Background: an optimization exercise with open tools, aiming at small area and a short achievable clock period. Do not read the settings as production practice.
Only simulation tests tie the RTL to the original design; equivalence was not proved.
Some runs may be left out. An edit can pass the tests and still lose a function that they never use.
Power is estimated from default activity; no workload was simulated.

$ cat run.sh
#!/bin/bash
# synth_recipe.tcl (not shown) runs the flow's synth.tcl, then flattens the netlist and writes it again
# the make line also repeats each setting of config.mk as NAME=value (left out here)
make -C /OpenROAD-flow-scripts/flow DESIGN_CONFIG=/design/flow/config.mk WORK_HOME=/design/flow/orfs CLKGATE_MAP_FILE= SYNTH_SCRIPT=/design/flow/synth_recipe.tcl finish
$ cat config.mk
export PLATFORM = sky130hd
export DESIGN_NAME = mult_top
export DESIGN_NICKNAME = mult_top
export VERILOG_FILES = /design/flow/design.v
export SDC_FILE = /design/flow/constraint.sdc
export NUM_CORES = 4
export LEC_CHECK = 0
export CAP_MARGIN = 20
export CORE_MARGIN = 2
export CORE_UTILIZATION = 40
export SLEW_MARGIN = 20
$ cat constraint.sdc
create_clock -name core_clock -period 7.0 [get_ports {clk}]
set_input_delay 1.4000 -clock core_clock [delete_from_list [all_inputs] [get_ports {clk}]]
set_output_delay 1.4000 -clock core_clock [all_outputs]
set_load 0.01 [all_outputs]
$ cat design.v
`timescale 1ns / 1ps
module ALM11_SOA(
    input [15:0] x,
    input [15:0] y,
    output [31:0] p
    );
	wire [15:0] x_abs;
	wire [15:0] y_abs;
	assign x_abs = x ^ {16{x[15]}};
	assign y_abs = y ^ {16{y[15]}};
	wire [15:0] kx;
	wire zero_x;
	wire [3:0] code_x;
	LOD16 LODx (
		.data_i(x_abs),
		.zero_o(zero_x),
		.data_o(kx)
	 ); 
	PriorityEncoder_16 PEx (
		.data_i(kx),
		.code_o(code_x)
	 ); 
	wire [15:0] ky;
	wire zero_y;
	wire [3:0] code_y;
	LOD16 LODy (
		.data_i(y_abs),
		.zero_o(zero_y),
		.data_o(ky)
	 ); 
	PriorityEncoder_16 PEy (
			.data_i(ky),
			.code_o(code_y)
		 ); 
	wire [3:0] code_x_inv;
	wire [5:0] barrel_x;
	assign code_x_inv = ~code_x;
	Barrel16L BShiftx (
		.data_i(x_abs),
		.shift_i(code_x_inv),
		.data_o(barrel_x)
 	 ); 
	wire [3:0] code_y_inv;
	wire [5:0] barrel_y;
	assign code_y_inv = ~code_y;
	Barrel16L BShifty (
		.data_i(y_abs),
		.shift_i(code_y_inv),
		.data_o(barrel_y)
 	 );
	wire [8:0] op1;
	wire [8:0] op2;
	wire [19:0] L;
	wire c_in;
	assign op1 = {1'b0,code_x,barrel_x[4:1]};
	assign op2 = {1'b0,code_y,barrel_y[4:1]};
	assign c_in = barrel_x[0] & barrel_y[0];
    assign L[19:11] = c_in + op1 + op2;
	assign L[10:0] = {11{1'b1}};
	wire [31:0] tmp_out; 
	AntiLog anti_log(
		.data_i(L),
		.data_o(tmp_out)
	);
	wire prod_sign; 
	wire [31:0] tmp_sign;
	assign prod_sign = x[15] ^ y[15];
	assign tmp_sign = {32{prod_sign}} ^ tmp_out;
	wire not_zero;
	assign not_zero = (~zero_x | x[15] | x[0]) & (~zero_y | y[15] | y[0]);
	assign p = not_zero ? tmp_sign : 32'b0;
endmodule
module AntiLog(
	input [19:0] data_i,
	output [31:0] data_o
	);
	wire [31:0] l1_in;
	wire [31:0] l1_out;
	wire [4:0] k_enc;
	wire [4:0] k_enc_inc;
	assign l1_in = {16'b0,1'b1,data_i[14:0]};
	assign k_enc = {1'b0,data_i[18:15]};
	carry_lookahead_inc inc_inst(
     .i_add1(k_enc),
     .o_result(k_enc_inc)
     );	
	Barrel32L L1shift (
		.data_i(l1_in),
		.shift_i(k_enc_inc),
		.data_o(l1_out)
 	 );
	wire [15:0] r_in;
	wire [15:0] r_out;
	wire [3:0] enc;
	assign enc = ~data_i[18:15];
	assign r_in = {1'b1,data_i[14:0]};
	Barrel16R Rshift (
		.data_i(r_in),
		.shift_i(enc),
		.data_o(r_out)
 	 );
	wire lr;
	wire [15:0] out_msb;
	assign lr = data_i[19];
	assign out_msb = {16{lr}} & l1_out[31:16];
	wire [15:0] out_lsb;
	assign out_lsb = lr ? l1_out[15:0] : r_out;
	assign data_o = {out_msb,out_lsb};
endmodule
module PriorityEncoder_16_old(
    input [15:0] data_i,
    output reg [3:0] code_o
    );
	always @*
		case (data_i)
	      16'b0000000000000001 : code_o = 4'b0000;
         16'b0000000000000010 : code_o = 4'b0001;
         16'b0000000000000100 : code_o = 4'b0010;
         16'b0000000000001000 : code_o = 4'b0011;
         16'b0000000000010000 : code_o = 4'b0100;
         16'b0000000000100000 : code_o = 4'b0101;
         16'b0000000001000000 : code_o = 4'b0110;
         16'b0000000010000000 : code_o = 4'b0111;
		   16'b0000000100000000 : code_o = 4'b1000;
         16'b0000001000000000 : code_o = 4'b1001;
         16'b0000010000000000 : code_o = 4'b1010;
         16'b0000100000000000 : code_o = 4'b1011;
         16'b0001000000000000 : code_o = 4'b1100;
         16'b0010000000000000 : code_o = 4'b1101;
         16'b0100000000000000 : code_o = 4'b1110;
         16'b1000000000000000 : code_o = 4'b1111;
			default     : code_o = 4'b0000;
		endcase
endmodule
module PriorityEncoder_16(
    input [15:0] data_i,
    output [3:0] code_o
    );
    wire [7:0] tmp0;
    assign tmp0 = {data_i[15],data_i[13],data_i[11],data_i[9],data_i[7],data_i[5],data_i[3],data_i[1]};
    OR_tree code0(tmp0,code_o[0]);
    wire [7:0] tmp1;
    assign tmp1 = {data_i[15],data_i[14],data_i[11],data_i[10],data_i[7],data_i[6],data_i[3],data_i[2]};
    OR_tree code1(tmp1,code_o[1]);
    wire [7:0] tmp2;
    assign tmp2 = {data_i[15],data_i[14],data_i[13],data_i[12],data_i[7],data_i[6],data_i[5],data_i[4]};
    OR_tree code2(tmp2,code_o[2]);
    wire [7:0] tmp3;
    assign tmp3 = {data_i[15],data_i[14],data_i[13],data_i[12],data_i[11],data_i[10],data_i[9],data_i[8]};
    OR_tree code3(tmp3,code_o[3]);
endmodule
module OR_tree(
    input [7:0] data_i,
    output data_o
    );
    wire [3:0] tmp1;
    wire [1:0] tmp2;
    assign tmp1 = data_i[3:0] | data_i[7:4];
    assign tmp2 = tmp1[1:0] | tmp1[3:2];
    assign data_o = tmp2[0] | tmp2[1];
endmodule
module LOD4(
    input [3:0] data_i,
    output [3:0] data_o
    );
	 wire mux0;
	 wire mux1;
	 wire mux2;
	 assign mux2 = (data_i[3]==1) ? 1'b0 : 1'b1;
	 assign mux1 = (data_i[2]==1) ? 1'b0 : mux2;
	 assign mux0 = (data_i[1]==1) ? 1'b0 : mux1;
	 assign data_o[3] = data_i[3];
	 assign data_o[2] =(mux2 & data_i[2]);
	 assign data_o[1] =(mux1 & data_i[1]);
	 assign data_o[0] =(mux0 & data_i[0]);
endmodule
module Muxes2in1Array4(
    input [3:0] data_i,
    input select_i,
    output [3:0] data_o
    );
	assign data_o[3] = select_i ? data_i[3] : 1'b0;
	assign data_o[2] = select_i ? data_i[2] : 1'b0;
	assign data_o[1] = select_i ? data_i[1] : 1'b0;
	assign data_o[0] = select_i ? data_i[0] : 1'b0;
endmodule
module LOD16(
    input [15:0] data_i,
    output zero_o,
    output [15:0] data_o
    );
	 wire [15:0] z;
	 wire [3:0] select;
	 wire [3:0] zdet;
	 assign zdet[3] = data_i[15] | data_i[14] | data_i[13] | data_i[12];
	 assign zdet[2] = data_i[11] | data_i[10] | data_i[9] | data_i[8];
	 assign zdet[1] = data_i[7] | data_i[6] | data_i[5] | data_i[4];
	 assign zdet[0] = data_i[3] | data_i[2] | data_i[1] | data_i[0];
	 assign zero_o = ~(zdet[3] | zdet[2] | zdet[1] | zdet[0]);
	 LOD4 lod4_3 (
		.data_i(data_i[15:12]), 
		.data_o(z[15:12])
	 );
	 LOD4 lod4_2 (
		.data_i(data_i[11:8]), 
		.data_o(z[11:8])
	 );
	 LOD4 lod4_1 (
		.data_i(data_i[7:4]), 
		.data_o(z[7:4])
	 );
	 LOD4 lod4_0 (
		.data_i(data_i[3:0]), 
		.data_o(z[3:0])
	 );
	 LOD4 lod4_middle (
		.data_i(zdet), 
		.data_o(select)
	 );
	 Muxes2in1Array4 Inst_MUX214_3 (
		.data_i(z[15:12]), 
		.select_i(select[3]), 
		.data_o(data_o[15:12])
    );
	 Muxes2in1Array4 Inst_MUX214_2 (
		.data_i(z[11:8]), 
		.select_i(select[2]), 
		.data_o(data_o[11:8])
    );
	 Muxes2in1Array4 Inst_MUX214_1 (
		.data_i(z[7:4]), 
		.select_i(select[1]), 
		.data_o(data_o[7:4])
    );
	 Muxes2in1Array4 Inst_MUX214_0 (
		.data_i(z[3:0]), 
		.select_i(select[0]), 
		.data_o(data_o[3:0])
    );
endmodule
module Barrel16L(
    input [15:0] data_i,
    input [3:0] shift_i,
    output [5:0] data_o
    );
   reg [15:0] tmp;
   always @*
      case (shift_i)
         4'b0000: tmp = data_i;
         4'b0001: tmp = data_i << 1;
         4'b0010: tmp = data_i << 2;
         4'b0011: tmp = data_i << 3;
         4'b0100: tmp = data_i << 4;
         4'b0101: tmp = data_i << 5;
         4'b0110: tmp = data_i << 6;
         4'b0111: tmp = data_i << 7;
         4'b1000: tmp = data_i << 8;
         4'b1001: tmp = data_i << 9;
         4'b1010: tmp = data_i << 10;
         4'b1011: tmp = data_i << 11;
         4'b1100: tmp = data_i << 12;
         4'b1101: tmp = data_i << 13;
         4'b1110: tmp = data_i << 14;
         default: tmp = data_i << 15;
      endcase
	assign data_o = tmp[15:10];
endmodule
module Barrel16R(
    input [15:0] data_i,
    input [3:0] shift_i,
    output reg [15:0] data_o
    );
   always @*
      case (shift_i)
         4'b0000: data_o = data_i;
         4'b0001: data_o = data_i >> 1;
         4'b0010: data_o = data_i >> 2;
         4'b0011: data_o = data_i >> 3;
         4'b0100: data_o = data_i >> 4;
         4'b0101: data_o = data_i >> 5;
         4'b0110: data_o = data_i >> 6;
         4'b0111: data_o = data_i >> 7;
         4'b1000: data_o = data_i >> 8;
         4'b1001: data_o = data_i >> 9;
         4'b1010: data_o = data_i >> 10;
         4'b1011: data_o = data_i >> 11;
         4'b1100: data_o = data_i >> 12;
         4'b1101: data_o = data_i >> 13;
         4'b1110: data_o = data_i >> 14;
         default: data_o = data_i >> 15;
      endcase
endmodule
module Barrel32L(
    input [31:0] data_i,
    input [4:0] shift_i,
    output reg [31:0] data_o
    );
   always @*
      case (shift_i)
         5'b00000: data_o = data_i;
         5'b00001: data_o = data_i << 1;
         5'b00010: data_o = data_i << 2;
         5'b00011: data_o = data_i << 3;
         5'b00100: data_o = data_i << 4;
         5'b00101: data_o = data_i << 5;
         5'b00110: data_o = data_i << 6;
         5'b00111: data_o = data_i << 7;
         5'b01000: data_o = data_i << 8;
         5'b01001: data_o = data_i << 9;
         5'b01010: data_o = data_i << 10;
         5'b01011: data_o = data_i << 11;
         5'b01100: data_o = data_i << 12;
         5'b01101: data_o = data_i << 13;
         5'b01110: data_o = data_i << 14;
			5'b01111: data_o = data_i << 15;
         default:  data_o = data_i << 16;
      endcase
endmodule
module FAd(a,b,c,cy,sm);
	input a,b,c;
	output cy,sm;
	wire x,y,z;
	xor x1(x,a,b);
	xor x2(sm,x,c);
	and a1(y,a,b);
	and a2(z,x,c);
	or o1(cy,y,z);
endmodule
module carry_lookahead_inc
  (
   input [4:0] i_add1,
   output [4:0]  o_result
   );
  wire [5:0]     w_C;
  wire [4:0]   w_SUM;
  genvar  ii;
  generate 
    for (ii=0; ii<5; ii=ii+1) 
      begin: once_told
         assign w_SUM[ii] = i_add1[ii] ^ w_C[ii];
      end
  endgenerate
  genvar jj;
  generate
    for (jj=0; jj<5; jj=jj+1) 
      begin : someone
        assign w_C[jj+1] = (i_add1[jj] & w_C[jj]);
      end
  endgenerate
  assign w_C[0] = 1'b1;  
  assign o_result = w_SUM;    
endmodule  
`timescale 1ns / 10ps
module mult_top(
    input clk,
    input  [15:0] x,
    input  [15:0] y,
    output reg [31:0] p_out
    );
    wire [31:0] P_vec;
    reg [15:0] X_vec;
    reg [15:0] Y_vec;
    ALM11_SOA mult(X_vec,Y_vec,P_vec); 
    always @(posedge clk) 
    begin
        p_out <= P_vec;
        X_vec <= x;
        Y_vec <= y;
    end
endmodule 
==> flow_summary.toml, run 1 <==
[worst_setup_path]
cp.arrival_ns = 6.85
crit_buf_inv = 6
reg2reg_depth = 30
cp.depth = 30
start_kind = "flip-flop"
cp.required_ns = 7.22

[floorplan]
start_util_pct = 40.83
die_x_um = 128.6
ios = 65
core_region_area_um2 = 15200
dieArea_um2 = 16530
num_rows = 45

[synth]
yosys_warnings = 4
yosysSeqAreaShare_pct = 20.64
ys_seq_elements = 64
ys_async_sr_fraction_pct = 0

[pwr]
power_frac_seq_pct = 22.0
power_frac_clock_pct = 18.6
p_comb_share_pct = 59.4

[grt]
grt_pass1_vias = 6376
antenna_found_initial = 0
track_usage_pct = 25.70
grt_pass1_wl_mm = 33.77
grt_max_degree = 27

[timing]
max_slew.worst_pin.slew_ns = 0.9567
clock.fmax_ghz = 0.1508
setup_viol_count_final = 0
fin_crit_sh_pct = 94.76
fin_ws_ns = 0.3670
relSlewSlack_pct = 35.76

[detailed_routing]
drt_iter0_drc = 1062
via_per_inst = 6.287
drc = 0
wirelength_mm = 21.17

[job]
drv_cap = 0

[cells_and_area]
antenna_cells = 0
nets = 977
final_area_um2 = 7675
syn2layout_area_growth_pct = 23.64

[outcome]
status = "timing/DRC/antenna clean"

[place]
place_inst = 1110
port_buffers = 64
postPlaceCellArea_um2 = 7292

[clocking]
cts_sinks = 64
cts_root_buffer = "clkbuf_16"
cts_tree = "done"

[hold_path]
worst_hold_path_type = "reg2reg"
[run 1: per-stage QoR]
step | utilization (%) | total power, mW
after floorplan | - | 1.361
after global placement | 47.97 | 1.829
after detailed placement | 47.97 | 1.813
after CTS | 49.83 | 2.256
after global routing | 50.49 | 2.442
final | 50.49 | 2.294
[run 1: cell families after synthesis]
| group | count (synthesis) | share of synthesized area [%] |
|---|---|---|
| mux | 34 | 5.543 |
| flops | 64 | 20.64 |
| simple gates | 306 | 23.58 |
| fa+ha+maj | 9 | 2.056 |
| buf+inv | 102 | 7.075 |
| xor+xnor | 28 | 3.951 |
| compound gates | 316 | 37.15 |
[run 1: Yosys cell counts, types with 7 or more instances]
master	count	share of area, %
a22oi_1	10	1.2
o22ai_1	20	2.0
nor3_1	18	1.5
inv_1	28	1.7
o221ai_1	15	2.1
nand2b_1	10	1.0
clkbuf_1	50	3.0
o21ai_0	55	4.4
o211ai_1	10	1.2
nor2_1	85	5.1
a211oi_1	13	1.6
ha_1	7	1.4
xnor2_1	19	2.7
a31oi_1	9	0.91
buf_1	10	0.60
a221oi_1	15	2.1
nand2_1	100	6.0
a21o_1	9	1.1
nand4_1	10	1.0
dfxtp_1	64	21
mux2i_1	31	5.0
a21oi_1	59	4.8
nand3_1	26	2.1
xor2_1	9	1.3
a222oi_1	10	1.6
[run 1: power by group through the flow]
stage          sequential (mW)  combinational, mW  clock (mW)
2_1_floorplan            0.544              0.817           0
3_3_place_gp             0.512               1.32           0
3_5_place_dp             0.510               1.30           0
4_1_cts                  0.505               1.31       0.439
5_1_grt                  0.513               1.48       0.453
6_report                 0.504               1.36       0.426
[run 1: registers in the layout, summed over array words and instances (netlist names)]
register,count
X_vec,16
p_out,32
Y_vec,16
[run 1: placed cells by master (no fill, tap or decap), types with 6 or more instances in the layout]
master,Yosys,final
clkdlybuf4s50_1,0,64
a32oi_1,6,6
clkbuf_16,0,9
o31ai_1,6,6
nor3_1,18,18
or2_2,6,6
a21oi_1,59,58
o221ai_1,15,14
nand3_1,26,26
a221oi_1,15,15
dfxtp_1,64,61
mux2i_1,31,30
a21o_1,9,8
and3_1,6,6
xor2_1,9,9
nand2_1,100,98
o22ai_1,20,20
nand2b_1,10,10
buf_4,1,69
ha_1,7,7
nand4_1,10,10
a31oi_1,9,9
o21ai_1,6,6
o21ai_0,55,55
inv_1,28,27
xnor2_1,19,19
nor2b_1,6,6
o211ai_1,10,10
a211o_1,6,6
a222oi_1,10,10
nor2_1,85,83
a22oi_1,10,10
a211oi_1,13,11
[run 1: per-layer routing]
metal	track usage (%)	part of all wire (%)
met4	9.399	3.4
met2	38.52	43
met1	36.12	45
met3	5.863	8.7
met5	0	0
[run 1: tightest hold or removal path: stages (launching register included)]
cell and delay, ns:
dfxtp_1 0.38, nor2_1 0.15, a41o_1 0.47, nor2_1 0.09
[run 1: final cells by class]
class / instances / area (um^2)
flip-flops and latches: 64 / 1285
inverters: 32 / 127.6
multi-input cells: 693 / 4563
clock inverters: 6 / 43.79
clock buffers: 10 / 239.0
well taps: 188 / 235.2
repair buffers: 135 / 1181
fillers: 1538 / 7527
[run 1: what timing repair did]
item                                    CTS  global route
buffers inserted                          0             2
gates resized for setup                   0            23
endpoints found under the setup margin    0            31
[run 1: final timing paths]
path,start,to,slack [ns]
setup / recovery,Y_vec[15],p_out[7],0.37
hold / removal,X_vec[0],p_out[31],1.13
setup reg to reg,Y_vec[15],p_out[7],0.37
hold reg to reg,X_vec[0],p_out[31],1.13
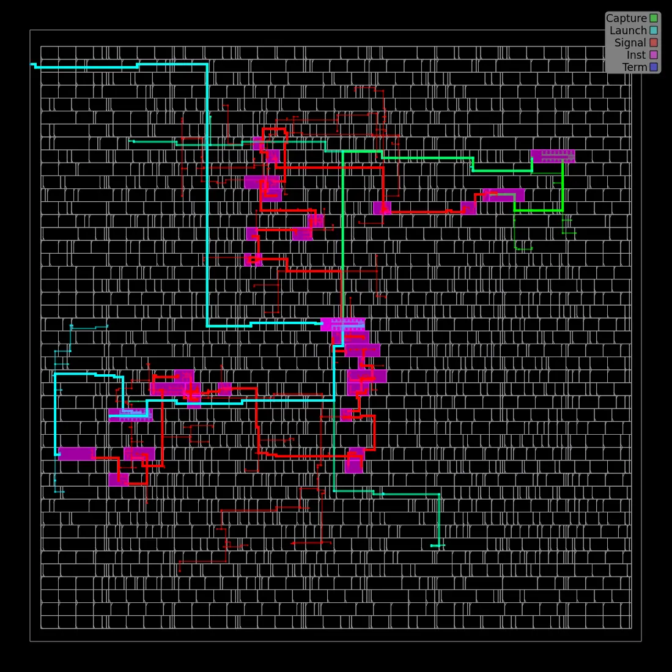
Run 1: critical path on the layout
final setup TNS: 0 ns
Finished Layout Cells: 1,128
post-route minimum period: 6.633 ns
post-route core utilization: 50.49%

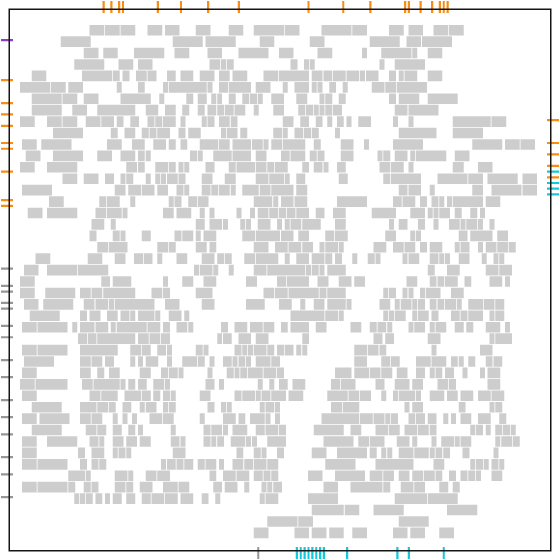
Run 1: pin map
Pins as bars across the die edge, other pins in gray.
p_out -> orange  # pins 32, direction output, edge 18 top, 9 left, 5 right
clk -> purple  # pins 1, direction input, edge left
x -> cyan  # pins 16, direction input, edge 12 bottom, 4 right

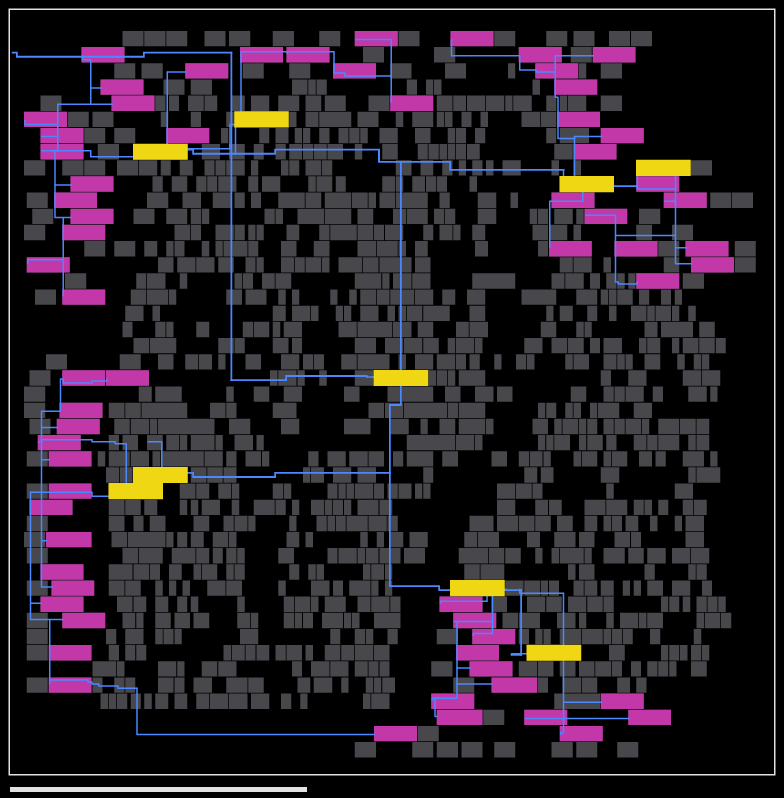
Run 1: clock distribution
Scale bar: 50 um.
cells driving clock nets -> yellow  # count 9
flip-flops -> magenta  # count 64
clock wires -> blue  # length 1,060 um
routed clock nets = 10
flops lie = all over the die

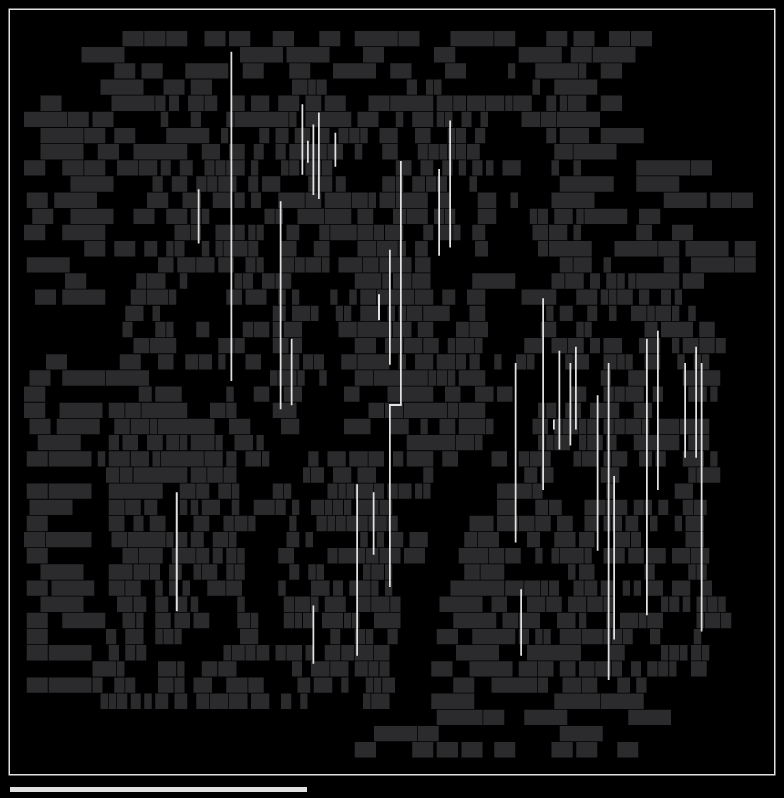
Run 1: metal 4
Scale bar: 50 um.
main direction = vertical
wire length on this layer = 731 um
share of all routed wire = 3.5%
nets with wire on the layer = 30

Run 1, sequential cells grouped by signal name:
Scale bar: 50 um. Other sequential cells in the stronger gray, the rest of the logic in the fainter gray.
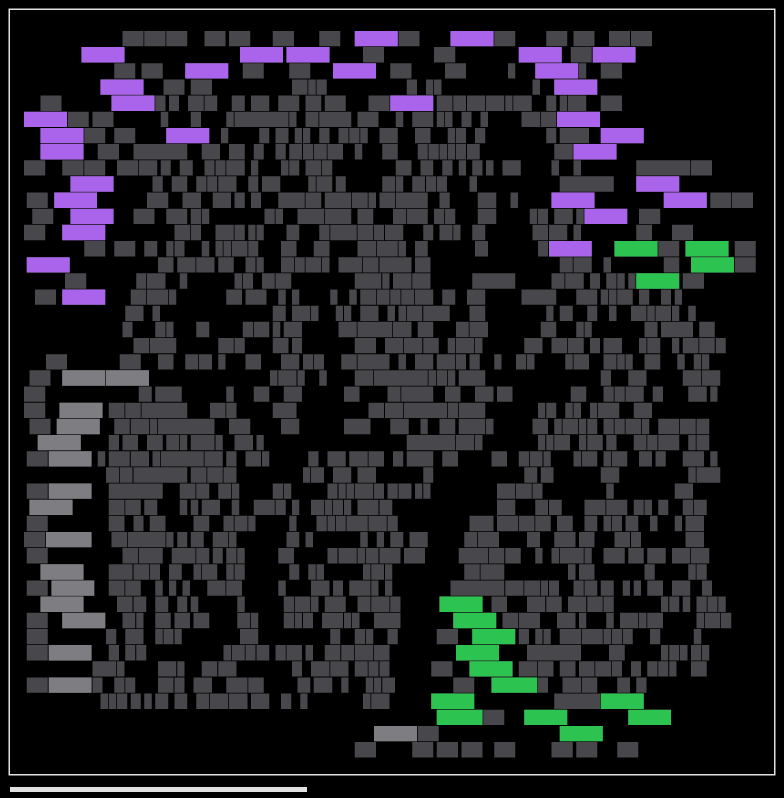

==> run 2, diff against run 1 <==
==> design.v (replaced) <==
`timescale 1ns / 1ps
module ALM11_SOA(
    input clk,
    input [15:0] x,
    input [15:0] y,
    output [31:0] p
    );
    wire [3:0] kx, ky;
    wire [4:0] fx, fy;
    LOG16 LOGx (.data_i(x), .k_o(kx), .f_o(fx));
    LOG16 LOGy (.data_i(y), .k_o(ky), .f_o(fy));
    reg [3:0] kx_r, ky_r;
    reg [3:0] fx_r, fy_r;
    reg       cin_r, sign_r, nz_r;
    always @(posedge clk) begin
        kx_r   <= kx;
        ky_r   <= ky;
        fx_r   <= fx[4:1];
        fy_r   <= fy[4:1];
        cin_r  <= fx[0] & fy[0];
        sign_r <= x[15] ^ y[15];
        nz_r   <= (|x) & (|y);
    end
    wire [8:0] L = {1'b0, kx_r, fx_r} + {1'b0, ky_r, fy_r} + {8'b0, cin_r};
    reg [8:0] L_r;
    reg       sign2_r, nz2_r;
    always @(posedge clk) begin
        L_r     <= L;
        sign2_r <= sign_r;
        nz2_r   <= nz_r;
    end
    wire [31:0] mag;
    AntiLog anti_log (.k_i(L_r[8:4]), .f_i(L_r[3:0]), .data_o(mag));
    assign p = nz2_r ? (mag ^ {32{sign2_r}}) : 32'b0;
endmodule
module LOG16(
    input  [15:0] data_i,
    output reg [3:0] k_o,
    output [4:0] f_o
    );
    wire [14:0] a = data_i[14:0] ^ {15{data_i[15]}};
    integer i;
    always @* begin
        k_o = 4'd0;
        for (i = 1; i < 15; i = i + 1)
            if (a[i]) k_o = i;
    end
    wire [19:0] n = {a, 5'b0} << (4'd14 - k_o);
    assign f_o = n[18:14];
endmodule
module AntiLog(
    input  [4:0] k_i,
    input  [3:0] f_i,
    output [31:0] data_o
    );
    wire [46:0] s = {31'b0, 1'b1, f_i, 11'h7FF} << k_i;
    assign data_o = s[46:15];
endmodule
`timescale 1ns / 10ps
module mult_top(
    input clk,
    input  [15:0] x,
    input  [15:0] y,
    output [31:0] p_out
    );
    ALM11_SOA mult(.clk(clk), .x(x), .y(y), .p(p_out));
endmodule
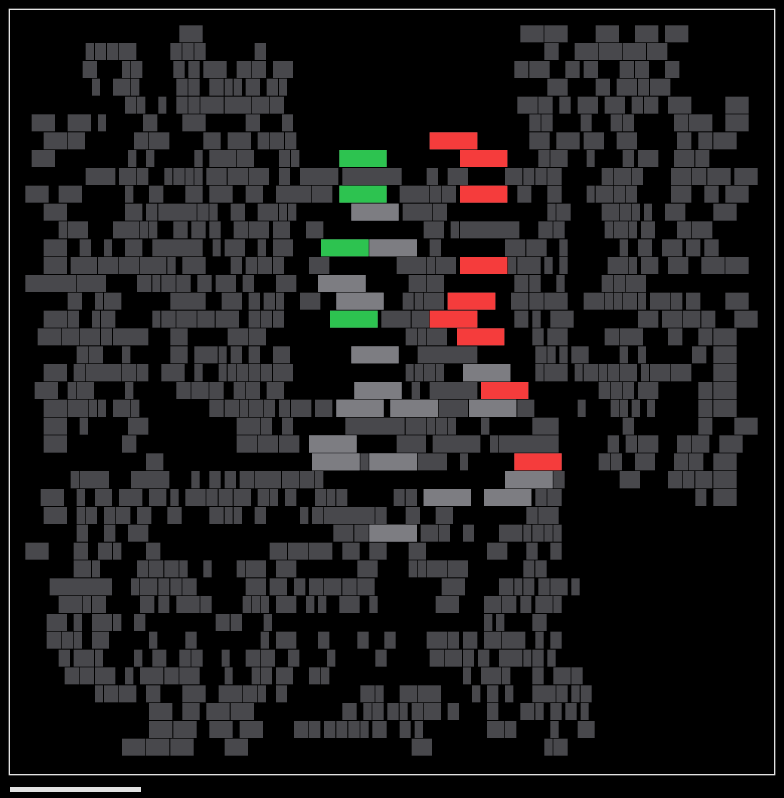
Run 2: sequential cells grouped by signal name
Scale bar: 20 um. Other sequential cells in the stronger gray, the rest of the logic in the fainter gray.
mult.L_r -> red  # flops 9
mult.kx_r -> green  # flops 4, where top middle
not colored = 17

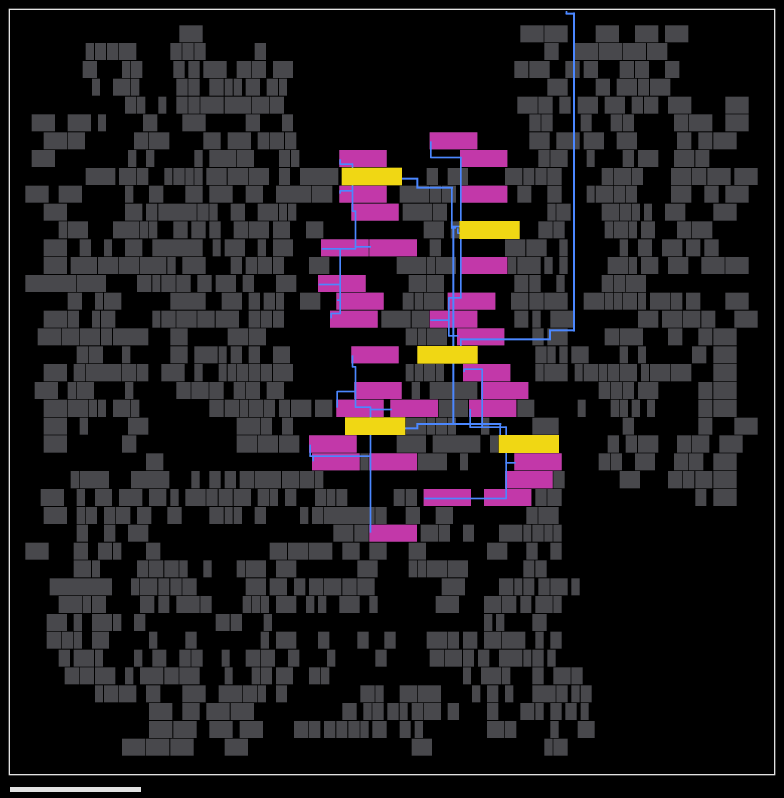
Run 2: clock distribution
Scale bar: 20 um.
clk pwr: 0.189 mW
Skew-Pair Late Insertion Delay: 0.27 ns
Worst Skew: 0.002152 ns

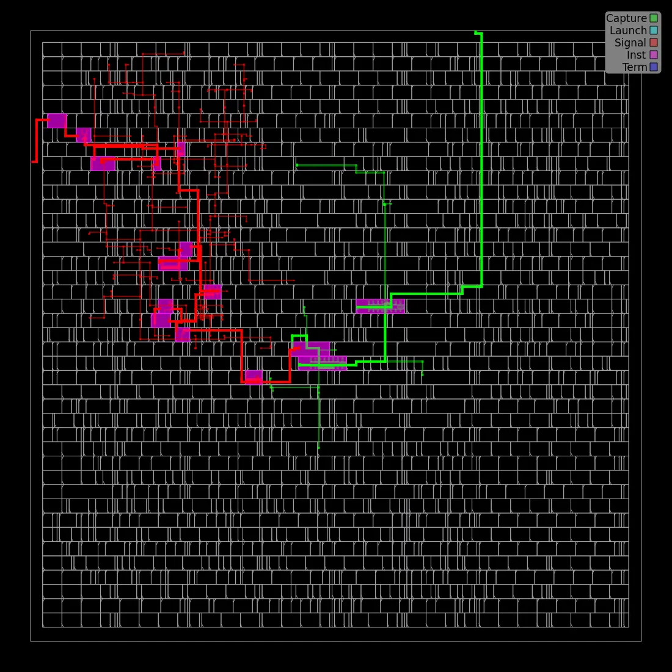
Run 2: critical path on the layout
post-route core utilization: 46.58%
Finished Layout Cells: 934
final worst slack: 2.064 ns
post-route minimum period: 4.936 ns

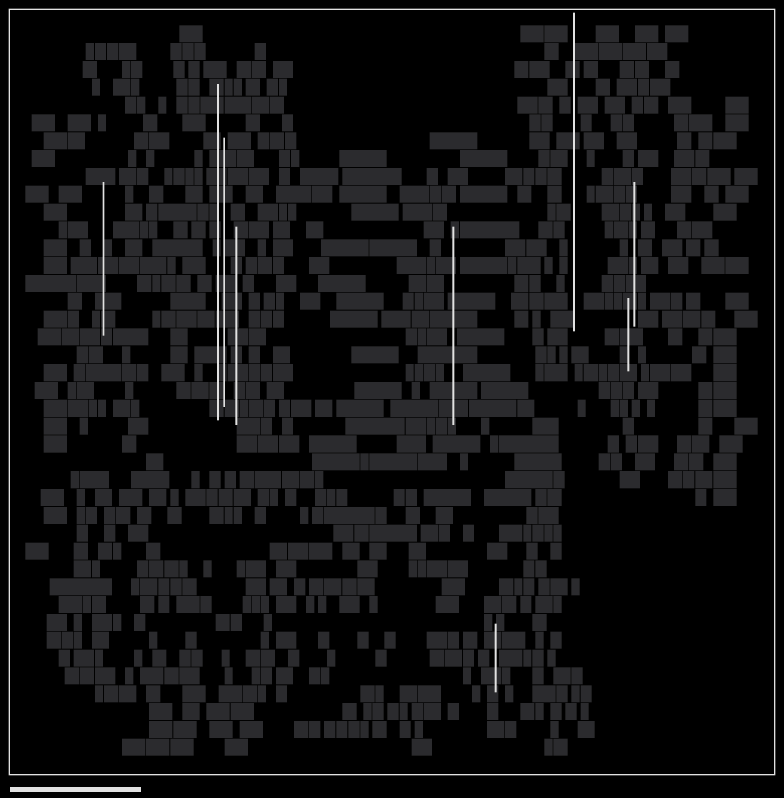
Run 2: metal 4
Scale bar: 20 um.
main direction = vertical
longest straight run = 51.0 um
share of all routed wire = 1.8%
wire length on this layer = 266 um

==> run 2 against run 1 <==
  * Synthesized cell count is 13% lower
  * Sequential power shrank 45%
  * Design area shrank 24%
  * Still clean on timing, DRC and antenna
  * Worst hold slack got worse by 0.80 ns
  * Clock-buffer cell count is 3 lower
  * Final cell count decreased by 17%
  * Total power down 38%
  * Combinational power decreased by about 30%
  * Flip-flop and latch count is 34 lower
==> flow_summary.toml, run 2 <==
[grt]
antenna_found_initial = 0
grt-ovfl-total = 0
grt_max_degree = 53
grt_pass1_wl_mm = 24.56
grt_pass1_vias = 4927
track_usage_pct = 22.10

[timing]
tns_ns = 0
fin_crit_sh_pct = 70.52
rsz0062_at_grt = "false"
relSlewSlack_pct = 31.75
setup_viol_count_final = 0
max_slew.worst_pin.slew_ns = 1.021
clock.fmax_ghz = 0.2026

[floorplan]
ios = 65
die_x_um = 116.5
start_util_pct = 40.61
core_region_area_um2 = 12470
num_rows = 41
dieArea_um2 = 13570

[clocking]
h-tree-depth = 2
cts_resized = 0
cts_sinks = 30
cts_root_buffer = "clkbuf_16"
worst_setup_hold_path_clk_slew_ns = 0.04
cts_tree = "done"
clockBufferDepth = 2
post_cts_buffers = 0

[hold_path]
holdPathEnd = "mult.sign2_r"
hold_depth = 0
worst_hold_path_type = "reg2reg"
hp-start = "mult.sign_r"

[detailed_routing]
firstDrtPassIters = 5
drc = 0
drt_iter0_drc = 361
via_per_inst = 5.889
vias = 5500
wirelength_mm = 14.87
antenna_left = 0

[cells_and_area]
largest_reg_flops = 9
syn2layout_area_growth_pct = 14.71
mostFrequentLayoutCells = "nand2_1, a21oi_1, clkdlybuf4s50_1"
drive_gt1_share_pct = 5.774
nets = 806
regMostFlops = "mult.L_r"
final_common_cell = "nand2_1"
antenna_cells = 0

[synth]
synthTopCellsByCount = "nand2_1, a21oi_1, nor2_1, o21ai_0, clkbuf_1"
ys_top_cells_by_area = "dfxtp_1, a21oi_1, xnor2_1, nand2_1, o21ai_0"
synth_top_area_cell = "dfxtp_1"
synth_area_um2 = 5062
ys_async_sr_fraction_pct = 0
synth_top_area_share_pct = 11.86
synth_cells = 748
yosysSeqAreaShare_pct = 11.86
ys_seq_elements = 30
yosys_warnings = 2
yosysMostFrequentCell = "nand2_1"

[worst_setup_path]
end_kind = "flip-flop"
cp.required_ns = 7.18
reg2reg_depth = 12
r2r_end = "mult.L_r[8]"
start_kind = "input port"
r2r-start = "mult.cin_r"
crit_fanout = 42
cp.arrival_ns = 5.11
slowest_delay_ns = 0.54
critPathKind = "in2reg"
rrSetupSlack_ns = 4.91

[job]
drv_cap = 0

[pwr]
ir_drop_mv = 0.1109
leakage_nw = 2.158

[place]
hpwlAfterDp_mm = 11.24
port_buffers = 64

[outcome]
status = "timing/DRC/antenna clean"
-- run 2: changes by cell type after synthesis, moves of 15 or more --
cell     change
dfxtp_1     -34
xnor2_1     +15
and2_1      +24
nor2_1      -36
nand2_1     -29
nor2b_1     +16
-- run 2: final cells by class --
class                   count  area [um^2]
inverters                  36        140.1
repair buffers             70        685.7
multi-input cells         619         4033
well taps                 172        215.2
fillers                  1299         6659
flip-flops and latches     30        600.6
clock buffers               7        132.6
-- run 2: worst max-delay path: cells and delay by family --
family / cells / cell delay [ns]
AO/OA/AOI/OAI: 4 / 0.74
adder cells (fa/ha/maj): 1 / 0.54
buffers and inverters: 5 / 1.64
multiplexers: 1 / 0.24
AND/OR/NAND/NOR: 1 / 0.53
-- run 2: through the flow --
stage	util (%)	instances	instance area [um^2]	setup WS (ns)	total power [mW]
6_report	46.58	934	5807	2.064	1.418
5_1_grt	46.58	934	5807	1.764	1.543
2_1_floorplan	-	748	5062	2.887	0.9067
4_1_cts	46.58	934	5807	2.117	1.424
3_5_place_dp	45.52	927	5674	1.851	1.229
3_3_place_gp	45.52	927	5674	1.955	1.212
-- run 2: power by group --
group	internal, mW	total, mW	switching, mW
sequential	0.214	0.279	0.0656
clock	0.129	0.189	0.0608
combinational	0.473	0.950	0.477
-- run 2: worst max-delay path by stage --
stage	startpoint	to	slack, ns	cells past startpoint
floorplan	y[15]	mult.fy_r[2]	2.89	13
global placement	y[15]	mult.cin_r	1.96	11
detailed placement	x[15]	mult.cin_r	1.85	11
CTS	x[15]	mult.cin_r	2.12	11
global route	x[15]	mult.fx_r[3]	1.76	12
finish	x[15]	mult.fx_r[3]	2.06	12
-- run 2: per-layer routing --
metal | vias up | share of wire (%) | track usage (%)
met5 | - | 0 | 0
met4 | 0 | 1.8 | 5.873
met3 | 19 | 5.2 | 2.595
met2 | 192 | 45 | 35.50
met1 | 2560 | 48 | 31.37
li1 | 2729 | - | -
-- run 2: cells by family (layout without fill, tap and decap cells) --
| logic type | Yosys count | in the layout | share of synthesized area, % |
|---|---|---|---|
| simple gates | 285 | 285 | 29.58 |
| compound gates | 252 | 252 | 33.76 |
| buf+inv | 99 | 113 | 8.626 |
| xor+xnor | 48 | 48 | 8.453 |
| flops | 30 | 30 | 11.86 |
| mux | 23 | 23 | 4.696 |
| fa+ha+maj | 11 | 11 | 3.015 |
Run 2, pin map:
Pins as bars across the die edge, other pins in gray.
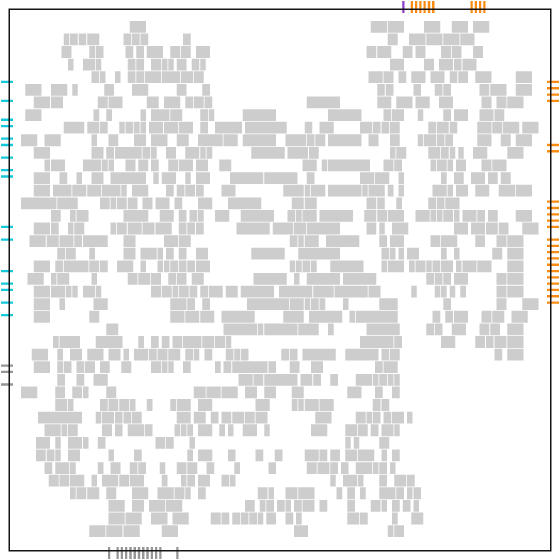

==> run 3, diff against run 2 <==
==> design.v (replaced) <==
`timescale 1ns / 1ps
module ALM11_SOA(
    input clk,
    input [15:0] x,
    input [15:0] y,
    output [31:0] p
    );
    wire [1:0] cx, cy;
    wire [8:0] wx, wy;
    NormCoarse NCx (.data_i(x), .k_o(cx), .win_o(wx));
    NormCoarse NCy (.data_i(y), .k_o(cy), .win_o(wy));
    reg [1:0] cx_r, cy_r;
    reg [8:0] wx_r, wy_r;
    reg       sign_r, nz_r;
    always @(posedge clk) begin
        cx_r   <= cx;
        cy_r   <= cy;
        wx_r   <= wx;
        wy_r   <= wy;
        sign_r <= x[15] ^ y[15];
        nz_r   <= (|x) & (|y);
    end
    wire [3:0] kx, ky;
    wire [4:0] fx, fy;
    NormFine NFx (.k_i(cx_r), .win_i(wx_r), .k_o(kx), .f_o(fx));
    NormFine NFy (.k_i(cy_r), .win_i(wy_r), .k_o(ky), .f_o(fy));
    wire [8:0] L = {1'b0, kx, fx[4:1]} + {1'b0, ky, fy[4:1]} + {8'b0, fx[0] & fy[0]};
    reg [8:0] L_r;
    reg       sign2_r, nz2_r;
    always @(posedge clk) begin
        L_r     <= L;
        sign2_r <= sign_r;
        nz2_r   <= nz_r;
    end
    wire [31:0] mag;
    AntiLog anti_log (.k_i(L_r[8:4]), .f_i(L_r[3:0]), .data_o(mag));
    assign p = nz2_r ? (mag ^ {32{sign2_r}}) : 32'b0;
endmodule
module NormCoarse(
    input  [15:0] data_i,
    output [1:0]  k_o,
    output [8:0]  win_o
    );
    wire [15:0] b  = {1'b0, data_i[14:0] ^ {15{data_i[15]}}};
    wire        z3 = ~|b[15:8];
    wire [15:0] b1 = z3 ? {b[7:0], 8'b0} : b;
    wire        z2 = ~|b1[15:12];
    wire [15:0] b2 = z2 ? {b1[11:0], 4'b0} : b1;
    assign k_o   = {~z3, ~z2};
    assign win_o = b2[15:7];
endmodule
module NormFine(
    input  [1:0] k_i,
    input  [8:0] win_i,
    output [3:0] k_o,
    output [4:0] f_o
    );
    wire       z1 = ~|win_i[8:7];
    wire [8:0] w1 = z1 ? {win_i[6:0], 2'b0} : win_i;
    wire       z0 = ~w1[8];
    wire [8:0] w2 = z0 ? {w1[7:0], 1'b0} : w1;
    assign k_o = {k_i, ~z1, ~z0};
    assign f_o = w2[7:3];
endmodule
module AntiLog(
    input  [4:0] k_i,
    input  [3:0] f_i,
    output [31:0] data_o
    );
    wire [46:0] s = {31'b0, 1'b1, f_i, 11'h7FF} << k_i;
    assign data_o = s[46:15];
endmodule
`timescale 1ns / 10ps
module mult_top(
    input clk,
    input  [15:0] x,
    input  [15:0] y,
    output [31:0] p_out
    );
    ALM11_SOA mult(.clk(clk), .x(x), .y(y), .p(p_out));
endmodule
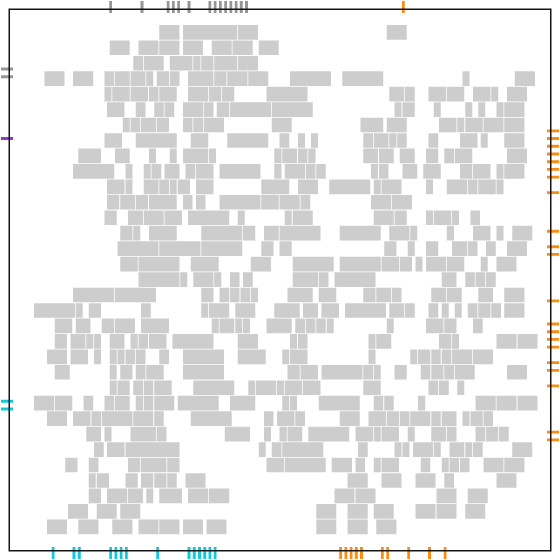
Run 3: pin map
Pins as bars across the die edge, other pins in gray.
p_out -> orange  # pins 32, direction output, edge 21 right, 10 bottom, 1 top
x -> cyan  # pins 16, direction input, edge 14 bottom, 2 left
clk -> purple  # pins 1, direction input, edge left

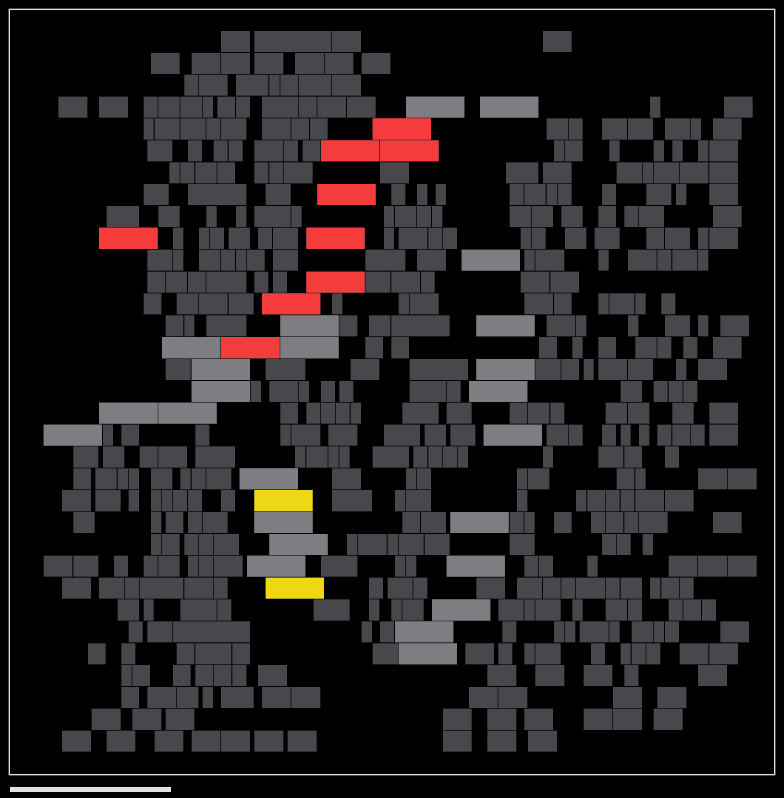
Run 3: sequential cells grouped by signal name
Scale bar: 20 um. Other sequential cells in the stronger gray, the rest of the logic in the fainter gray.
mult.cx_r -> yellow  # flops 2
mult.wy_r -> red  # flops 9
not colored = 24

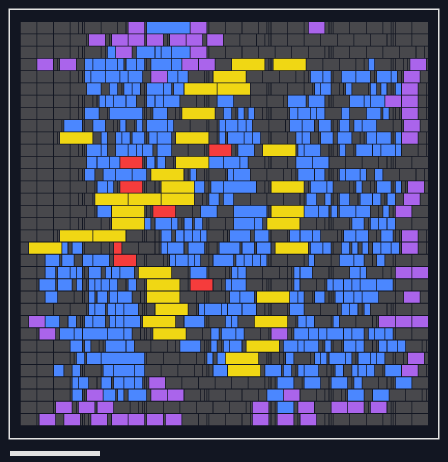
Run 3: placement by cell class
Scale bar: 20 um. Fill, decap, tap and diode cells in gray.
all other logic -> blue  # cells 376
flip-flops -> yellow  # cells 35
clock drivers and dummy loads -> red  # cells 7
other buffers and delay cells -> purple  # cells 64

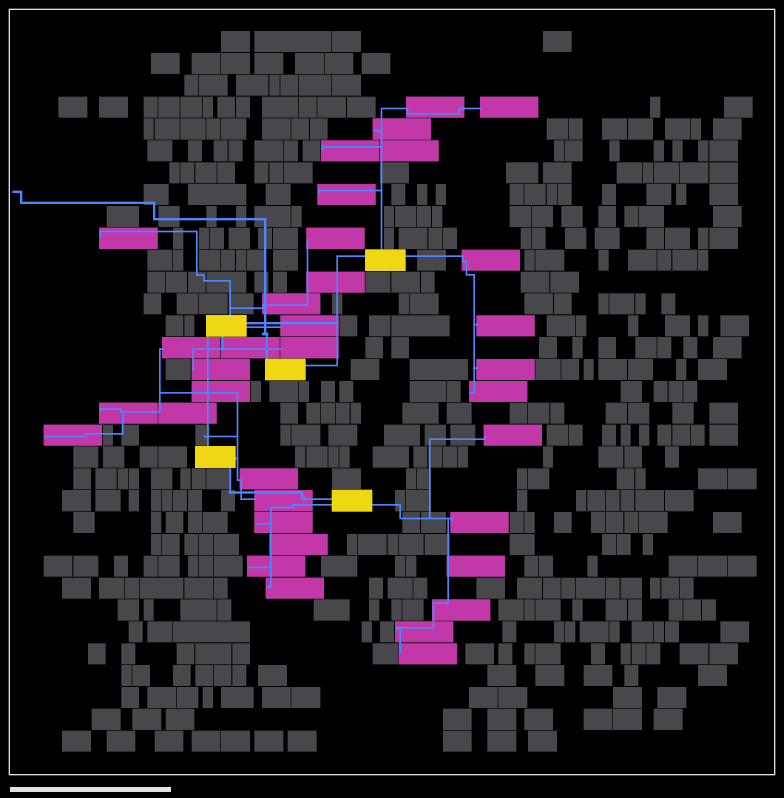
Run 3: clock distribution
Scale bar: 20 um.
clk pwr: 0.143 mW
Clock Power Share: 12.4%
Worst Skew: 0.006346 ns

==> run 3 against run 2 <==
  * Highest routed layer unchanged
  * Utilization rose by 3.4 points
  * Sequential power up 11%
  * Routed wire length decreased by 42%
  * Worst hold slack about the same
  * Non-clock buffer count is 6 lower
  * Largest power group unchanged
  * Design area is 30% lower
  * First-iteration DRC count decreased by 58%
  * Combinational power down 27%
==> flow_summary.toml, run 3 <==
[outcome]
status = "timing/DRC/antenna clean"

[clocking]
cts_root_buffer = "clkbuf_8"
cts_tree = "done"
h-tree-depth = 2
cts_sinks = 35
cts_resized = 0
worst_setup_hold_path_clk_slew_ns = 0.07
clk_latency_ns = 0.28
clockBufferDepth = 2
post_cts_buffers = 0

[timing]
finalHoldViolCount = 0
clock.fmax_ghz = 0.2242
setup_viol_count_final = 0
relSlewSlack_pct = 39.68
final.min_clock_period_ns = 4.460
max_slew.worst_pin.slew_ns = 0.9020
tns_ns = 0
rsz0062_at_grt = "false"
fin_ws_ns = 2.540
fin_crit_sh_pct = 63.71

[synth]
yosysSeqAreaShare_pct = 21.13
avgSynthCellArea_um2 = 7.657
yosys_warnings = 1
yosysMostFrequentCell = "nor2_1"
ys_async_sr_fraction_pct = 0
ys_top_cells_by_area = "dfxtp_1, mux2i_1, nor2_1, a21oi_1, xnor2_1"
ys_seq_elements = 35
synth_top_area_share_pct = 21.13
synth_top_area_cell = "dfxtp_1"
synthTopCellsByCount = "nor2_1, dfxtp_1, a21oi_1, mux2i_1, o21ai_0"
synth_cells = 433
synth_area_um2 = 3316

[floorplan]
ios = 65
die_x_um = 95.05
start_util_pct = 40.76
num_rows = 33
core_region_area_um2 = 8134
dieArea_um2 = 9034

[worst_setup_path]
critPathKind = "in2reg"
crit_fanout = 24
cp.arrival_ns = 4.68
r2r-start = "mult.wx_r[8]"
cp.required_ns = 7.22
end_kind = "flip-flop"
start_kind = "input port"
rrSetupSlack_ns = 3.50
crit_start = "y[15]"

[detailed_routing]
wl_met2_mm = 4.642
wirelength_met1_mm = 3.630
vias = 3380
wirelength_mm = 8.675
via_per_inst = 5.758
drt_iter0_drc = 152
firstDrtPassIters = 4
antenna_left = 0
maxUsedRoutingLayer = "met4"
drc = 0
met3WireLength_um = 288

[cells_and_area]
antenna_cells = 0
final_common_cell = "clkdlybuf4s50_1"
syn2layout_area_growth_pct = 22.72
nets = 525
fin_util_pct = 50.02
drive_gt1_share_pct = 5.394
final_area_um2 = 4069
mostFrequentLayoutCells = "clkdlybuf4s50_1, nor2_1, dfxtp_1"
fillCellCount = 805
reg_top3 = "mult.L_r (9), mult.wx_r (9), mult.wy_r (9)"

[job]
drv_cap = 0

[place]
place_inst = 580
dp_slack_ns = 2.360
postPlaceCellArea_um2 = 3981
hpwlAfterDp_mm = 6.745
port_buffers = 64

[hold_path]
hp-start = "mult.nz_r"
worst_hold_path_type = "reg2reg"

[pwr]
ir_drop_mv = 0.08505
leakage_nw = 1.682
powerDensity_nw_per_um2 = 283.3

[grt]
grt_max_degree = 26
grt_pass1_wl_mm = 14.09
grt_pass1_vias = 2984
grt-ovfl-total = 0
track_usage_pct = 19.26
antenna_found_initial = 0
run 3: area by class of cell:
cell class | count | area (um^2) | share of cell area [%]
Multi-Input combinational cell | 349 | 2405 | 59.10
Sequential cell | 35 | 700.7 | 17.22
Clock buffer | 6 | 82.58 | 2.030
Clock inverter | 1 | 5.005 | 0.1230
Timing Repair Buffer | 64 | 640.6 | 15.74
Inverter | 27 | 103.9 | 2.552
Tap cell | 105 | 131.4 | 3.229
run 3: layer usage:
layer | vias up | track usage [%]
li1 | 1710 | -
met1 | 1584 | 22.60
met2 | 78 | 36.82
met3 | 8 | 2.134
met4 | 0 | 5.193
met5 | - | 0
run 3: worst max-delay path, stage by stage:
cell and delay [ns]:
clkdlybuf4s50_1 1.06, clkinv_1 0.50, ha_1 0.50, a221oi_4 0.43, inv_2 0.20, o211a_1 0.25
a21oi_1 0.16, a221o_1 0.18
run 3: cells by family (layout without fill, tap and decap cells):
| family | count (synthesis) | in the layout | share of synthesized area (%) |
|---|---|---|---|
| buf+inv | 49 | 98 | 6.340 |
| flops | 35 | 35 | 21.13 |
| simple gates | 137 | 137 | 21.02 |
| mux | 28 | 28 | 8.491 |
| fa+ha+maj | 11 | 11 | 4.528 |
| compound gates | 147 | 147 | 31.62 |
| xor+xnor | 26 | 26 | 6.868 |
run 3: worst paths after layout:
check / to / cells after the start
worst max-delay path: mult.wy_r[7] / 8
worst min-delay path: mult.nz2_r / 0
worst max register to register: mult.L_r[6] / 11
worst min register to register: mult.nz2_r / 0
run 3: metrics by stage:
step,total power [mW],hold slack [ns]
floorplan,0.7503,0.3096
global placement,1.009,0.3122
detailed placement,1.011,0.3150
CTS,1.158,0.3311
global route,1.246,0.3516
finish,1.153,0.3293
run 3: power breakdown:
part	internal [mW]	switching (mW)
Combinational	0.356	0.342
Sequential	0.236	0.0759
Clock	0.0771	0.0662
Total	0.668	0.484
==> run 4, diff against run 3 <==
--- a/config.mk
+++ b/config.mk
@@ -9,3 +9,4 @@
 export CORE_MARGIN = 2
 export CORE_UTILIZATION = 40
+export SETUP_SLACK_MARGIN = 4
 export SLEW_MARGIN = 20
==> run 4 against run 3 <==
  * Still clean
  * Register-to-register slack improved by 0.70 ns
  * Combinational power rose by 69%
  * Synthesized cell count did not move
  * Non-clock buffer count rose by 80
  * Area after synthesis did not move
  * Design area rose by 25%
  * Flip-flop and latch count did not move
  * Global-route usage rose by 4.3 points
  * Total power rose by 42%
  * Worst hold slack got worse by 0.0013 ns
  * Clock-buffer cell count did not move
  * Clock skew fell by 0.0037 ns
  * Critical endpoint is now p_out[1]
  * Largest cell class unchanged
==> flow_summary.toml, run 4 <==
[outcome]
status = "timing/DRC/antenna clean"

[place]
postPlaceCellArea_um2 = 4019
place_inst = 580
gp_congestion = 0.9177
hpwlAfterDp_mm = 6.792
dp_slack_ns = 2.456

[cells_and_area]
mostFrequentLayoutCells = "buf_4, buf_2, nor2_1"
reg_top3 = "mult.L_r (9), mult.wx_r (9), mult.wy_r (9)"
syn2layout_area_growth_pct = 52.91
final_common_cell = "buf_4"
drive_gt1_share_pct = 43.34
nets = 605
antenna_cells = 0
final_area_um2 = 5070

[synth]
synthTopCellsByCount = "nor2_1, dfxtp_1, a21oi_1, mux2i_1, o21ai_0"
synth_top_area_cell = "dfxtp_1"
ys_seq_elements = 35
synth_nets = 476
avgSynthCellArea_um2 = 7.657
synth_cell_types = 67
ys_top_cells_by_area = "dfxtp_1, mux2i_1, nor2_1, a21oi_1, xnor2_1"
synth_edf_count = 0
ys_async_sr_fraction_pct = 0
yosysSeqAreaShare_pct = 21.13
synth_area_um2 = 3316
yosysMostFrequentCell = "nor2_1"
synth_ff_type = "dfxtp_1"
yosys_warnings = 1
synth_cells = 433
synth_top_area_share_pct = 21.13

[floorplan]
core_region_area_um2 = 8134
num_rows = 33
dieArea_um2 = 9034
ios = 65
start_util_pct = 40.76

[timing]
clock.fmax_ghz = 0.2859
rsz0062_at_grt = "true"
fin_crit_sh_pct = 49.96
finalHoldViolCount = 0
setup_viol_count_final = 0
tns_ns = 0
timing.hold.ws_ns = 0.3280
drv_slew = 0
fin_ws_ns = 3.503
max_slew.worst_pin.slew_ns = 0.3595
finalClockSkew_ns = 0.002654
relSlewSlack_pct = 76.04

[pwr]
total_power_mw = 1.633
ir_drop_mv = 0.1543
powerDensity_nw_per_um2 = 322.2
leakage_nw = 2.180

[clocking]
cts_root_buffer = "clkbuf_8"
worst_setup_hold_path_clk_slew_ns = 0.07
clk_latency_ns = 0.28
clockBufferDepth = 2
cts_hold_buf = 0
cts_sinks = 35
cts_buffers = 5
cts_tree = "done"
h-tree-depth = 2

[hold_path]
worst_hold_path_type = "reg2reg"

[worst_setup_path]
start_kind = "flip-flop"
critPathKind = "reg2out"
cp.required_ns = 5.60
end_kind = "output pin"
crit_fanout = 7
cp.arrival_ns = 2.10

[grt]
grt_pass1_wl_mm = 17.25
track_usage_pct = 23.57
grt_pass1_vias = 3620
antenna_found_initial = 0
grt_max_degree = 25
grt-ovfl-total = 0

[detailed_routing]
firstDrtPassIters = 6
vias = 3918
wire_per_inst_um = 16.64
via_per_inst = 5.865
wirelength_mm = 11.11
drc = 0
antenna_left = 0
drt_iter0_drc = 205

[job]
drv_cap = 0
==> run 4: layout make-up <==
class / count / area (um^2)
clock inverter: 2 / 12.51
sequential: 35 / 730.7
inverter: 27 / 122.6
clock buffer: 6 / 72.57
multi-input combinational: 349 / 2880
timing repair buffer: 144 / 1120
fill: 703 / 3064
tap: 105 / 131.4
==> run 4: power breakdown <==
part	internal (mW)	leakage [nW]	switching, mW
combinational	0.606	1.85	0.578
clock	0.0694	0.0412	0.0675
sequential	0.244	0.294	0.0689
total	0.919	2.18	0.714
==> run 4: per-layer routing <==
layer | vias to the layer above | GRT usage, % | share of wire [%]
li1 | 1880 | - | -
met5 | - | 0 | 0
met3 | 27 | 2.846 | 5.7
met4 | 0 | 11.47 | 3.0
met1 | 1822 | 28.09 | 40
met2 | 189 | 41.84 | 51
==> run 4: kinds of logic after synthesis <==
| family | count (synthesis) | synth area share, % |
|---|---|---|
| AOI/OAI and AO/OA | 147 | 31.62 |
| and+or+nand+nor | 137 | 21.02 |
| buffers and inverters | 49 | 6.340 |
| DFF | 35 | 21.13 |
| muxes | 28 | 8.491 |
| xor gates and xnor gates | 26 | 6.868 |
| adders and majority gates | 11 | 4.528 |
==> run 4: timing repair <==
action / CTS / global route
cloned: 0 / 0
buffers inserted: 59 / 21
endpoints found under the setup margin: 57 / 45
pin swaps: 54 / 47
resized for setup: 282 / 71
==> run 4: path summary, 6_finish.rpt <==
path | start | endpoint | slack (ns) | cells past startpoint
worst max-delay path | mult.L_r[4] | p_out[1] | 3.50 | 7
worst min-delay path | mult.nz_r | mult.nz2_r | 0.33 | 0
worst max register to register | mult.wx_r[8] | mult.L_r[6] | 4.20 | 11
worst min register to register | mult.nz_r | mult.nz2_r | 0.33 | 0
==> run 4: critical path: stages, from the launching register on <==
cell and delay [ns]:
dfxtp_4 0.40, buf_4 0.13, mux2i_2 0.23, nand2_1 0.15
o21a_1 0.17, or4_1 0.51, nand3b_1 0.10, buf_2 0.13
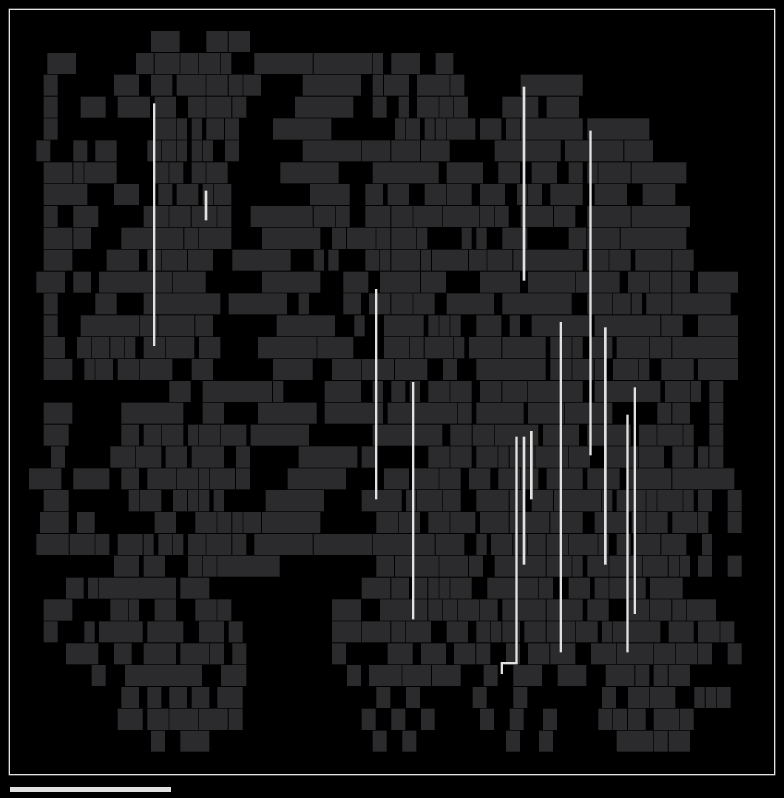
Run 4: metal 4
Scale bar: 20 um.
main direction = vertical
longest straight run = 40.8 um

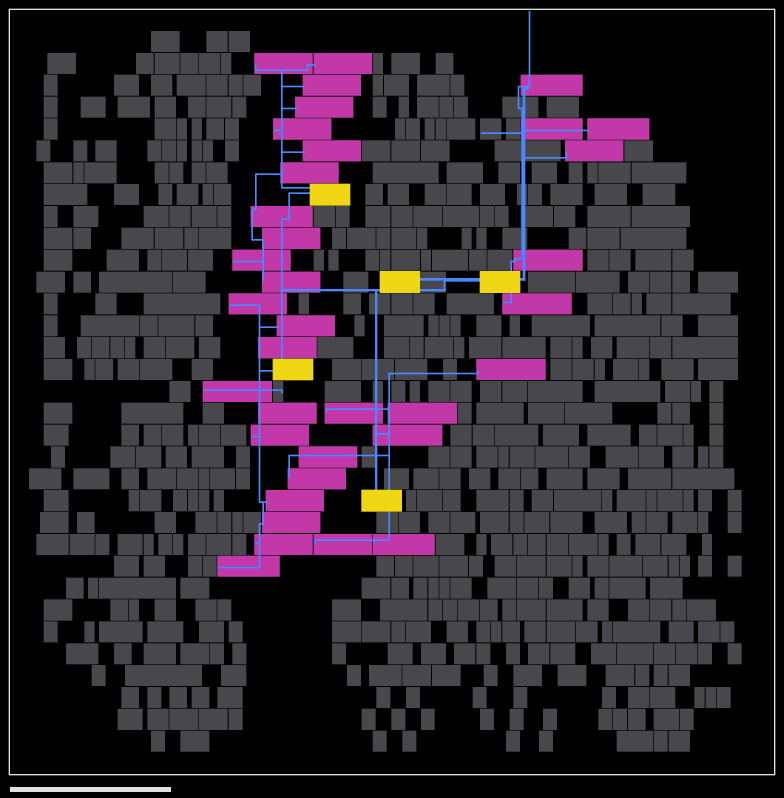
Run 4: clock distribution
Scale bar: 20 um.
flip-flops -> magenta  # count 35
clock wires -> blue  # length 375 um
cells driving clock nets -> yellow  # count 5
routed clock nets = 6

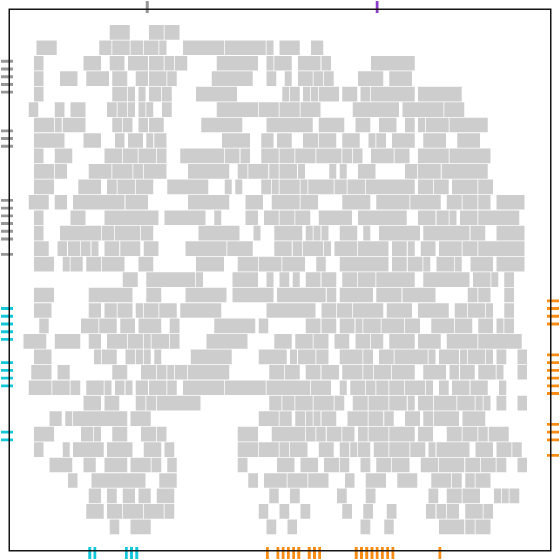
Run 4: pin map
Pins as bars across the die edge, other pins in gray.
Buffers on Ports: 64
Die Wd: 95.05 um
Die Ht: 95.05 um

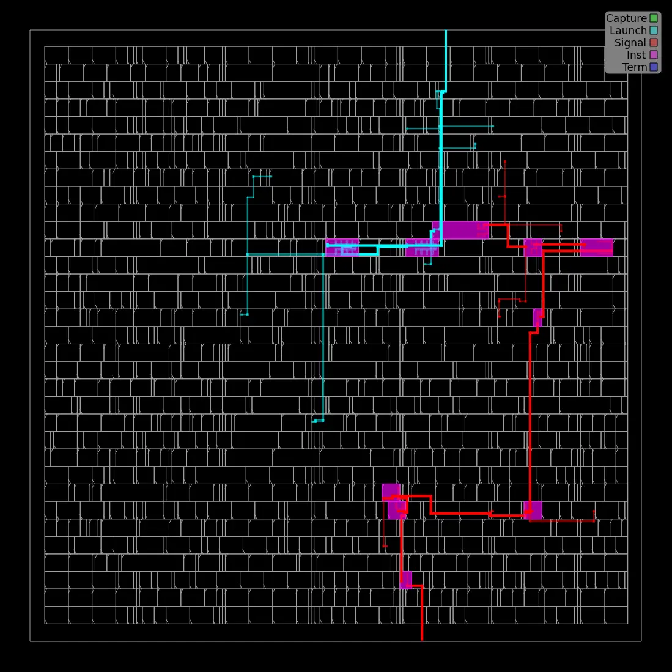
Run 4: critical path on the layout
post-route core utilization: 62.33%
Finished Layout Cells: 668
post-route minimum period: 3.497 ns

Run 4, sequential cells grouped by signal name:
Scale bar: 20 um. Other sequential cells in the stronger gray, the rest of the logic in the fainter gray.
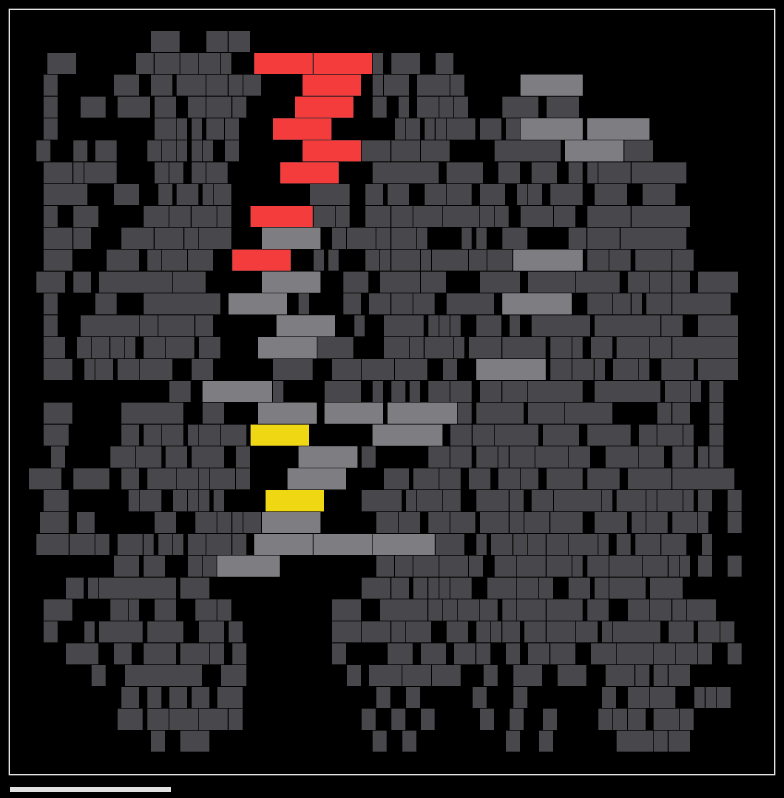

==> run 5, diff against run 4 <==
==> flow/run.sh (new file) <==
#!/bin/bash
# The standard ORFS layout (standard.sh) with one change: the input and
# output port buffers are sky130_fd_sc_hd__buf_2 instead of the cell buffer_ports
# picks by default (clkdlybuf4s50_1, a slow delay cell).
set -euo pipefail
bash standard.sh "BUFFER_PORTS_ARGS=-buffer_cell sky130_fd_sc_hd__buf_2" finish > flow_make.log 2>&1
==> standard.sh (new file) <==
#!/bin/bash
# synth_recipe.tcl (not shown) runs the flow's synth.tcl, then flattens the netlist and writes it again
# the make line also repeats each setting of config.mk as NAME=value (left out here)
make -C /OpenROAD-flow-scripts/flow DESIGN_CONFIG=/design/flow/config.mk WORK_HOME=/design/flow/orfs CLKGATE_MAP_FILE= SYNTH_SCRIPT=/design/flow/synth_recipe.tcl "${@:-finish}"
--- a/config.mk
+++ b/config.mk
@@ -9,4 +9,4 @@
 export CORE_MARGIN = 2
 export CORE_UTILIZATION = 40
-export SETUP_SLACK_MARGIN = 4
+export SETUP_SLACK_MARGIN = 3.3
 export SLEW_MARGIN = 20
removed: run.sh
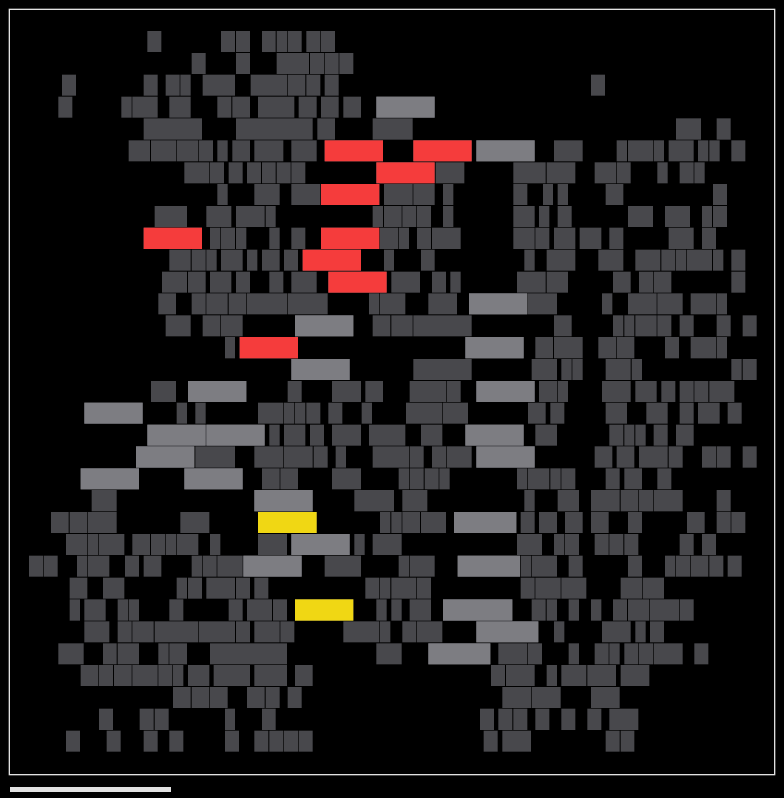
Run 5: sequential cells grouped by signal name
Scale bar: 20 um. Other sequential cells in the stronger gray, the rest of the logic in the fainter gray.
Storage cell area: 709.4 um^2
fraction of area in registers: 18.84%
post-route core utilization: 46.30%
sequential power: 0.315 mW

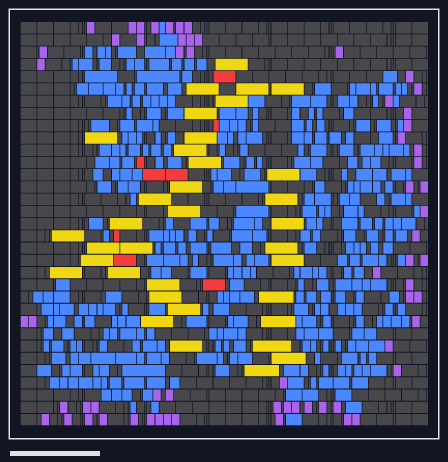
Run 5: placement by cell class
Scale bar: 20 um. Fill, decap, tap and diode cells in gray.
all other logic -> blue  # cells 376
other buffers and delay cells -> purple  # cells 64
clock drivers and dummy loads -> red  # cells 8
flip-flops -> yellow  # cells 35

==> run 5 against run 4 <==
  * Non-clock buffer count is 80 lower
  * First-iteration DRC count is 25% lower
  * Critical path depth is 1 lower
  * Utilization is 16 points lower
  * Global-route usage is 4.7 points lower
  * Clock-buffer cell count is 1 higher
  * Routed wire length is 25% lower
  * Largest cell class unchanged
==> flow_summary.toml, run 5 <==
[detailed_routing]
antenna_left = 0
vias = 3392
firstDrtPassIters = 4
wirelength_mm = 8.381
wire_per_inst_um = 14.25
drt_iter0_drc = 153
via_per_inst = 5.769
drc = 0

[floorplan]
ios = 65
dieArea_um2 = 9034
core_region_area_um2 = 8134
num_rows = 33
die_y_um = 95.05
die_x_um = 95.05
start_util_pct = 40.76

[synth]
ys_seq_elements = 35
yosys.area_share.adder_pct = 4.528
ys_async_sr_fraction_pct = 0
synthTopCellsByCount = "nor2_1, dfxtp_1, a21oi_1, mux2i_1, o21ai_0"
synth-compound-area-share_pct = 31.62
synthMuxAreaShare_pct = 8.491
yosysSeqAreaShare_pct = 21.13
synth_cell_types = 67
synth_top_family_by_area = "compound AO/OA/AOI/OAI gates"
synth_nets = 476
synth_top_area_cell = "dfxtp_1"
yosys.area_share.simple_pct = 21.02
synth_area_um2 = 3316
avgSynthCellArea_um2 = 7.657
ys_top_cells_by_area = "dfxtp_1, mux2i_1, nor2_1, a21oi_1, xnor2_1"
synth_ff_type = "dfxtp_1"
yosysMostFrequentCell = "nor2_1"
synth_cells = 433
synth_xor_area_share_pct = 6.868
synth_top_area_share_pct = 21.13
yosys_warnings = 1
synth_edf_count = 0

[cells_and_area]
drive_gt1_share_pct = 20.70
reg_top3 = "mult.L_r (9), mult.wx_r (9), mult.wy_r (9)"
nets = 525
syn2layout_area_growth_pct = 13.58
antenna_cells = 0
final_common_cell = "buf_2"
mostFrequentLayoutCells = "buf_2, nor2_1, a21oi_1, dfxtp_1, mux2i_1"

[worst_setup_path]
start_kind = "flip-flop"
crit_end = "p_out[3]"
crit_fanout = 17
reg2reg_depth = 11
cp.required_ns = 5.60
crit_start = "mult.L_r[5]"
r2r-start = "mult.wx_r[8]"
r2r_end = "mult.L_r[6]"
end_kind = "output pin"
critPathKind = "reg2out"
cp.arrival_ns = 2.18
rrSetupSlack_ns = 3.64

[place]
place_inst = 580
dp_slack_ns = 3.206
hpwlAfterDp_mm = 6.571
port_buffers = 64
gp_congestion = 0.9233

[grt]
grt-ovfl-total = 0
track_usage_pct = 18.91
grt_pass1_vias = 3074
antenna_found_initial = 0
grt_max_degree = 26
grt_pass1_wl_mm = 13.88

[timing]
clock.fmax_ghz = 0.2790
finalClockSkew_ns = 0.001530
finalHoldViolCount = 0
relSlewSlack_pct = 52.68
rsz0062_at_grt = "true"
fin_crit_sh_pct = 51.21
tns_ns = 0
max_slew.worst_pin.slew_ns = 0.7034
drv_slew = 0
setup_viol_count_final = 0
timing.hold.ws_ns = 0.3389

[clocking]
cts_buffers = 5
cts_root_buffer = "clkbuf_8"
cts_tree = "done"
cts_sinks = 35
cts_hold_buf = 0
post_cts_buffers = 0
h-tree-depth = 2
worst_setup_hold_path_clk_slew_ns = 0.07
clockBufferDepth = 2
clk_latency_ns = 0.28

[hold_path]
hold_depth = 0
worst_hold_path_type = "reg2reg"
hp-start = "mult.nz_r"

[pwr]
ir_drop_mv = 0.1068
leakage_nw = 1.681
powerDensity_nw_per_um2 = 282.2

[job]
drv_cap = 0

[outcome]
status = "timing/DRC/antenna clean"
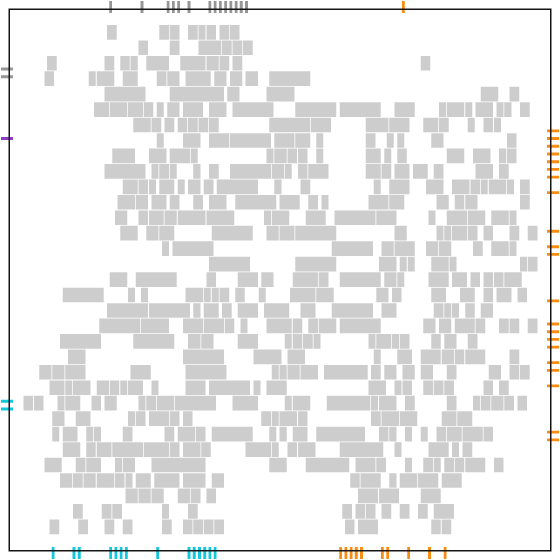
Run 5: pin map
Pins as bars across the die edge, other pins in gray.
x -> cyan  # pins 16, direction input, edge 14 bottom, 2 left
p_out -> orange  # pins 32, direction output, edge 21 right, 10 bottom, 1 top
clk -> purple  # pins 1, direction input, edge left
all pins by edge = 24 bottom, 21 right, 15 top, 5 left

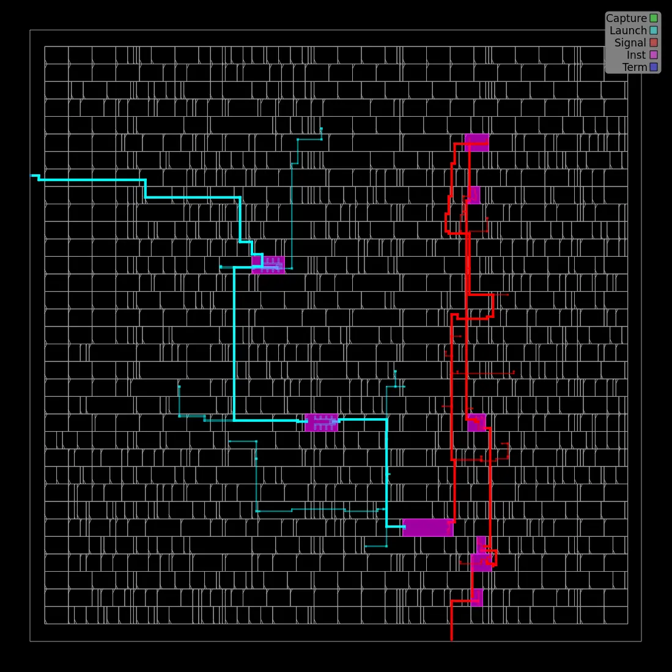
Run 5: critical path on the layout
Finished Layout Cells: 588
post-route minimum period: 3.584 ns
final worst slack: 3.416 ns

## run 5: logic make-up (layout without fill, tap and decap cells)
family | after synthesis | in the layout
AOI/OAI and AO/OA | 147 | 147
xor gates and xnor gates | 26 | 26
adders and majority gates | 11 | 11
buffers and inverters | 49 | 99
DFF | 35 | 35
muxes | 28 | 28
and+or+nand+nor | 137 | 137
## run 5: how the worst min path moves through the flow
stage	slack, ns	to
finish	0.34	mult.nz2_r
global route	0.35	mult.nz2_r
CTS	0.34	mult.nz2_r
detailed placement	0.33	mult.nz2_r
global placement	0.31	mult.nz2_r
floorplan	0.31	mult.nz2_r
## run 5: where the power goes
group | internal [mW] | switching (mW) | leakage (nW)
Combinational | 0.274 | 0.337 | 1.35
Sequential | 0.239 | 0.0768 | 0.292
Clock | 0.0697 | 0.0666 | 0.0422
Total | 0.582 | 0.481 | 1.68
## run 5: per-layer routing
layer / up-vias / wire length, um / track usage (%)
li1: 1714 / - / -
met1: 1565 / 3428 / 21.69
met2: 103 / 4399 / 35.99
met3: 10 / 401 / 2.846
met4: 0 / 151 / 5.435
met5: - / 0 / 0
## run 5: through the flow
step / power, mW / utilization [%] / area (um^2)
after floorplan: 0.7503 / - / 3316
after global placement: 0.9207 / 45.01 / 3661
after detailed placement: 0.9252 / 45.01 / 3661
after CTS: 1.068 / 46.10 / 3750
after global routing: 1.158 / 46.30 / 3766
final: 1.063 / 46.30 / 3766
## run 5: cell type report
class / count / area, um^2
Clock inverter: 1 / 5.005
Multi-Input combinational cell: 349 / 2415
Tap cell: 105 / 131.4
Timing Repair Buffer: 64 / 320.3
Fill cell: 864 / 4368
Clock buffer: 7 / 76.32
Inverter: 27 / 108.9
Sequential cell: 35 / 709.4
## run 5: timing repair
item	4_1_cts	5_1_grt
endpoints found under the hold margin	0	0
endpoints found under the setup margin	25	15
resized for setup	6	7
## run 5: worst max-delay path: stages (launching register included)
cell and delay [ns]:
dfxtp_2 0.51, mux2i_1 0.32, nor3_1 0.13, a211oi_1 0.43, nor2_1 0.10, a211o_1 0.27, buf_2 0.14
==> run 6, diff against run 5 <==
==> design.v (replaced) <==
`timescale 1ns / 1ps
module ALM11_SOA(
    input clk,
    input [15:0] x,
    input [15:0] y,
    output [31:0] p
    );
    wire [3:0] kx, ky;
    wire [4:0] fx, fy;
    wire       nzx, nzy;
    LOG16 LOGx (.data_i(x), .k_o(kx), .f_o(fx), .nz_o(nzx));
    LOG16 LOGy (.data_i(y), .k_o(ky), .f_o(fy), .nz_o(nzy));
    reg [3:0] kx_r, ky_r;
    reg [3:0] fx_r, fy_r;
    reg       cin_r, sign_r, nz_r;
    always @(posedge clk) begin
        kx_r   <= kx;
        ky_r   <= ky;
        fx_r   <= fx[4:1];
        fy_r   <= fy[4:1];
        cin_r  <= fx[0] & fy[0];
        sign_r <= x[15] ^ y[15];
        nz_r   <= nzx & nzy;
    end
    wire [8:0] L = {1'b0, kx_r, fx_r} + {1'b0, ky_r, fy_r} + {8'b0, cin_r};
    reg [4:0] k_r;
    reg [3:0] g_r;       
    reg       u_r;       
    reg       v_r;       
    always @(posedge clk) begin
        k_r <= L[8:4];
        g_r <= (L[3:0] ^ {4{sign_r}}) & {4{nz_r}};
        u_r <= sign_r & nz_r;
        v_r <= ~sign_r & nz_r;
    end
    AntiLog anti_log (.k_i(k_r), .g_i(g_r), .u_i(u_r), .v_i(v_r), .data_o(p));
endmodule
module LOG16(
    input  [15:0] data_i,
    output [3:0]  k_o,
    output [4:0]  f_o,
    output        nz_o
    );
    wire [15:0] b  = {1'b0, data_i[14:0] ^ {15{data_i[15]}}};
    wire        z3 = ~|b[15:8];
    wire [15:0] b1 = z3 ? {b[7:0], 8'b0} : b;
    wire        z2 = ~|b1[15:12];
    wire [15:0] b2 = z2 ? {b1[11:0], 4'b0} : b1;
    wire        z1 = ~|b2[15:14];
    wire [15:0] b3 = z1 ? {b2[13:0], 2'b0} : b2;
    wire        z0 = ~b3[15];
    wire [15:0] b4 = z0 ? {b3[14:0], 1'b0} : b3;
    assign k_o  = {~z3, ~z2, ~z1, ~z0};
    assign f_o  = b4[14:10];
    assign nz_o = b4[15] | data_i[15];
endmodule
module AntiLog(
    input  [4:0]  k_i,
    input  [3:0]  g_i,
    input         u_i,
    input         v_i,
    output [31:0] data_o
    );
    wire [77:0]  w = {{31{u_i}}, v_i, g_i, {11{v_i}}, {31{u_i}}};
    wire [108:0] t = {31'b0, w} << k_i;
    assign data_o = {u_i, u_i, t[75:46]};
endmodule
`timescale 1ns / 10ps
module mult_top(
    input clk,
    input  [15:0] x,
    input  [15:0] y,
    output [31:0] p_out
    );
    ALM11_SOA mult(.clk(clk), .x(x), .y(y), .p(p_out));
endmodule
--- a/config.mk
+++ b/config.mk
@@ -6,4 +6,5 @@
 export NUM_CORES = 4
 export LEC_CHECK = 0
+export ABC_AREA = 1
 export CAP_MARGIN = 20
 export CORE_MARGIN = 2
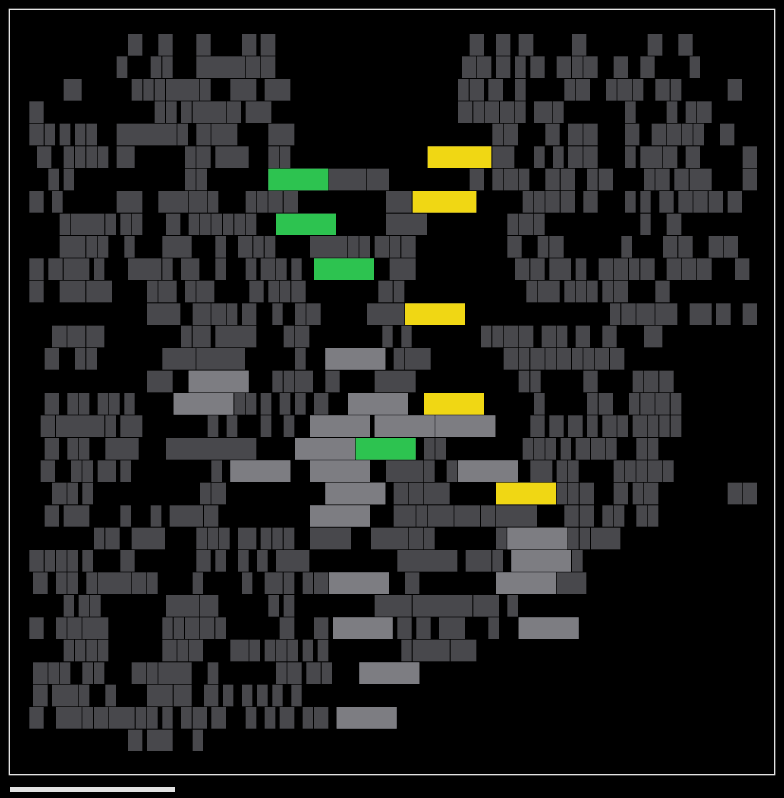
Run 6: sequential cells grouped by signal name
Scale bar: 20 um. Other sequential cells in the stronger gray, the rest of the logic in the fainter gray.
mult.k_r -> yellow  # flops 5
mult.kx_r -> green  # flops 4

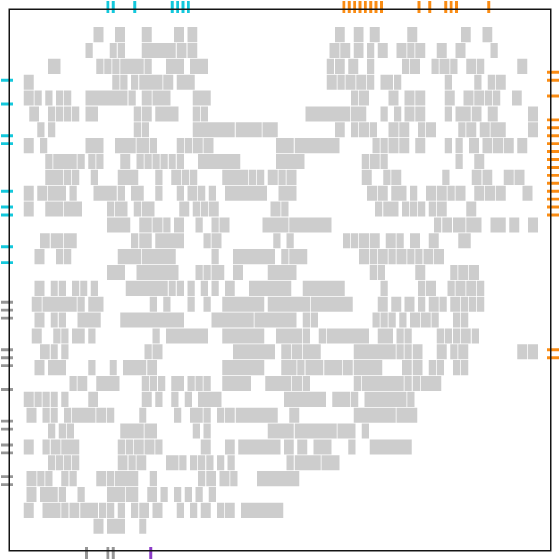
Run 6: pin map
Pins as bars across the die edge, other pins in gray.
Die Wd: 92.63 um
Die Ht: 92.63 um

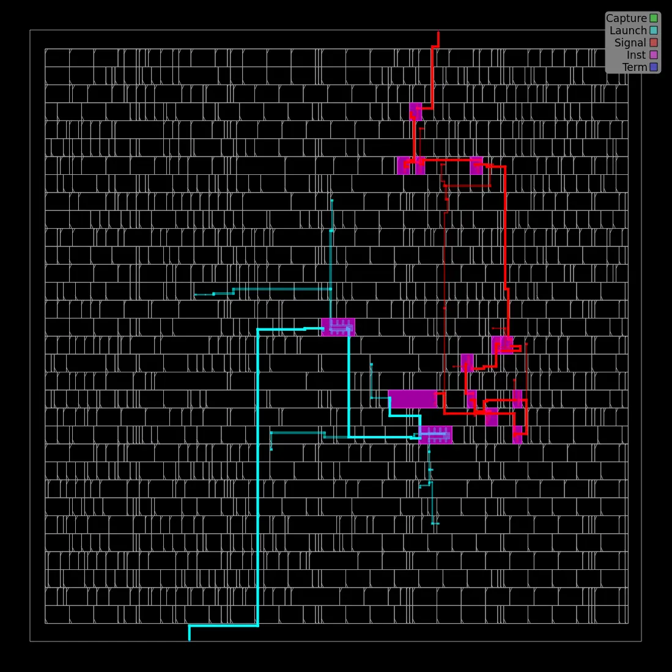
Run 6: critical path on the layout
post-route core utilization: 46.48%
final worst slack: 3.546 ns
Finished Layout Cells: 672
post-route minimum period: 3.454 ns

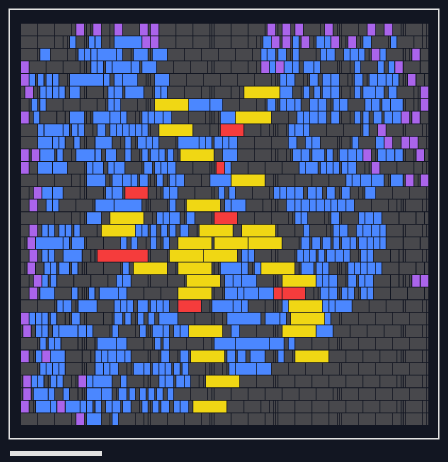
Run 6: placement by cell class
Scale bar: 20 um. Fill, decap, tap and diode cells in gray.
Design Area, Final: 3573 um^2
Row Count: 32
core box area: 7687 um^2
fraction of area in registers: 16.88%

==> run 6 against run 5 <==
  * Global-route usage down 2.4 points
  * Still clean on timing, DRC and antenna
  * Final cell count up 14%
  * Critical path type unchanged
  * Area after synthesis down 5.2%
  * Combinational power down 8.7%
  * Fmax up 3.8%
  * Critical path depth up 5
  * First-iteration DRC count down 55%
  * Sequential power down about 20%
  * Non-clock buffer count unchanged
  * Clock power up 24%
==> flow_summary.toml, run 6 <==
[clocking]
cts_buffers = 5
clockBufferDepth = 2
cts_tree = "done"
cts_sinks = 30
clk_latency_ns = 0.28
cts_root_buffer = "clkbuf_8"
worst_setup_hold_path_clk_slew_ns = 0.06
cts_hold_buf = 0
h-tree-depth = 2

[worst_setup_path]
crit_fanout = 6
slowest_delay_ns = 0.44
cpMostUsedCell = "o21ai_0"
start_kind = "flip-flop"
cp.required_ns = 5.60
end_kind = "output pin"
critPathKind = "reg2out"
crit_path_cell_trace = "inv_1 -> nor2_1 -> a21oi_1 -> inv_1 -> o21ai_0 -> nand2_1 -> o21ai_0 -> o21ai_0 -> nand2_1 -> o21ai_0 -> buf_2"
cp.arrival_ns = 2.05
crit_path_top_delay_cell = "dfxtp_1"

[cells_and_area]
regMostFlops = "mult.k_r"
nets = 611
mostFrequentLayoutCells = "nand2_1, buf_2, inv_1"
drive_gt1_share_pct = 21.40
final_common_cell = "nand2_1"
antenna_cells = 0
syn2layout_area_growth_pct = 13.74
largest_reg_flops = 5

[pwr]
p_comb_share_pct = 57.0
total_power_mw = 0.9798
p_int_mw = 0.5304
p_switching_mw = 0.4493
leakage_nw = 1.973
power_frac_seq_pct = 25.9
powerDensity_nw_per_um2 = 274.2
ir_drop_mv = 0.1143
power.share.switching_pct = 45.86
power_frac_clock_pct = 17.2

[detailed_routing]
firstDrtPassIters = 5
drt_iter0_drc = 69
antenna_left = 0
vias = 3141
wire_per_inst_um = 10.25
drc = 0
wirelength_mm = 6.890
via_per_inst = 4.674

[timing]
relSlewSlack_pct = 71.14
finalHoldViolCount = 0
setup_viol_count_final = 0
clock.fmax_ghz = 0.2896
drv_slew = 0
rsz0062_at_grt = "false"
finalClockSkew_ns = 0.004462
tns_ns = 0
max_slew.worst_pin.slew_ns = 0.4329
fin_crit_sh_pct = 49.34

[grt]
grt-ovfl-total = 0
antenna_found_initial = 0
gr-usage-met1_pct = 18.77
grtUsageMet2_pct = 31.63
grt_pass1_vias = 2796
track_usage_pct = 16.48
grt_max_degree = 26
grt_util_met3_pct = 2.604
busiest_layer = "met2"
grt_pass1_wl_mm = 11.79

[synth]
synth_ff_type = "dfxtp_1"
yosysMostFrequentCell = "nand2_1"
synth_nets = 560
synthTopCellsByCount = "nand2_1, inv_1, o21ai_0, nor2_1, dfxtp_1"
yosys_warnings = 1
avgSynthCellArea_um2 = 6.065
synth_top_area_cell = "dfxtp_1"
synth_cell_types = 38
ys_seq_elements = 30
ys_top_cells_by_area = "dfxtp_1, nand2_1, o21ai_0, inv_1, xor2_1"
yosysSeqAreaShare_pct = 19.12
synth_area_um2 = 3142
synth_edf_count = 0
ys_async_sr_fraction_pct = 0
synth_top_area_share_pct = 19.12
synth_cells = 518

[floorplan]
ios = 65
start_util_pct = 40.87
dieArea_um2 = 8579

[job]
drv_cap = 0

[place]
gp_congestion = 0.9184
hpwlAfterDp_mm = 5.745
port_buffers = 64

[outcome]
status = "timing/DRC/antenna clean"

[hold_path]
worst_hold_path_type = "reg2reg"
-- run 6: changes by cell type after synthesis, sizes merged, moves of 6 or more --
cell,before,now
o211ai,8,2
xnor2,16,7
inv,24,71
a211oi,8,0
nand4,6,0
mux2i,27,2
o21ai,39,74
xor2,10,21
nor3,8,0
a211o,8,0
a22oi,7,1
nand2,23,175
or4,7,0
nor2b,10,0
-- run 6: worst max-delay path, delay by kind of cell (launching register included) --
family / cells / cell delay, ns
AO/OA/AOI/OAI: 5 / 0.67
AND/OR/NAND/NOR: 3 / 0.30
flip-flops: 1 / 0.44
buffers and inverters: 3 / 0.36
-- run 6: area by class of cell --
cell class / instances / area [um^2]
clock inverter: 3 / 40.04
multi-input combinational: 396 / 2133
sequential: 30 / 603.1
timing repair buffer: 64 / 320.3
tap: 102 / 127.6
timing repair inverter: 1 / 5.005
fill: 823 / 4114
clock buffer: 5 / 68.82
inverter: 71 / 275.3
-- run 6: per-layer routing --
layer	routed length (um)	part of all wire, %	vias up
met4	76	1.1	0
met1	2969	43	1339
met2	3552	52	66
met5	0	0	-
li1	-	-	1729
met3	291	4.2	7
-- run 6: stage by stage --
step / instance area, um^2 / setup slack [ns] / hold WS (ns) / utilization, % / cells
CTS: 3562 / 3.346 / 0.4560 / 46.34 / 671
detailed placement: 3453 / 3.499 / 0.4401 / 44.92 / 663
global route: 3573 / 3.321 / 0.4734 / 46.48 / 672
floorplan: 3142 / 4.085 / 0.4133 / - / 518
global placement: 3453 / 3.561 / 0.4406 / 44.92 / 663
finish: 3573 / 3.546 / 0.4504 / 46.48 / 672
-- run 6: timing repair --
action / 4_1_cts / 5_1_grt
cloned: 0 / 1
gates resized for setup: 1 / 3
endpoints found under the setup margin: 4 / 20
setup buffers: 0 / 0
-- run 6: worst paths after layout --
path	from	endpoint	slack, ns	depth (start not counted)
setup / recovery	mult.v_r	p_out[0]	3.55	11
hold reg to reg	mult.nz_r	mult.u_r	0.45	2
setup reg to reg	mult.cin_r	mult.k_r[4]	4.78	9
hold / removal	mult.nz_r	mult.u_r	0.45	2
-- run 6: kinds of logic (layout without fill, tap and decap cells) --
family	count (synthesis)	after routing	share of synthesized area, %
simple gates	241	241	34.93
fa+ha+maj	9	9	4.062
compound gates	116	116	19.99
xor+xnor	28	28	8.284
flops	30	30	19.12
buf+inv	92	144	12.98
mux	2	2	0.6372
-- run 6: power by group through the flow --
| stage | Clock, mW | Combinational, mW | Sequential, mW |
|---|---|---|---|
| after detailed placement | 0 | 0.558 | 0.257 |
| after floorplan | 0 | 0.433 | 0.229 |
| after global routing | 0.180 | 0.644 | 0.261 |
| after CTS | 0.173 | 0.560 | 0.254 |
| after global placement | 0 | 0.558 | 0.257 |
| final | 0.168 | 0.558 | 0.253 |
Run 6, clock distribution:
Scale bar: 20 um.
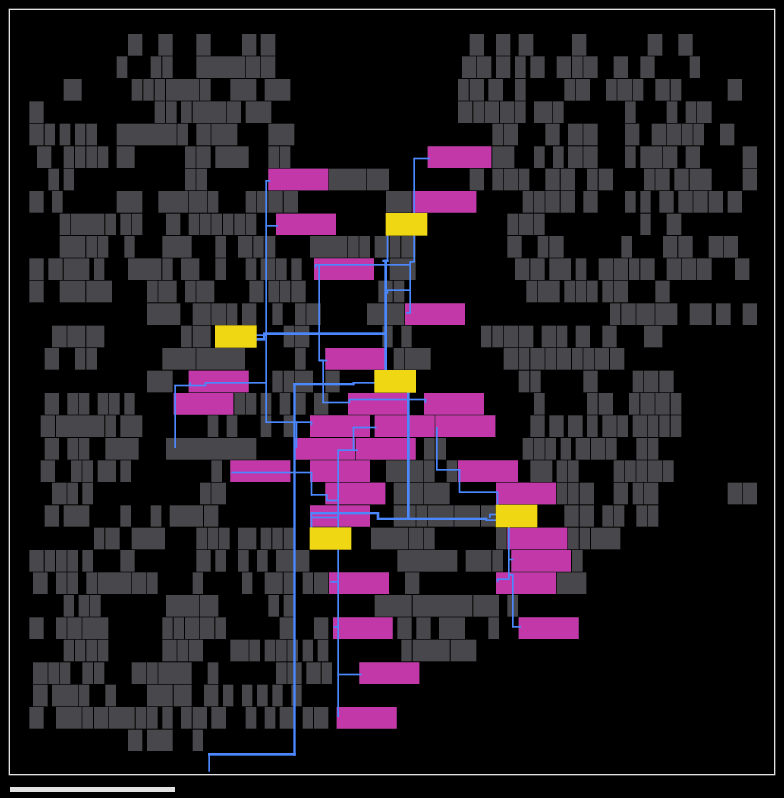

==> run 7, diff against run 6 <==
--- a/design.v
+++ b/design.v
@@ -24,15 +24,21 @@
     end
     wire [8:0] L = {1'b0, kx_r, fx_r} + {1'b0, ky_r, fy_r} + {8'b0, cin_r};
-    reg [4:0] k_r;
-    reg [3:0] g_r;       
-    reg       u_r;       
-    reg       v_r;       
+    wire       u = sign_r & nz_r;
+    wire       v = ~sign_r & nz_r;
+    wire [3:0] g = (L[3:0] ^ {4{sign_r}}) & {4{nz_r}};
+    wire [21:0] qs = {u, u, u, v, g, {11{v}}, u, u, u} << L[5:4];
+    wire [18:0] q = qs[21:3];    
+    reg [2:0] kh_r;      
+    reg [7:0] qh_r;      
+    reg [2:0] ql_r;      
+    reg       u_r, v_r;
     always @(posedge clk) begin
-        k_r <= L[8:4];
-        g_r <= (L[3:0] ^ {4{sign_r}}) & {4{nz_r}};
-        u_r <= sign_r & nz_r;
-        v_r <= ~sign_r & nz_r;
+        kh_r <= L[8:6];
+        qh_r <= q[18:11];
+        ql_r <= q[2:0];
+        u_r  <= u;
+        v_r  <= v;
     end
-    AntiLog anti_log (.k_i(k_r), .g_i(g_r), .u_i(u_r), .v_i(v_r), .data_o(p));
+    AntiLog anti_log (.kh_i(kh_r), .qh_i(qh_r), .ql_i(ql_r), .u_i(u_r), .v_i(v_r), .data_o(p));
 endmodule
 module LOG16(
@@ -56,13 +62,14 @@
 endmodule
 module AntiLog(
-    input  [4:0]  k_i,
-    input  [3:0]  g_i,
+    input  [2:0]  kh_i,
+    input  [7:0]  qh_i,
+    input  [2:0]  ql_i,
     input         u_i,
     input         v_i,
     output [31:0] data_o
     );
-    wire [77:0]  w = {{31{u_i}}, v_i, g_i, {11{v_i}}, {31{u_i}}};
-    wire [108:0] t = {31'b0, w} << k_i;
-    assign data_o = {u_i, u_i, t[75:46]};
+    wire [59:0] z = {{28{u_i}}, qh_i, {8{v_i}}, ql_i, {13{u_i}}};
+    wire [87:0] t = {28'b0, z} << {kh_i, 2'b0};
+    assign data_o = {u_i, u_i, t[57:28]};
 endmodule
 `timescale 1ns / 10ps
--- a/config.mk
+++ b/config.mk
@@ -10,4 +10,4 @@
 export CORE_MARGIN = 2
 export CORE_UTILIZATION = 40
-export SETUP_SLACK_MARGIN = 3.3
+export SETUP_SLACK_MARGIN = 4.0
 export SLEW_MARGIN = 20
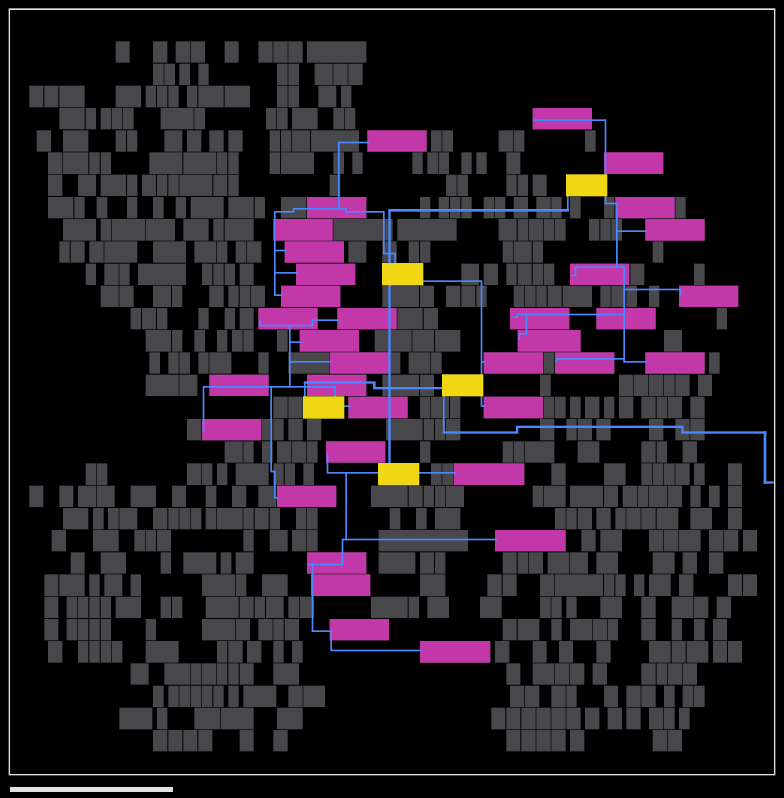
Run 7: clock distribution
Scale bar: 20 um.
Worst Skew: 0.005749 ns
clk pwr: 0.187 mW
Clock Power Share: 18.2%

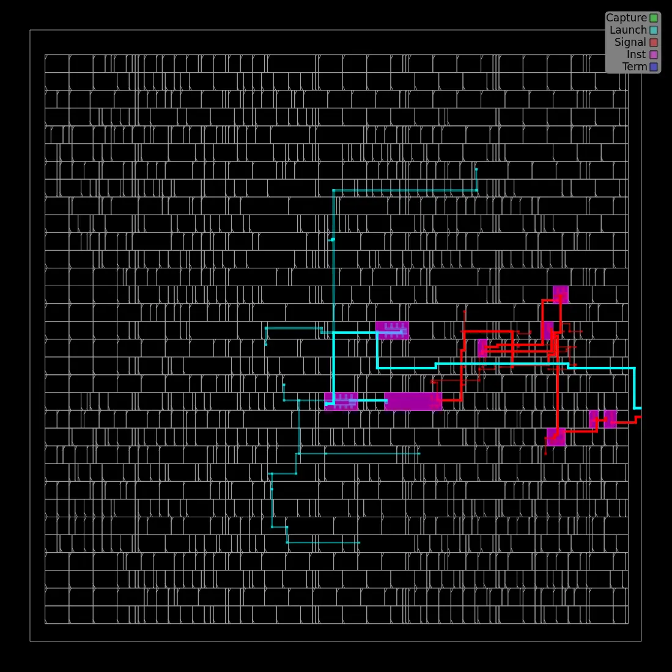
Run 7: critical path on the layout
Finished Layout Cells: 681
post-route core utilization: 49.36%

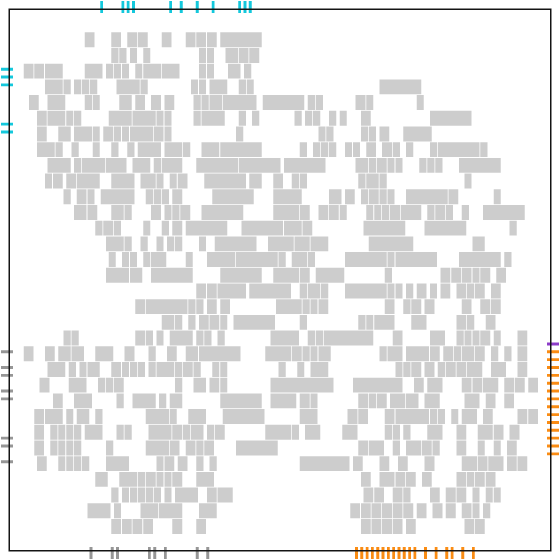
Run 7: pin map
Pins as bars across the die edge, other pins in gray.
x -> cyan  # pins 16, direction input, edge 11 top, 5 left
clk -> purple  # pins 1, direction input, edge right
p_out -> orange  # pins 32, direction output, edge 18 bottom, 14 right
all pins by edge = 26 bottom, 15 right, 13 left, 11 top

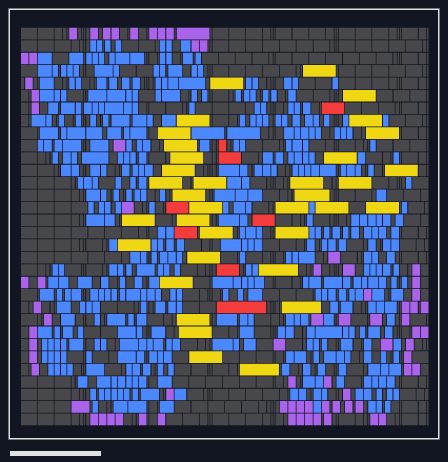
Run 7: placement by cell class
Scale bar: 20 um. Fill, decap, tap and diode cells in gray.
clock drivers and dummy loads -> red  # cells 8
other buffers and delay cells -> purple  # cells 74
all other logic -> blue  # cells 462
flip-flops -> yellow  # cells 35

==> run 7 against run 6 <==
  * First-iteration DRC count rose by 20%
  * Still clean on timing, DRC and antenna
  * Worst hold slack improved by 0.13 ns
  * Largest cell class unchanged
  * Register-to-register slack got worse by 0.18 ns
  * Critical path depth fell by 5
  * Flip-flop and latch count rose by 5
  * Critical endpoint is now p_out[15]
==> flow_summary.toml, run 7 <==
[floorplan]
die_y_um = 93.56
ios = 65
die_x_um = 93.56
dieArea_um2 = 8753
core_region_area_um2 = 7767
num_rows = 32
start_util_pct = 41.30

[detailed_routing]
vias = 3339
via_per_inst = 4.903
wirelength_mm = 7.571
drc = 0
wire_per_inst_um = 11.12
antenna_left = 0
firstDrtPassIters = 5
drt_iter0_drc = 83

[synth]
synth_nets = 556
ys_top_cells_by_area = "dfxtp_1, nand2_1, o21ai_0, inv_1, xor2_1"
avgSynthCellArea_um2 = 6.241
synth_cell_types = 35
yosys_warnings = 1
ys_seq_elements = 35
ys_async_sr_fraction_pct = 0
synth_edf_count = 0
yosysMostFrequentCell = "nand2_1"
synth_cells = 514
synth_top_area_cell = "dfxtp_1"
synth_ff_type = "dfxtp_1"
synth_area_um2 = 3208
synth_top_area_share_pct = 21.84
synthTopCellsByCount = "nand2_1, inv_1, o21ai_0, dfxtp_1, a21oi_1"
yosysSeqAreaShare_pct = 21.84

[clocking]
cts_root_buffer = "clkbuf_8"
clk_latency_ns = 0.29
clockBufferDepth = 2
h-tree-depth = 2
cts_tree = "done"
cts_buffers = 5
worst_setup_hold_path_clk_slew_ns = 0.07
cts_sinks = 35

[grt]
antenna_found_initial = 0
track_usage_pct = 17.02
grt_max_degree = 18
grt_pass1_wl_mm = 12.28
grt-ovfl-total = 0
grt_pass1_vias = 2813

[timing]
clock.fmax_ghz = 0.3425
fin_crit_sh_pct = 41.72
fin_ws_ns = 4.080
final.min_clock_period_ns = 2.920
tns_ns = 0
rsz0062_at_grt = "true"
relSlewSlack_pct = 74.54
max_slew.worst_pin.slew_ns = 0.3779
setup_viol_count_final = 0
drv_slew = 0
finalHoldViolCount = 0

[worst_setup_path]
cp.arrival_ns = 1.52
crit_path_top_delay_cell = "dfxtp_4"
crit_fanout = 14
crit_path_cell_trace = "inv_4 -> nand2_1 -> o21ai_0 -> a211oi_1 -> nor2_1 -> buf_2"
end_kind = "output pin"
slowest_delay_ns = 0.43
reg2reg_depth = 10
cp.required_ns = 5.60
critPathKind = "reg2out"
start_kind = "flip-flop"

[cells_and_area]
final_common_cell = "nand2_1"
nets = 620
antenna_cells = 0
drive_gt1_share_pct = 26.08
largest_reg_flops = 8
regMostFlops = "mult.qh_r"
syn2layout_area_growth_pct = 19.50
mostFrequentLayoutCells = "nand2_1, buf_2, inv_1"

[outcome]
status = "timing/DRC/antenna clean"

[place]
gp_congestion = 0.8181
hpwlAfterDp_mm = 5.898
port_buffers = 64
dp_slack_ns = 3.578

[hold_path]
hold_depth = 2
worst_hold_path_type = "reg2reg"

[pwr]
ir_drop_mv = 0.08103
power_frac_seq_pct = 27.8
p_int_mw = 0.5783
p_comb_share_pct = 53.9
p_switching_mw = 0.4480
power.share.switching_pct = 43.65
powerDensity_nw_per_um2 = 267.7
leakage_nw = 2.034

[job]
drv_cap = 0
[run 7: cells by family after synthesis]
kind of cell             share of synthesized area, %
buffers and inverters                           12.21
adder cells (fa/ha/maj)                         3.978
flip-flops                                      21.84
AO/OA/AOI/OAI                                   21.45
AND/OR/NAND/NOR                                 33.62
multiplexers                                   0.6240
XOR/XNOR                                        6.279
[run 7: path summary, 6_finish.rpt]
path                startpoint            to  slack (ns)
setup reg to reg    mult.cin_r  mult.qh_r[2]        4.60
hold / removal     mult.sign_r      mult.u_r        0.58
hold reg to reg    mult.sign_r      mult.u_r        0.58
setup / recovery  mult.kh_r[0]     p_out[15]        4.08
[run 7: area by class of cell]
type | instances | area [um^2]
clock buffers | 6 | 82.58
clock inverters | 2 | 35.03
repair inverters | 1 | 7.507
inverters | 67 | 271.5
well taps | 102 | 127.6
multi-input cells | 394 | 2182
flip-flops and latches | 35 | 713.2
repair buffers | 74 | 414.1
fillers | 832 | 3934
[run 7: critical path: cells and delay by family, from the launching register on]
family	cells	cell delay, ns
and+or+nand+nor	2	0.19
buffers and inverters	2	0.22
DFF	1	0.43
AOI/OAI and AO/OA	2	0.40
[run 7: stage by stage]
stage	cells	hold WS, ns	total power, mW	instance area, um^2
2_1_floorplan	514	0.4952	0.6681	3208
3_3_place_gp	662	0.5643	0.8164	3523
3_5_place_dp	662	0.5774	0.8209	3523
4_1_cts	677	0.5760	1.021	3734
5_1_grt	681	0.6174	1.121	3834
6_report	681	0.5769	1.026	3834
[run 7: per-layer routing]
| layer | vias up | wire [um] | global-route usage (%) | part of all wire, % |
|---|---|---|---|---|
| met1 | 1483 | 3293 | 21.32 | 43 |
| li1 | 1766 | - | - | - |
| met3 | 12 | 310 | 2.901 | 4.1 |
| met5 | - | 0 | 0 | 0 |
| met2 | 78 | 3867 | 30.70 | 51 |
| met4 | 0 | 99 | 3.382 | 1.3 |
[run 7: repair_timing]
item / CTS / global route
hold buffers: 0 / 0
cloned: 1 / 0
setup buffers: 6 / 4
setup endpoints to repair: 40 / 38
gates resized for setup: 18 / 23
pin swaps: 0 / 4
[run 7: power by group through the flow]
stage,clock (mW),sequential (mW),combinational (mW)
after floorplan,0,0.274,0.394
after global placement,0,0.289,0.528
after detailed placement,0,0.290,0.531
after CTS,0.193,0.286,0.541
after global routing,0.201,0.291,0.629
final,0.187,0.286,0.553
Run 7, sequential cells grouped by signal name:
Scale bar: 20 um. Other sequential cells in the stronger gray, the rest of the logic in the fainter gray.
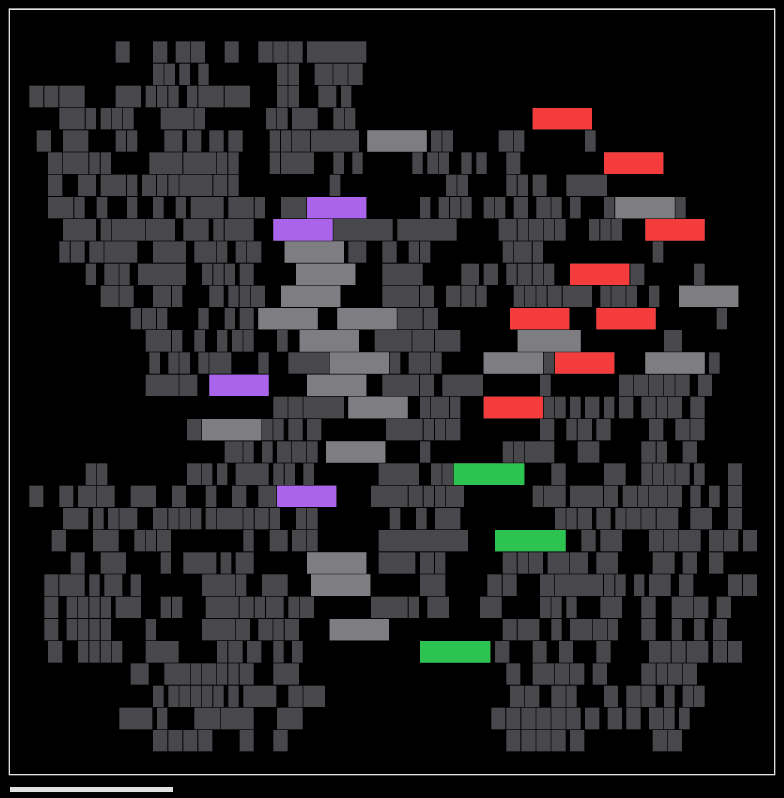

==> run 8, diff against run 7 <==
--- a/design.v
+++ b/design.v
@@ -6,22 +6,25 @@
     output [31:0] p
     );
-    wire [3:0] kx, ky;
-    wire [4:0] fx, fy;
+    wire [2:0] cx, cy;
+    wire [6:0] wx, wy;
     wire       nzx, nzy;
-    LOG16 LOGx (.data_i(x), .k_o(kx), .f_o(fx), .nz_o(nzx));
-    LOG16 LOGy (.data_i(y), .k_o(ky), .f_o(fy), .nz_o(nzy));
-    reg [3:0] kx_r, ky_r;
-    reg [3:0] fx_r, fy_r;
-    reg       cin_r, sign_r, nz_r;
+    NormCoarse NCx (.data_i(x), .k_o(cx), .win_o(wx), .nz_o(nzx));
+    NormCoarse NCy (.data_i(y), .k_o(cy), .win_o(wy), .nz_o(nzy));
+    reg [2:0] cx_r, cy_r;
+    reg [6:0] wx_r, wy_r;
+    reg       sign_r, nz_r;
     always @(posedge clk) begin
-        kx_r   <= kx;
-        ky_r   <= ky;
-        fx_r   <= fx[4:1];
-        fy_r   <= fy[4:1];
-        cin_r  <= fx[0] & fy[0];
+        cx_r   <= cx;
+        cy_r   <= cy;
+        wx_r   <= wx;
+        wy_r   <= wy;
         sign_r <= x[15] ^ y[15];
         nz_r   <= nzx & nzy;
     end
-    wire [8:0] L = {1'b0, kx_r, fx_r} + {1'b0, ky_r, fy_r} + {8'b0, cin_r};
+    wire [3:0] kx, ky;
+    wire [4:0] fx, fy;
+    NormFine NFx (.k_i(cx_r), .win_i(wx_r), .k_o(kx), .f_o(fx));
+    NormFine NFy (.k_i(cy_r), .win_i(wy_r), .k_o(ky), .f_o(fy));
+    wire [8:0] L = {1'b0, kx, fx[4:1]} + {1'b0, ky, fy[4:1]} + {8'b0, fx[0] & fy[0]};
     wire       u = sign_r & nz_r;
     wire       v = ~sign_r & nz_r;
@@ -42,8 +45,8 @@
     AntiLog anti_log (.kh_i(kh_r), .qh_i(qh_r), .ql_i(ql_r), .u_i(u_r), .v_i(v_r), .data_o(p));
 endmodule
-module LOG16(
+module NormCoarse(
     input  [15:0] data_i,
-    output [3:0]  k_o,
-    output [4:0]  f_o,
+    output [2:0]  k_o,
+    output [6:0]  win_o,
     output        nz_o
     );
@@ -55,9 +58,17 @@
     wire        z1 = ~|b2[15:14];
     wire [15:0] b3 = z1 ? {b2[13:0], 2'b0} : b2;
-    wire        z0 = ~b3[15];
-    wire [15:0] b4 = z0 ? {b3[14:0], 1'b0} : b3;
-    assign k_o  = {~z3, ~z2, ~z1, ~z0};
-    assign f_o  = b4[14:10];
-    assign nz_o = b4[15] | data_i[15];
+    assign k_o   = {~z3, ~z2, ~z1};
+    assign win_o = b3[15:9];
+    assign nz_o  = (|b1[15:8]) | data_i[15];
+endmodule
+module NormFine(
+    input  [2:0] k_i,
+    input  [6:0] win_i,
+    output [3:0] k_o,
+    output [4:0] f_o
+    );
+    wire z0 = ~win_i[6];
+    assign k_o = {k_i, ~z0};
+    assign f_o = z0 ? win_i[4:0] : win_i[5:1];
 endmodule
 module AntiLog(
==> flow/run.sh (replaced) <==
#!/bin/bash
# The standard ORFS layout (standard.sh) with two changes:
#  - synthesis maps the logic with ABC script flow/abc.script (synth.tcl is
#    synth_recipe.tcl with only the ABC script replaced);
#  - the input and output port buffers are sky130_fd_sc_hd__buf_1 instead of
#    the cell buffer_ports picks by default (clkdlybuf4s50_1, a delay cell);
#    the resizer upsizes the ones on critical paths.
# All output goes to flow_make.log here; ORFS's own logs stay under orfs/logs.
set -euo pipefail
F="$(cd "$(dirname "${BASH_SOURCE[0]}")" && pwd)"
export CUSTOM_ABC_SCRIPT="$F/abc.script"
bash standard.sh "SYNTH_SCRIPT=$F/synth.tcl" \
  "BUFFER_PORTS_ARGS=-buffer_cell sky130_fd_sc_hd__buf_1" finish > flow_make.log 2>&1
==> flow/abc.script (new file) <==
strash
dc2
dch -f
map -D 1600
topo
stime -c
buffer -c
upsize -c
dnsize -c
==> flow/synth.tcl (new file) <==
# The standard synthesis script (synth_recipe.tcl) with one change: ABC maps
# the logic with the script named by CUSTOM_ABC_SCRIPT instead of ORFS's.
proc synth {args} { yosys synth -nofsm -noshare {*}$args }
proc abc {args} {
  set i [lsearch -exact $args -script]
  if { $i >= 0 } { lset args [expr { $i + 1 }] $::env(CUSTOM_ABC_SCRIPT) }
  yosys abc {*}$args
}
source $::env(SCRIPTS_DIR)/synth.tcl
# left out here: clear keep_hierarchy, flatten, clean up, hide names made inside functions, write 1_2_yosys.v
--- a/config.mk
+++ b/config.mk
@@ -6,8 +6,7 @@
 export NUM_CORES = 4
 export LEC_CHECK = 0
-export ABC_AREA = 1
 export CAP_MARGIN = 20
 export CORE_MARGIN = 2
 export CORE_UTILIZATION = 40
-export SETUP_SLACK_MARGIN = 4.0
+export SETUP_SLACK_MARGIN = 3.6
 export SLEW_MARGIN = 20
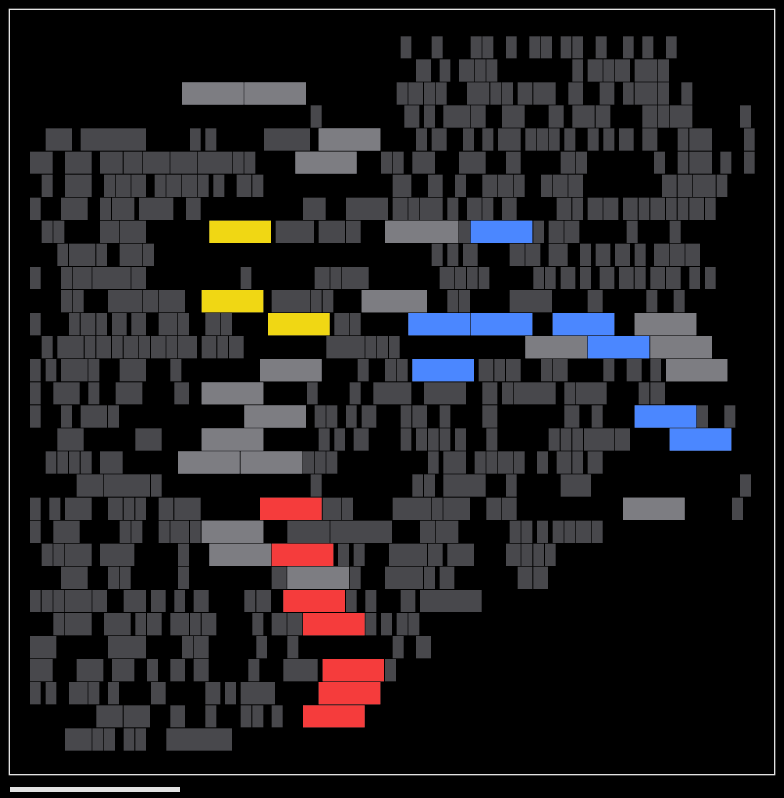
Run 8: sequential cells grouped by signal name
Scale bar: 20 um. Other sequential cells in the stronger gray, the rest of the logic in the fainter gray.
mult.qh_r -> blue  # flops 8
mult.cx_r -> yellow  # flops 3
mult.wy_r -> red  # flops 7, where bottom middle

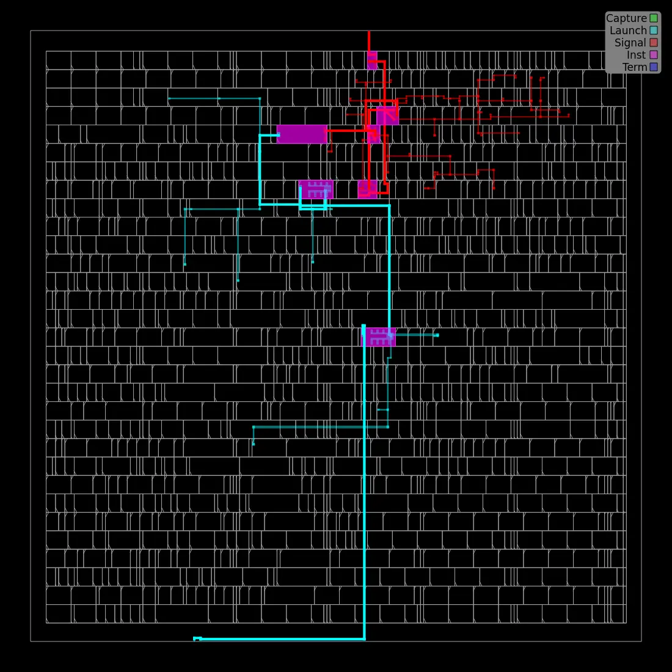
Run 8: critical path on the layout
final worst slack: 3.773 ns
Finished Layout Cells: 601
post-route minimum period: 3.227 ns

==> run 8 against run 7 <==
  * Still clean
  * Via count down 12%
  * Clock skew is 0.00091 ns lower
  * Sequential power increased by 9.4%
  * Total power grew 2.1%
  * Worst setup slack lost 0.31 ns
  * Die area is 7.3% lower
  * Fmax down 9.5%
  * Final cell count fell by 12%
  * Clock power decreased by 17%
  * Critical path type unchanged
  * Critical endpoint is now p_out[4]
==> flow_summary.toml, run 8 <==
[detailed_routing]
firstDrtPassIters = 4
drt_iter0_drc = 91
vias = 2926
drc = 0
wirelength_mm = 6.812

[outcome]
status = "timing/DRC/antenna clean"

[cells_and_area]
mostFrequentLayoutCells = "nand2_1, buf_1, o21ai_0"
fillCellCount = 791
syn2layout_area_growth_pct = 13.72
regMostFlops = "mult.qh_r"
final_common_cell = "nand2_1"
reg_top3 = "mult.qh_r (8), mult.wx_r (7), mult.wy_r (7)"

[pwr]
total_power_mw = 1.047
leakage_nw = 1.486
p_switching_mw = 0.4890
power.share.switching_pct = 46.69
p_int_mw = 0.5584
power_frac_clock_pct = 14.8
ir_drop_mv = 0.08938
powerDensity_nw_per_um2 = 310.8

[clocking]
cts_tree = "done"
clk_latency_ns = 0.29
cts_hold_buf = 0
cts_buffers = 5
cts_root_buffer = "clkbuf_8"
worst_setup_hold_path_clk_slew_ns = 0.07

[synth]
synth_top_area_cell = "dfxtp_1"
ys_top_cells_by_area = "dfxtp_1, nand2_1, o21ai_0, a21oi_1, inv_1"
synth_nets = 489
synth_area_um2 = 2964
yosysSeqAreaShare_pct = 25.66
ys_async_sr_fraction_pct = 0
ys_seq_elements = 38
synth_ff_type = "dfxtp_1"
synth_cell_types = 46

[timing]
max_slew.worst_pin.slew_ns = 0.4224
drv_slew = 0
setup_viol_count_final = 0
finalClockSkew_ns = 0.004835
rsz0062_at_grt = "true"
fin_crit_sh_pct = 46.10
relSlewSlack_pct = 71.80

[job]
drv_cap = 0

[worst_setup_path]
end_kind = "output pin"
cp.arrival_ns = 1.83
crit_buf_inv = 2
crit_fanout = 19
start_kind = "flip-flop"

[floorplan]
num_rows = 31
dieArea_um2 = 8114
die_y_um = 90.08
die_x_um = 90.08

[place]
gp_congestion = 0.8372
hpwlAfterDp_mm = 5.446
port_buffers = 64

[grt]
antenna_found_initial = 0
grt_pass1_vias = 2641
grt_max_degree = 21
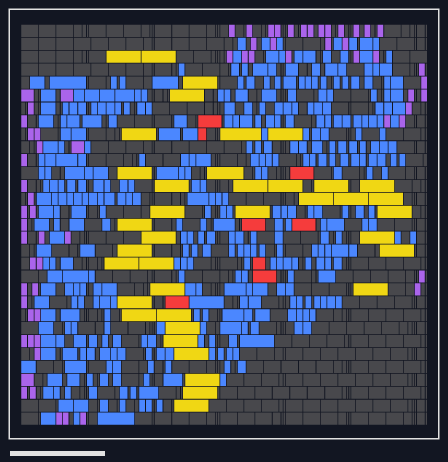
Run 8: placement by cell class
Scale bar: 20 um. Fill, decap, tap and diode cells in gray.
flip-flops -> yellow  # cells 38
other buffers and delay cells -> purple  # cells 66
all other logic -> blue  # cells 390
clock drivers and dummy loads -> red  # cells 8

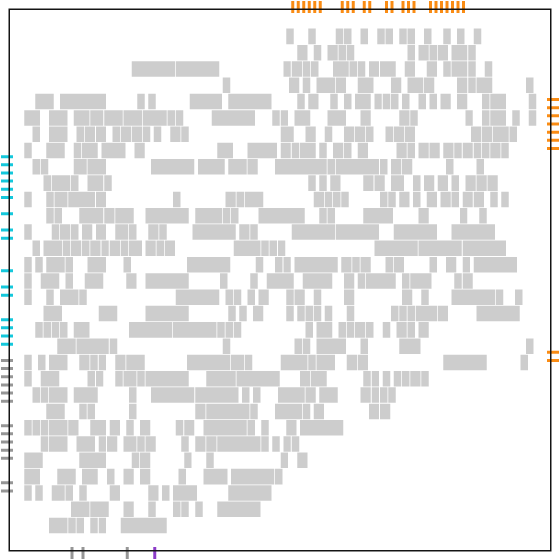
Run 8: pin map
Pins as bars across the die edge, other pins in gray.
clk -> purple  # pins 1, direction input, edge bottom
p_out -> orange  # pins 32, direction output, edge 23 top, 9 right
x -> cyan  # pins 16, direction input, edge left
all pins by edge = 29 left, 23 top, 9 right, 4 bottom

==> run 8: through the flow <==
stage          setup slack, ns  instance area (um^2)  util (%)
2_1_floorplan            3.853                  2964         -
3_3_place_gp             2.880                  3209     44.48
3_5_place_dp             2.816                  3209     44.48
4_1_cts                  3.600                  3343     46.34
5_1_grt                  3.594                  3371     46.72
6_report                 3.773                  3371     46.72
==> run 8: power groups by stage <==
stage	Sequential (mW)	Combinational (mW)	Clock, mW
floorplan	0.296	0.444	0
global placement	0.316	0.565	0
detailed placement	0.316	0.571	0
CTS	0.312	0.576	0.161
global route	0.322	0.659	0.173
finish	0.313	0.579	0.155
==> run 8: logic make-up after synthesis <==
logic type / count (synthesis) / share of synthesized area (%)
multiplexers: 5 / 1.899
flip-flops: 38 / 25.66
buffers and inverters: 72 / 10.59
XOR/XNOR: 30 / 8.864
AO/OA/AOI/OAI: 135 / 25.96
AND/OR/NAND/NOR: 158 / 22.71
adder cells (fa/ha/maj): 9 / 4.306
==> run 8: repair_timing <==
| item | CTS | global route |
|---|---|---|
| hold endpoints to repair | 0 | 0 |
| resized for setup | 11 | 11 |
| setup buffers | 2 | 0 |
| pin swaps | 1 | 1 |
| endpoints found under the setup margin | 38 | 30 |
| cloned | 0 | 1 |
==> run 8: path summary, 6_finish.rpt <==
path / start / to / slack [ns] / depth (start not counted)
worst max-delay path: mult.kh_r[2] / p_out[4] / 3.77 / 4
worst min register to register: mult.cx_r[2] / mult.kh_r[2] / 0.55 / 2
worst max register to register: mult.wy_r[6] / mult.qh_r[6] / 4.17 / 14
worst min-delay path: mult.cx_r[2] / mult.kh_r[2] / 0.55 / 2
==> run 8: cell type report <==
type,instances,area (um^2),share of cell area [%]
Clock buffer,6,82.58,2.450
Clock inverter,2,12.51,0.3712
Inverter,52,200.2,5.939
Multi-Input combinational cell,337,1918,56.90
Sequential cell,38,765.7,22.72
Tap cell,99,123.9,3.675
Timing Repair Buffer,66,262.8,7.795
Timing Repair inverter,1,5.005,0.1485
==> run 8: worst register-to-register path: cells and delay by family, from the launching register on <==
kind	cells	cell delay, ns
fa+ha+maj	2	0.89
simple gates	6	0.62
buf+inv	3	0.32
compound gates	3	0.43
flops	1	0.48
==> run 8: metal layers <==
| layer | global-route usage, % | routed length (um) | vias up |
|---|---|---|---|
| met5 | 0 | 0 | - |
| met4 | 4.872 | 80 | 0 |
| met1 | 20.14 | 3093 | 1260 |
| met3 | 2.850 | 322 | 6 |
| met2 | 29.76 | 3315 | 77 |
| li1 | - | - | 1583 |

==> static timing again, ports no longer ideal <==
The flow's constraints put no driver on any port. The routed layouts listed below were extracted and timed again, unchanged, in two steps. Step 1: set_driving_cell puts a clkbuf_16 on clk and a buf_2 on each other input, an assumption about the parent block. Step 2 times the ports against the registers' clock, not the clock port: input delays grow and output delays shrink by t, the midpoint of the rising clock arrivals with the driver on. Three values: ideal, step 1, step 2; two values: the first two.
run	t (ns)	setup slack, ns	slew at the worst register clock pin (ns)	pins driven straight from the clock port
run 1	0.390	0.367 / 0.367 / 0.367	0.06 / 0.06	1
run 2	0.300	2.064 / 2.074 / 1.774	0.04 / 0.04	1
run 3	0.301	2.540 / 2.531 / 2.230	0.07 / 0.07	1
run 4	0.305	3.503 / 3.477 / 3.741	0.07 / 0.07	1
run 5	0.303	3.416 / 3.390 / 3.161	0.07 / 0.07	1
run 6	0.307	3.546 / 3.518 / 3.584	0.06 / 0.06	1
run 7	0.309	4.080 / 4.054 / 3.804	0.07 / 0.07	1
run 8	0.314	3.773 / 3.745 / 3.483	0.08 / 0.08	1
After both steps every run listed still meets setup and hold. The setup slack of run 3, which loses most, moves by -0.009 ns with the drivers and by -0.310 ns with both steps.
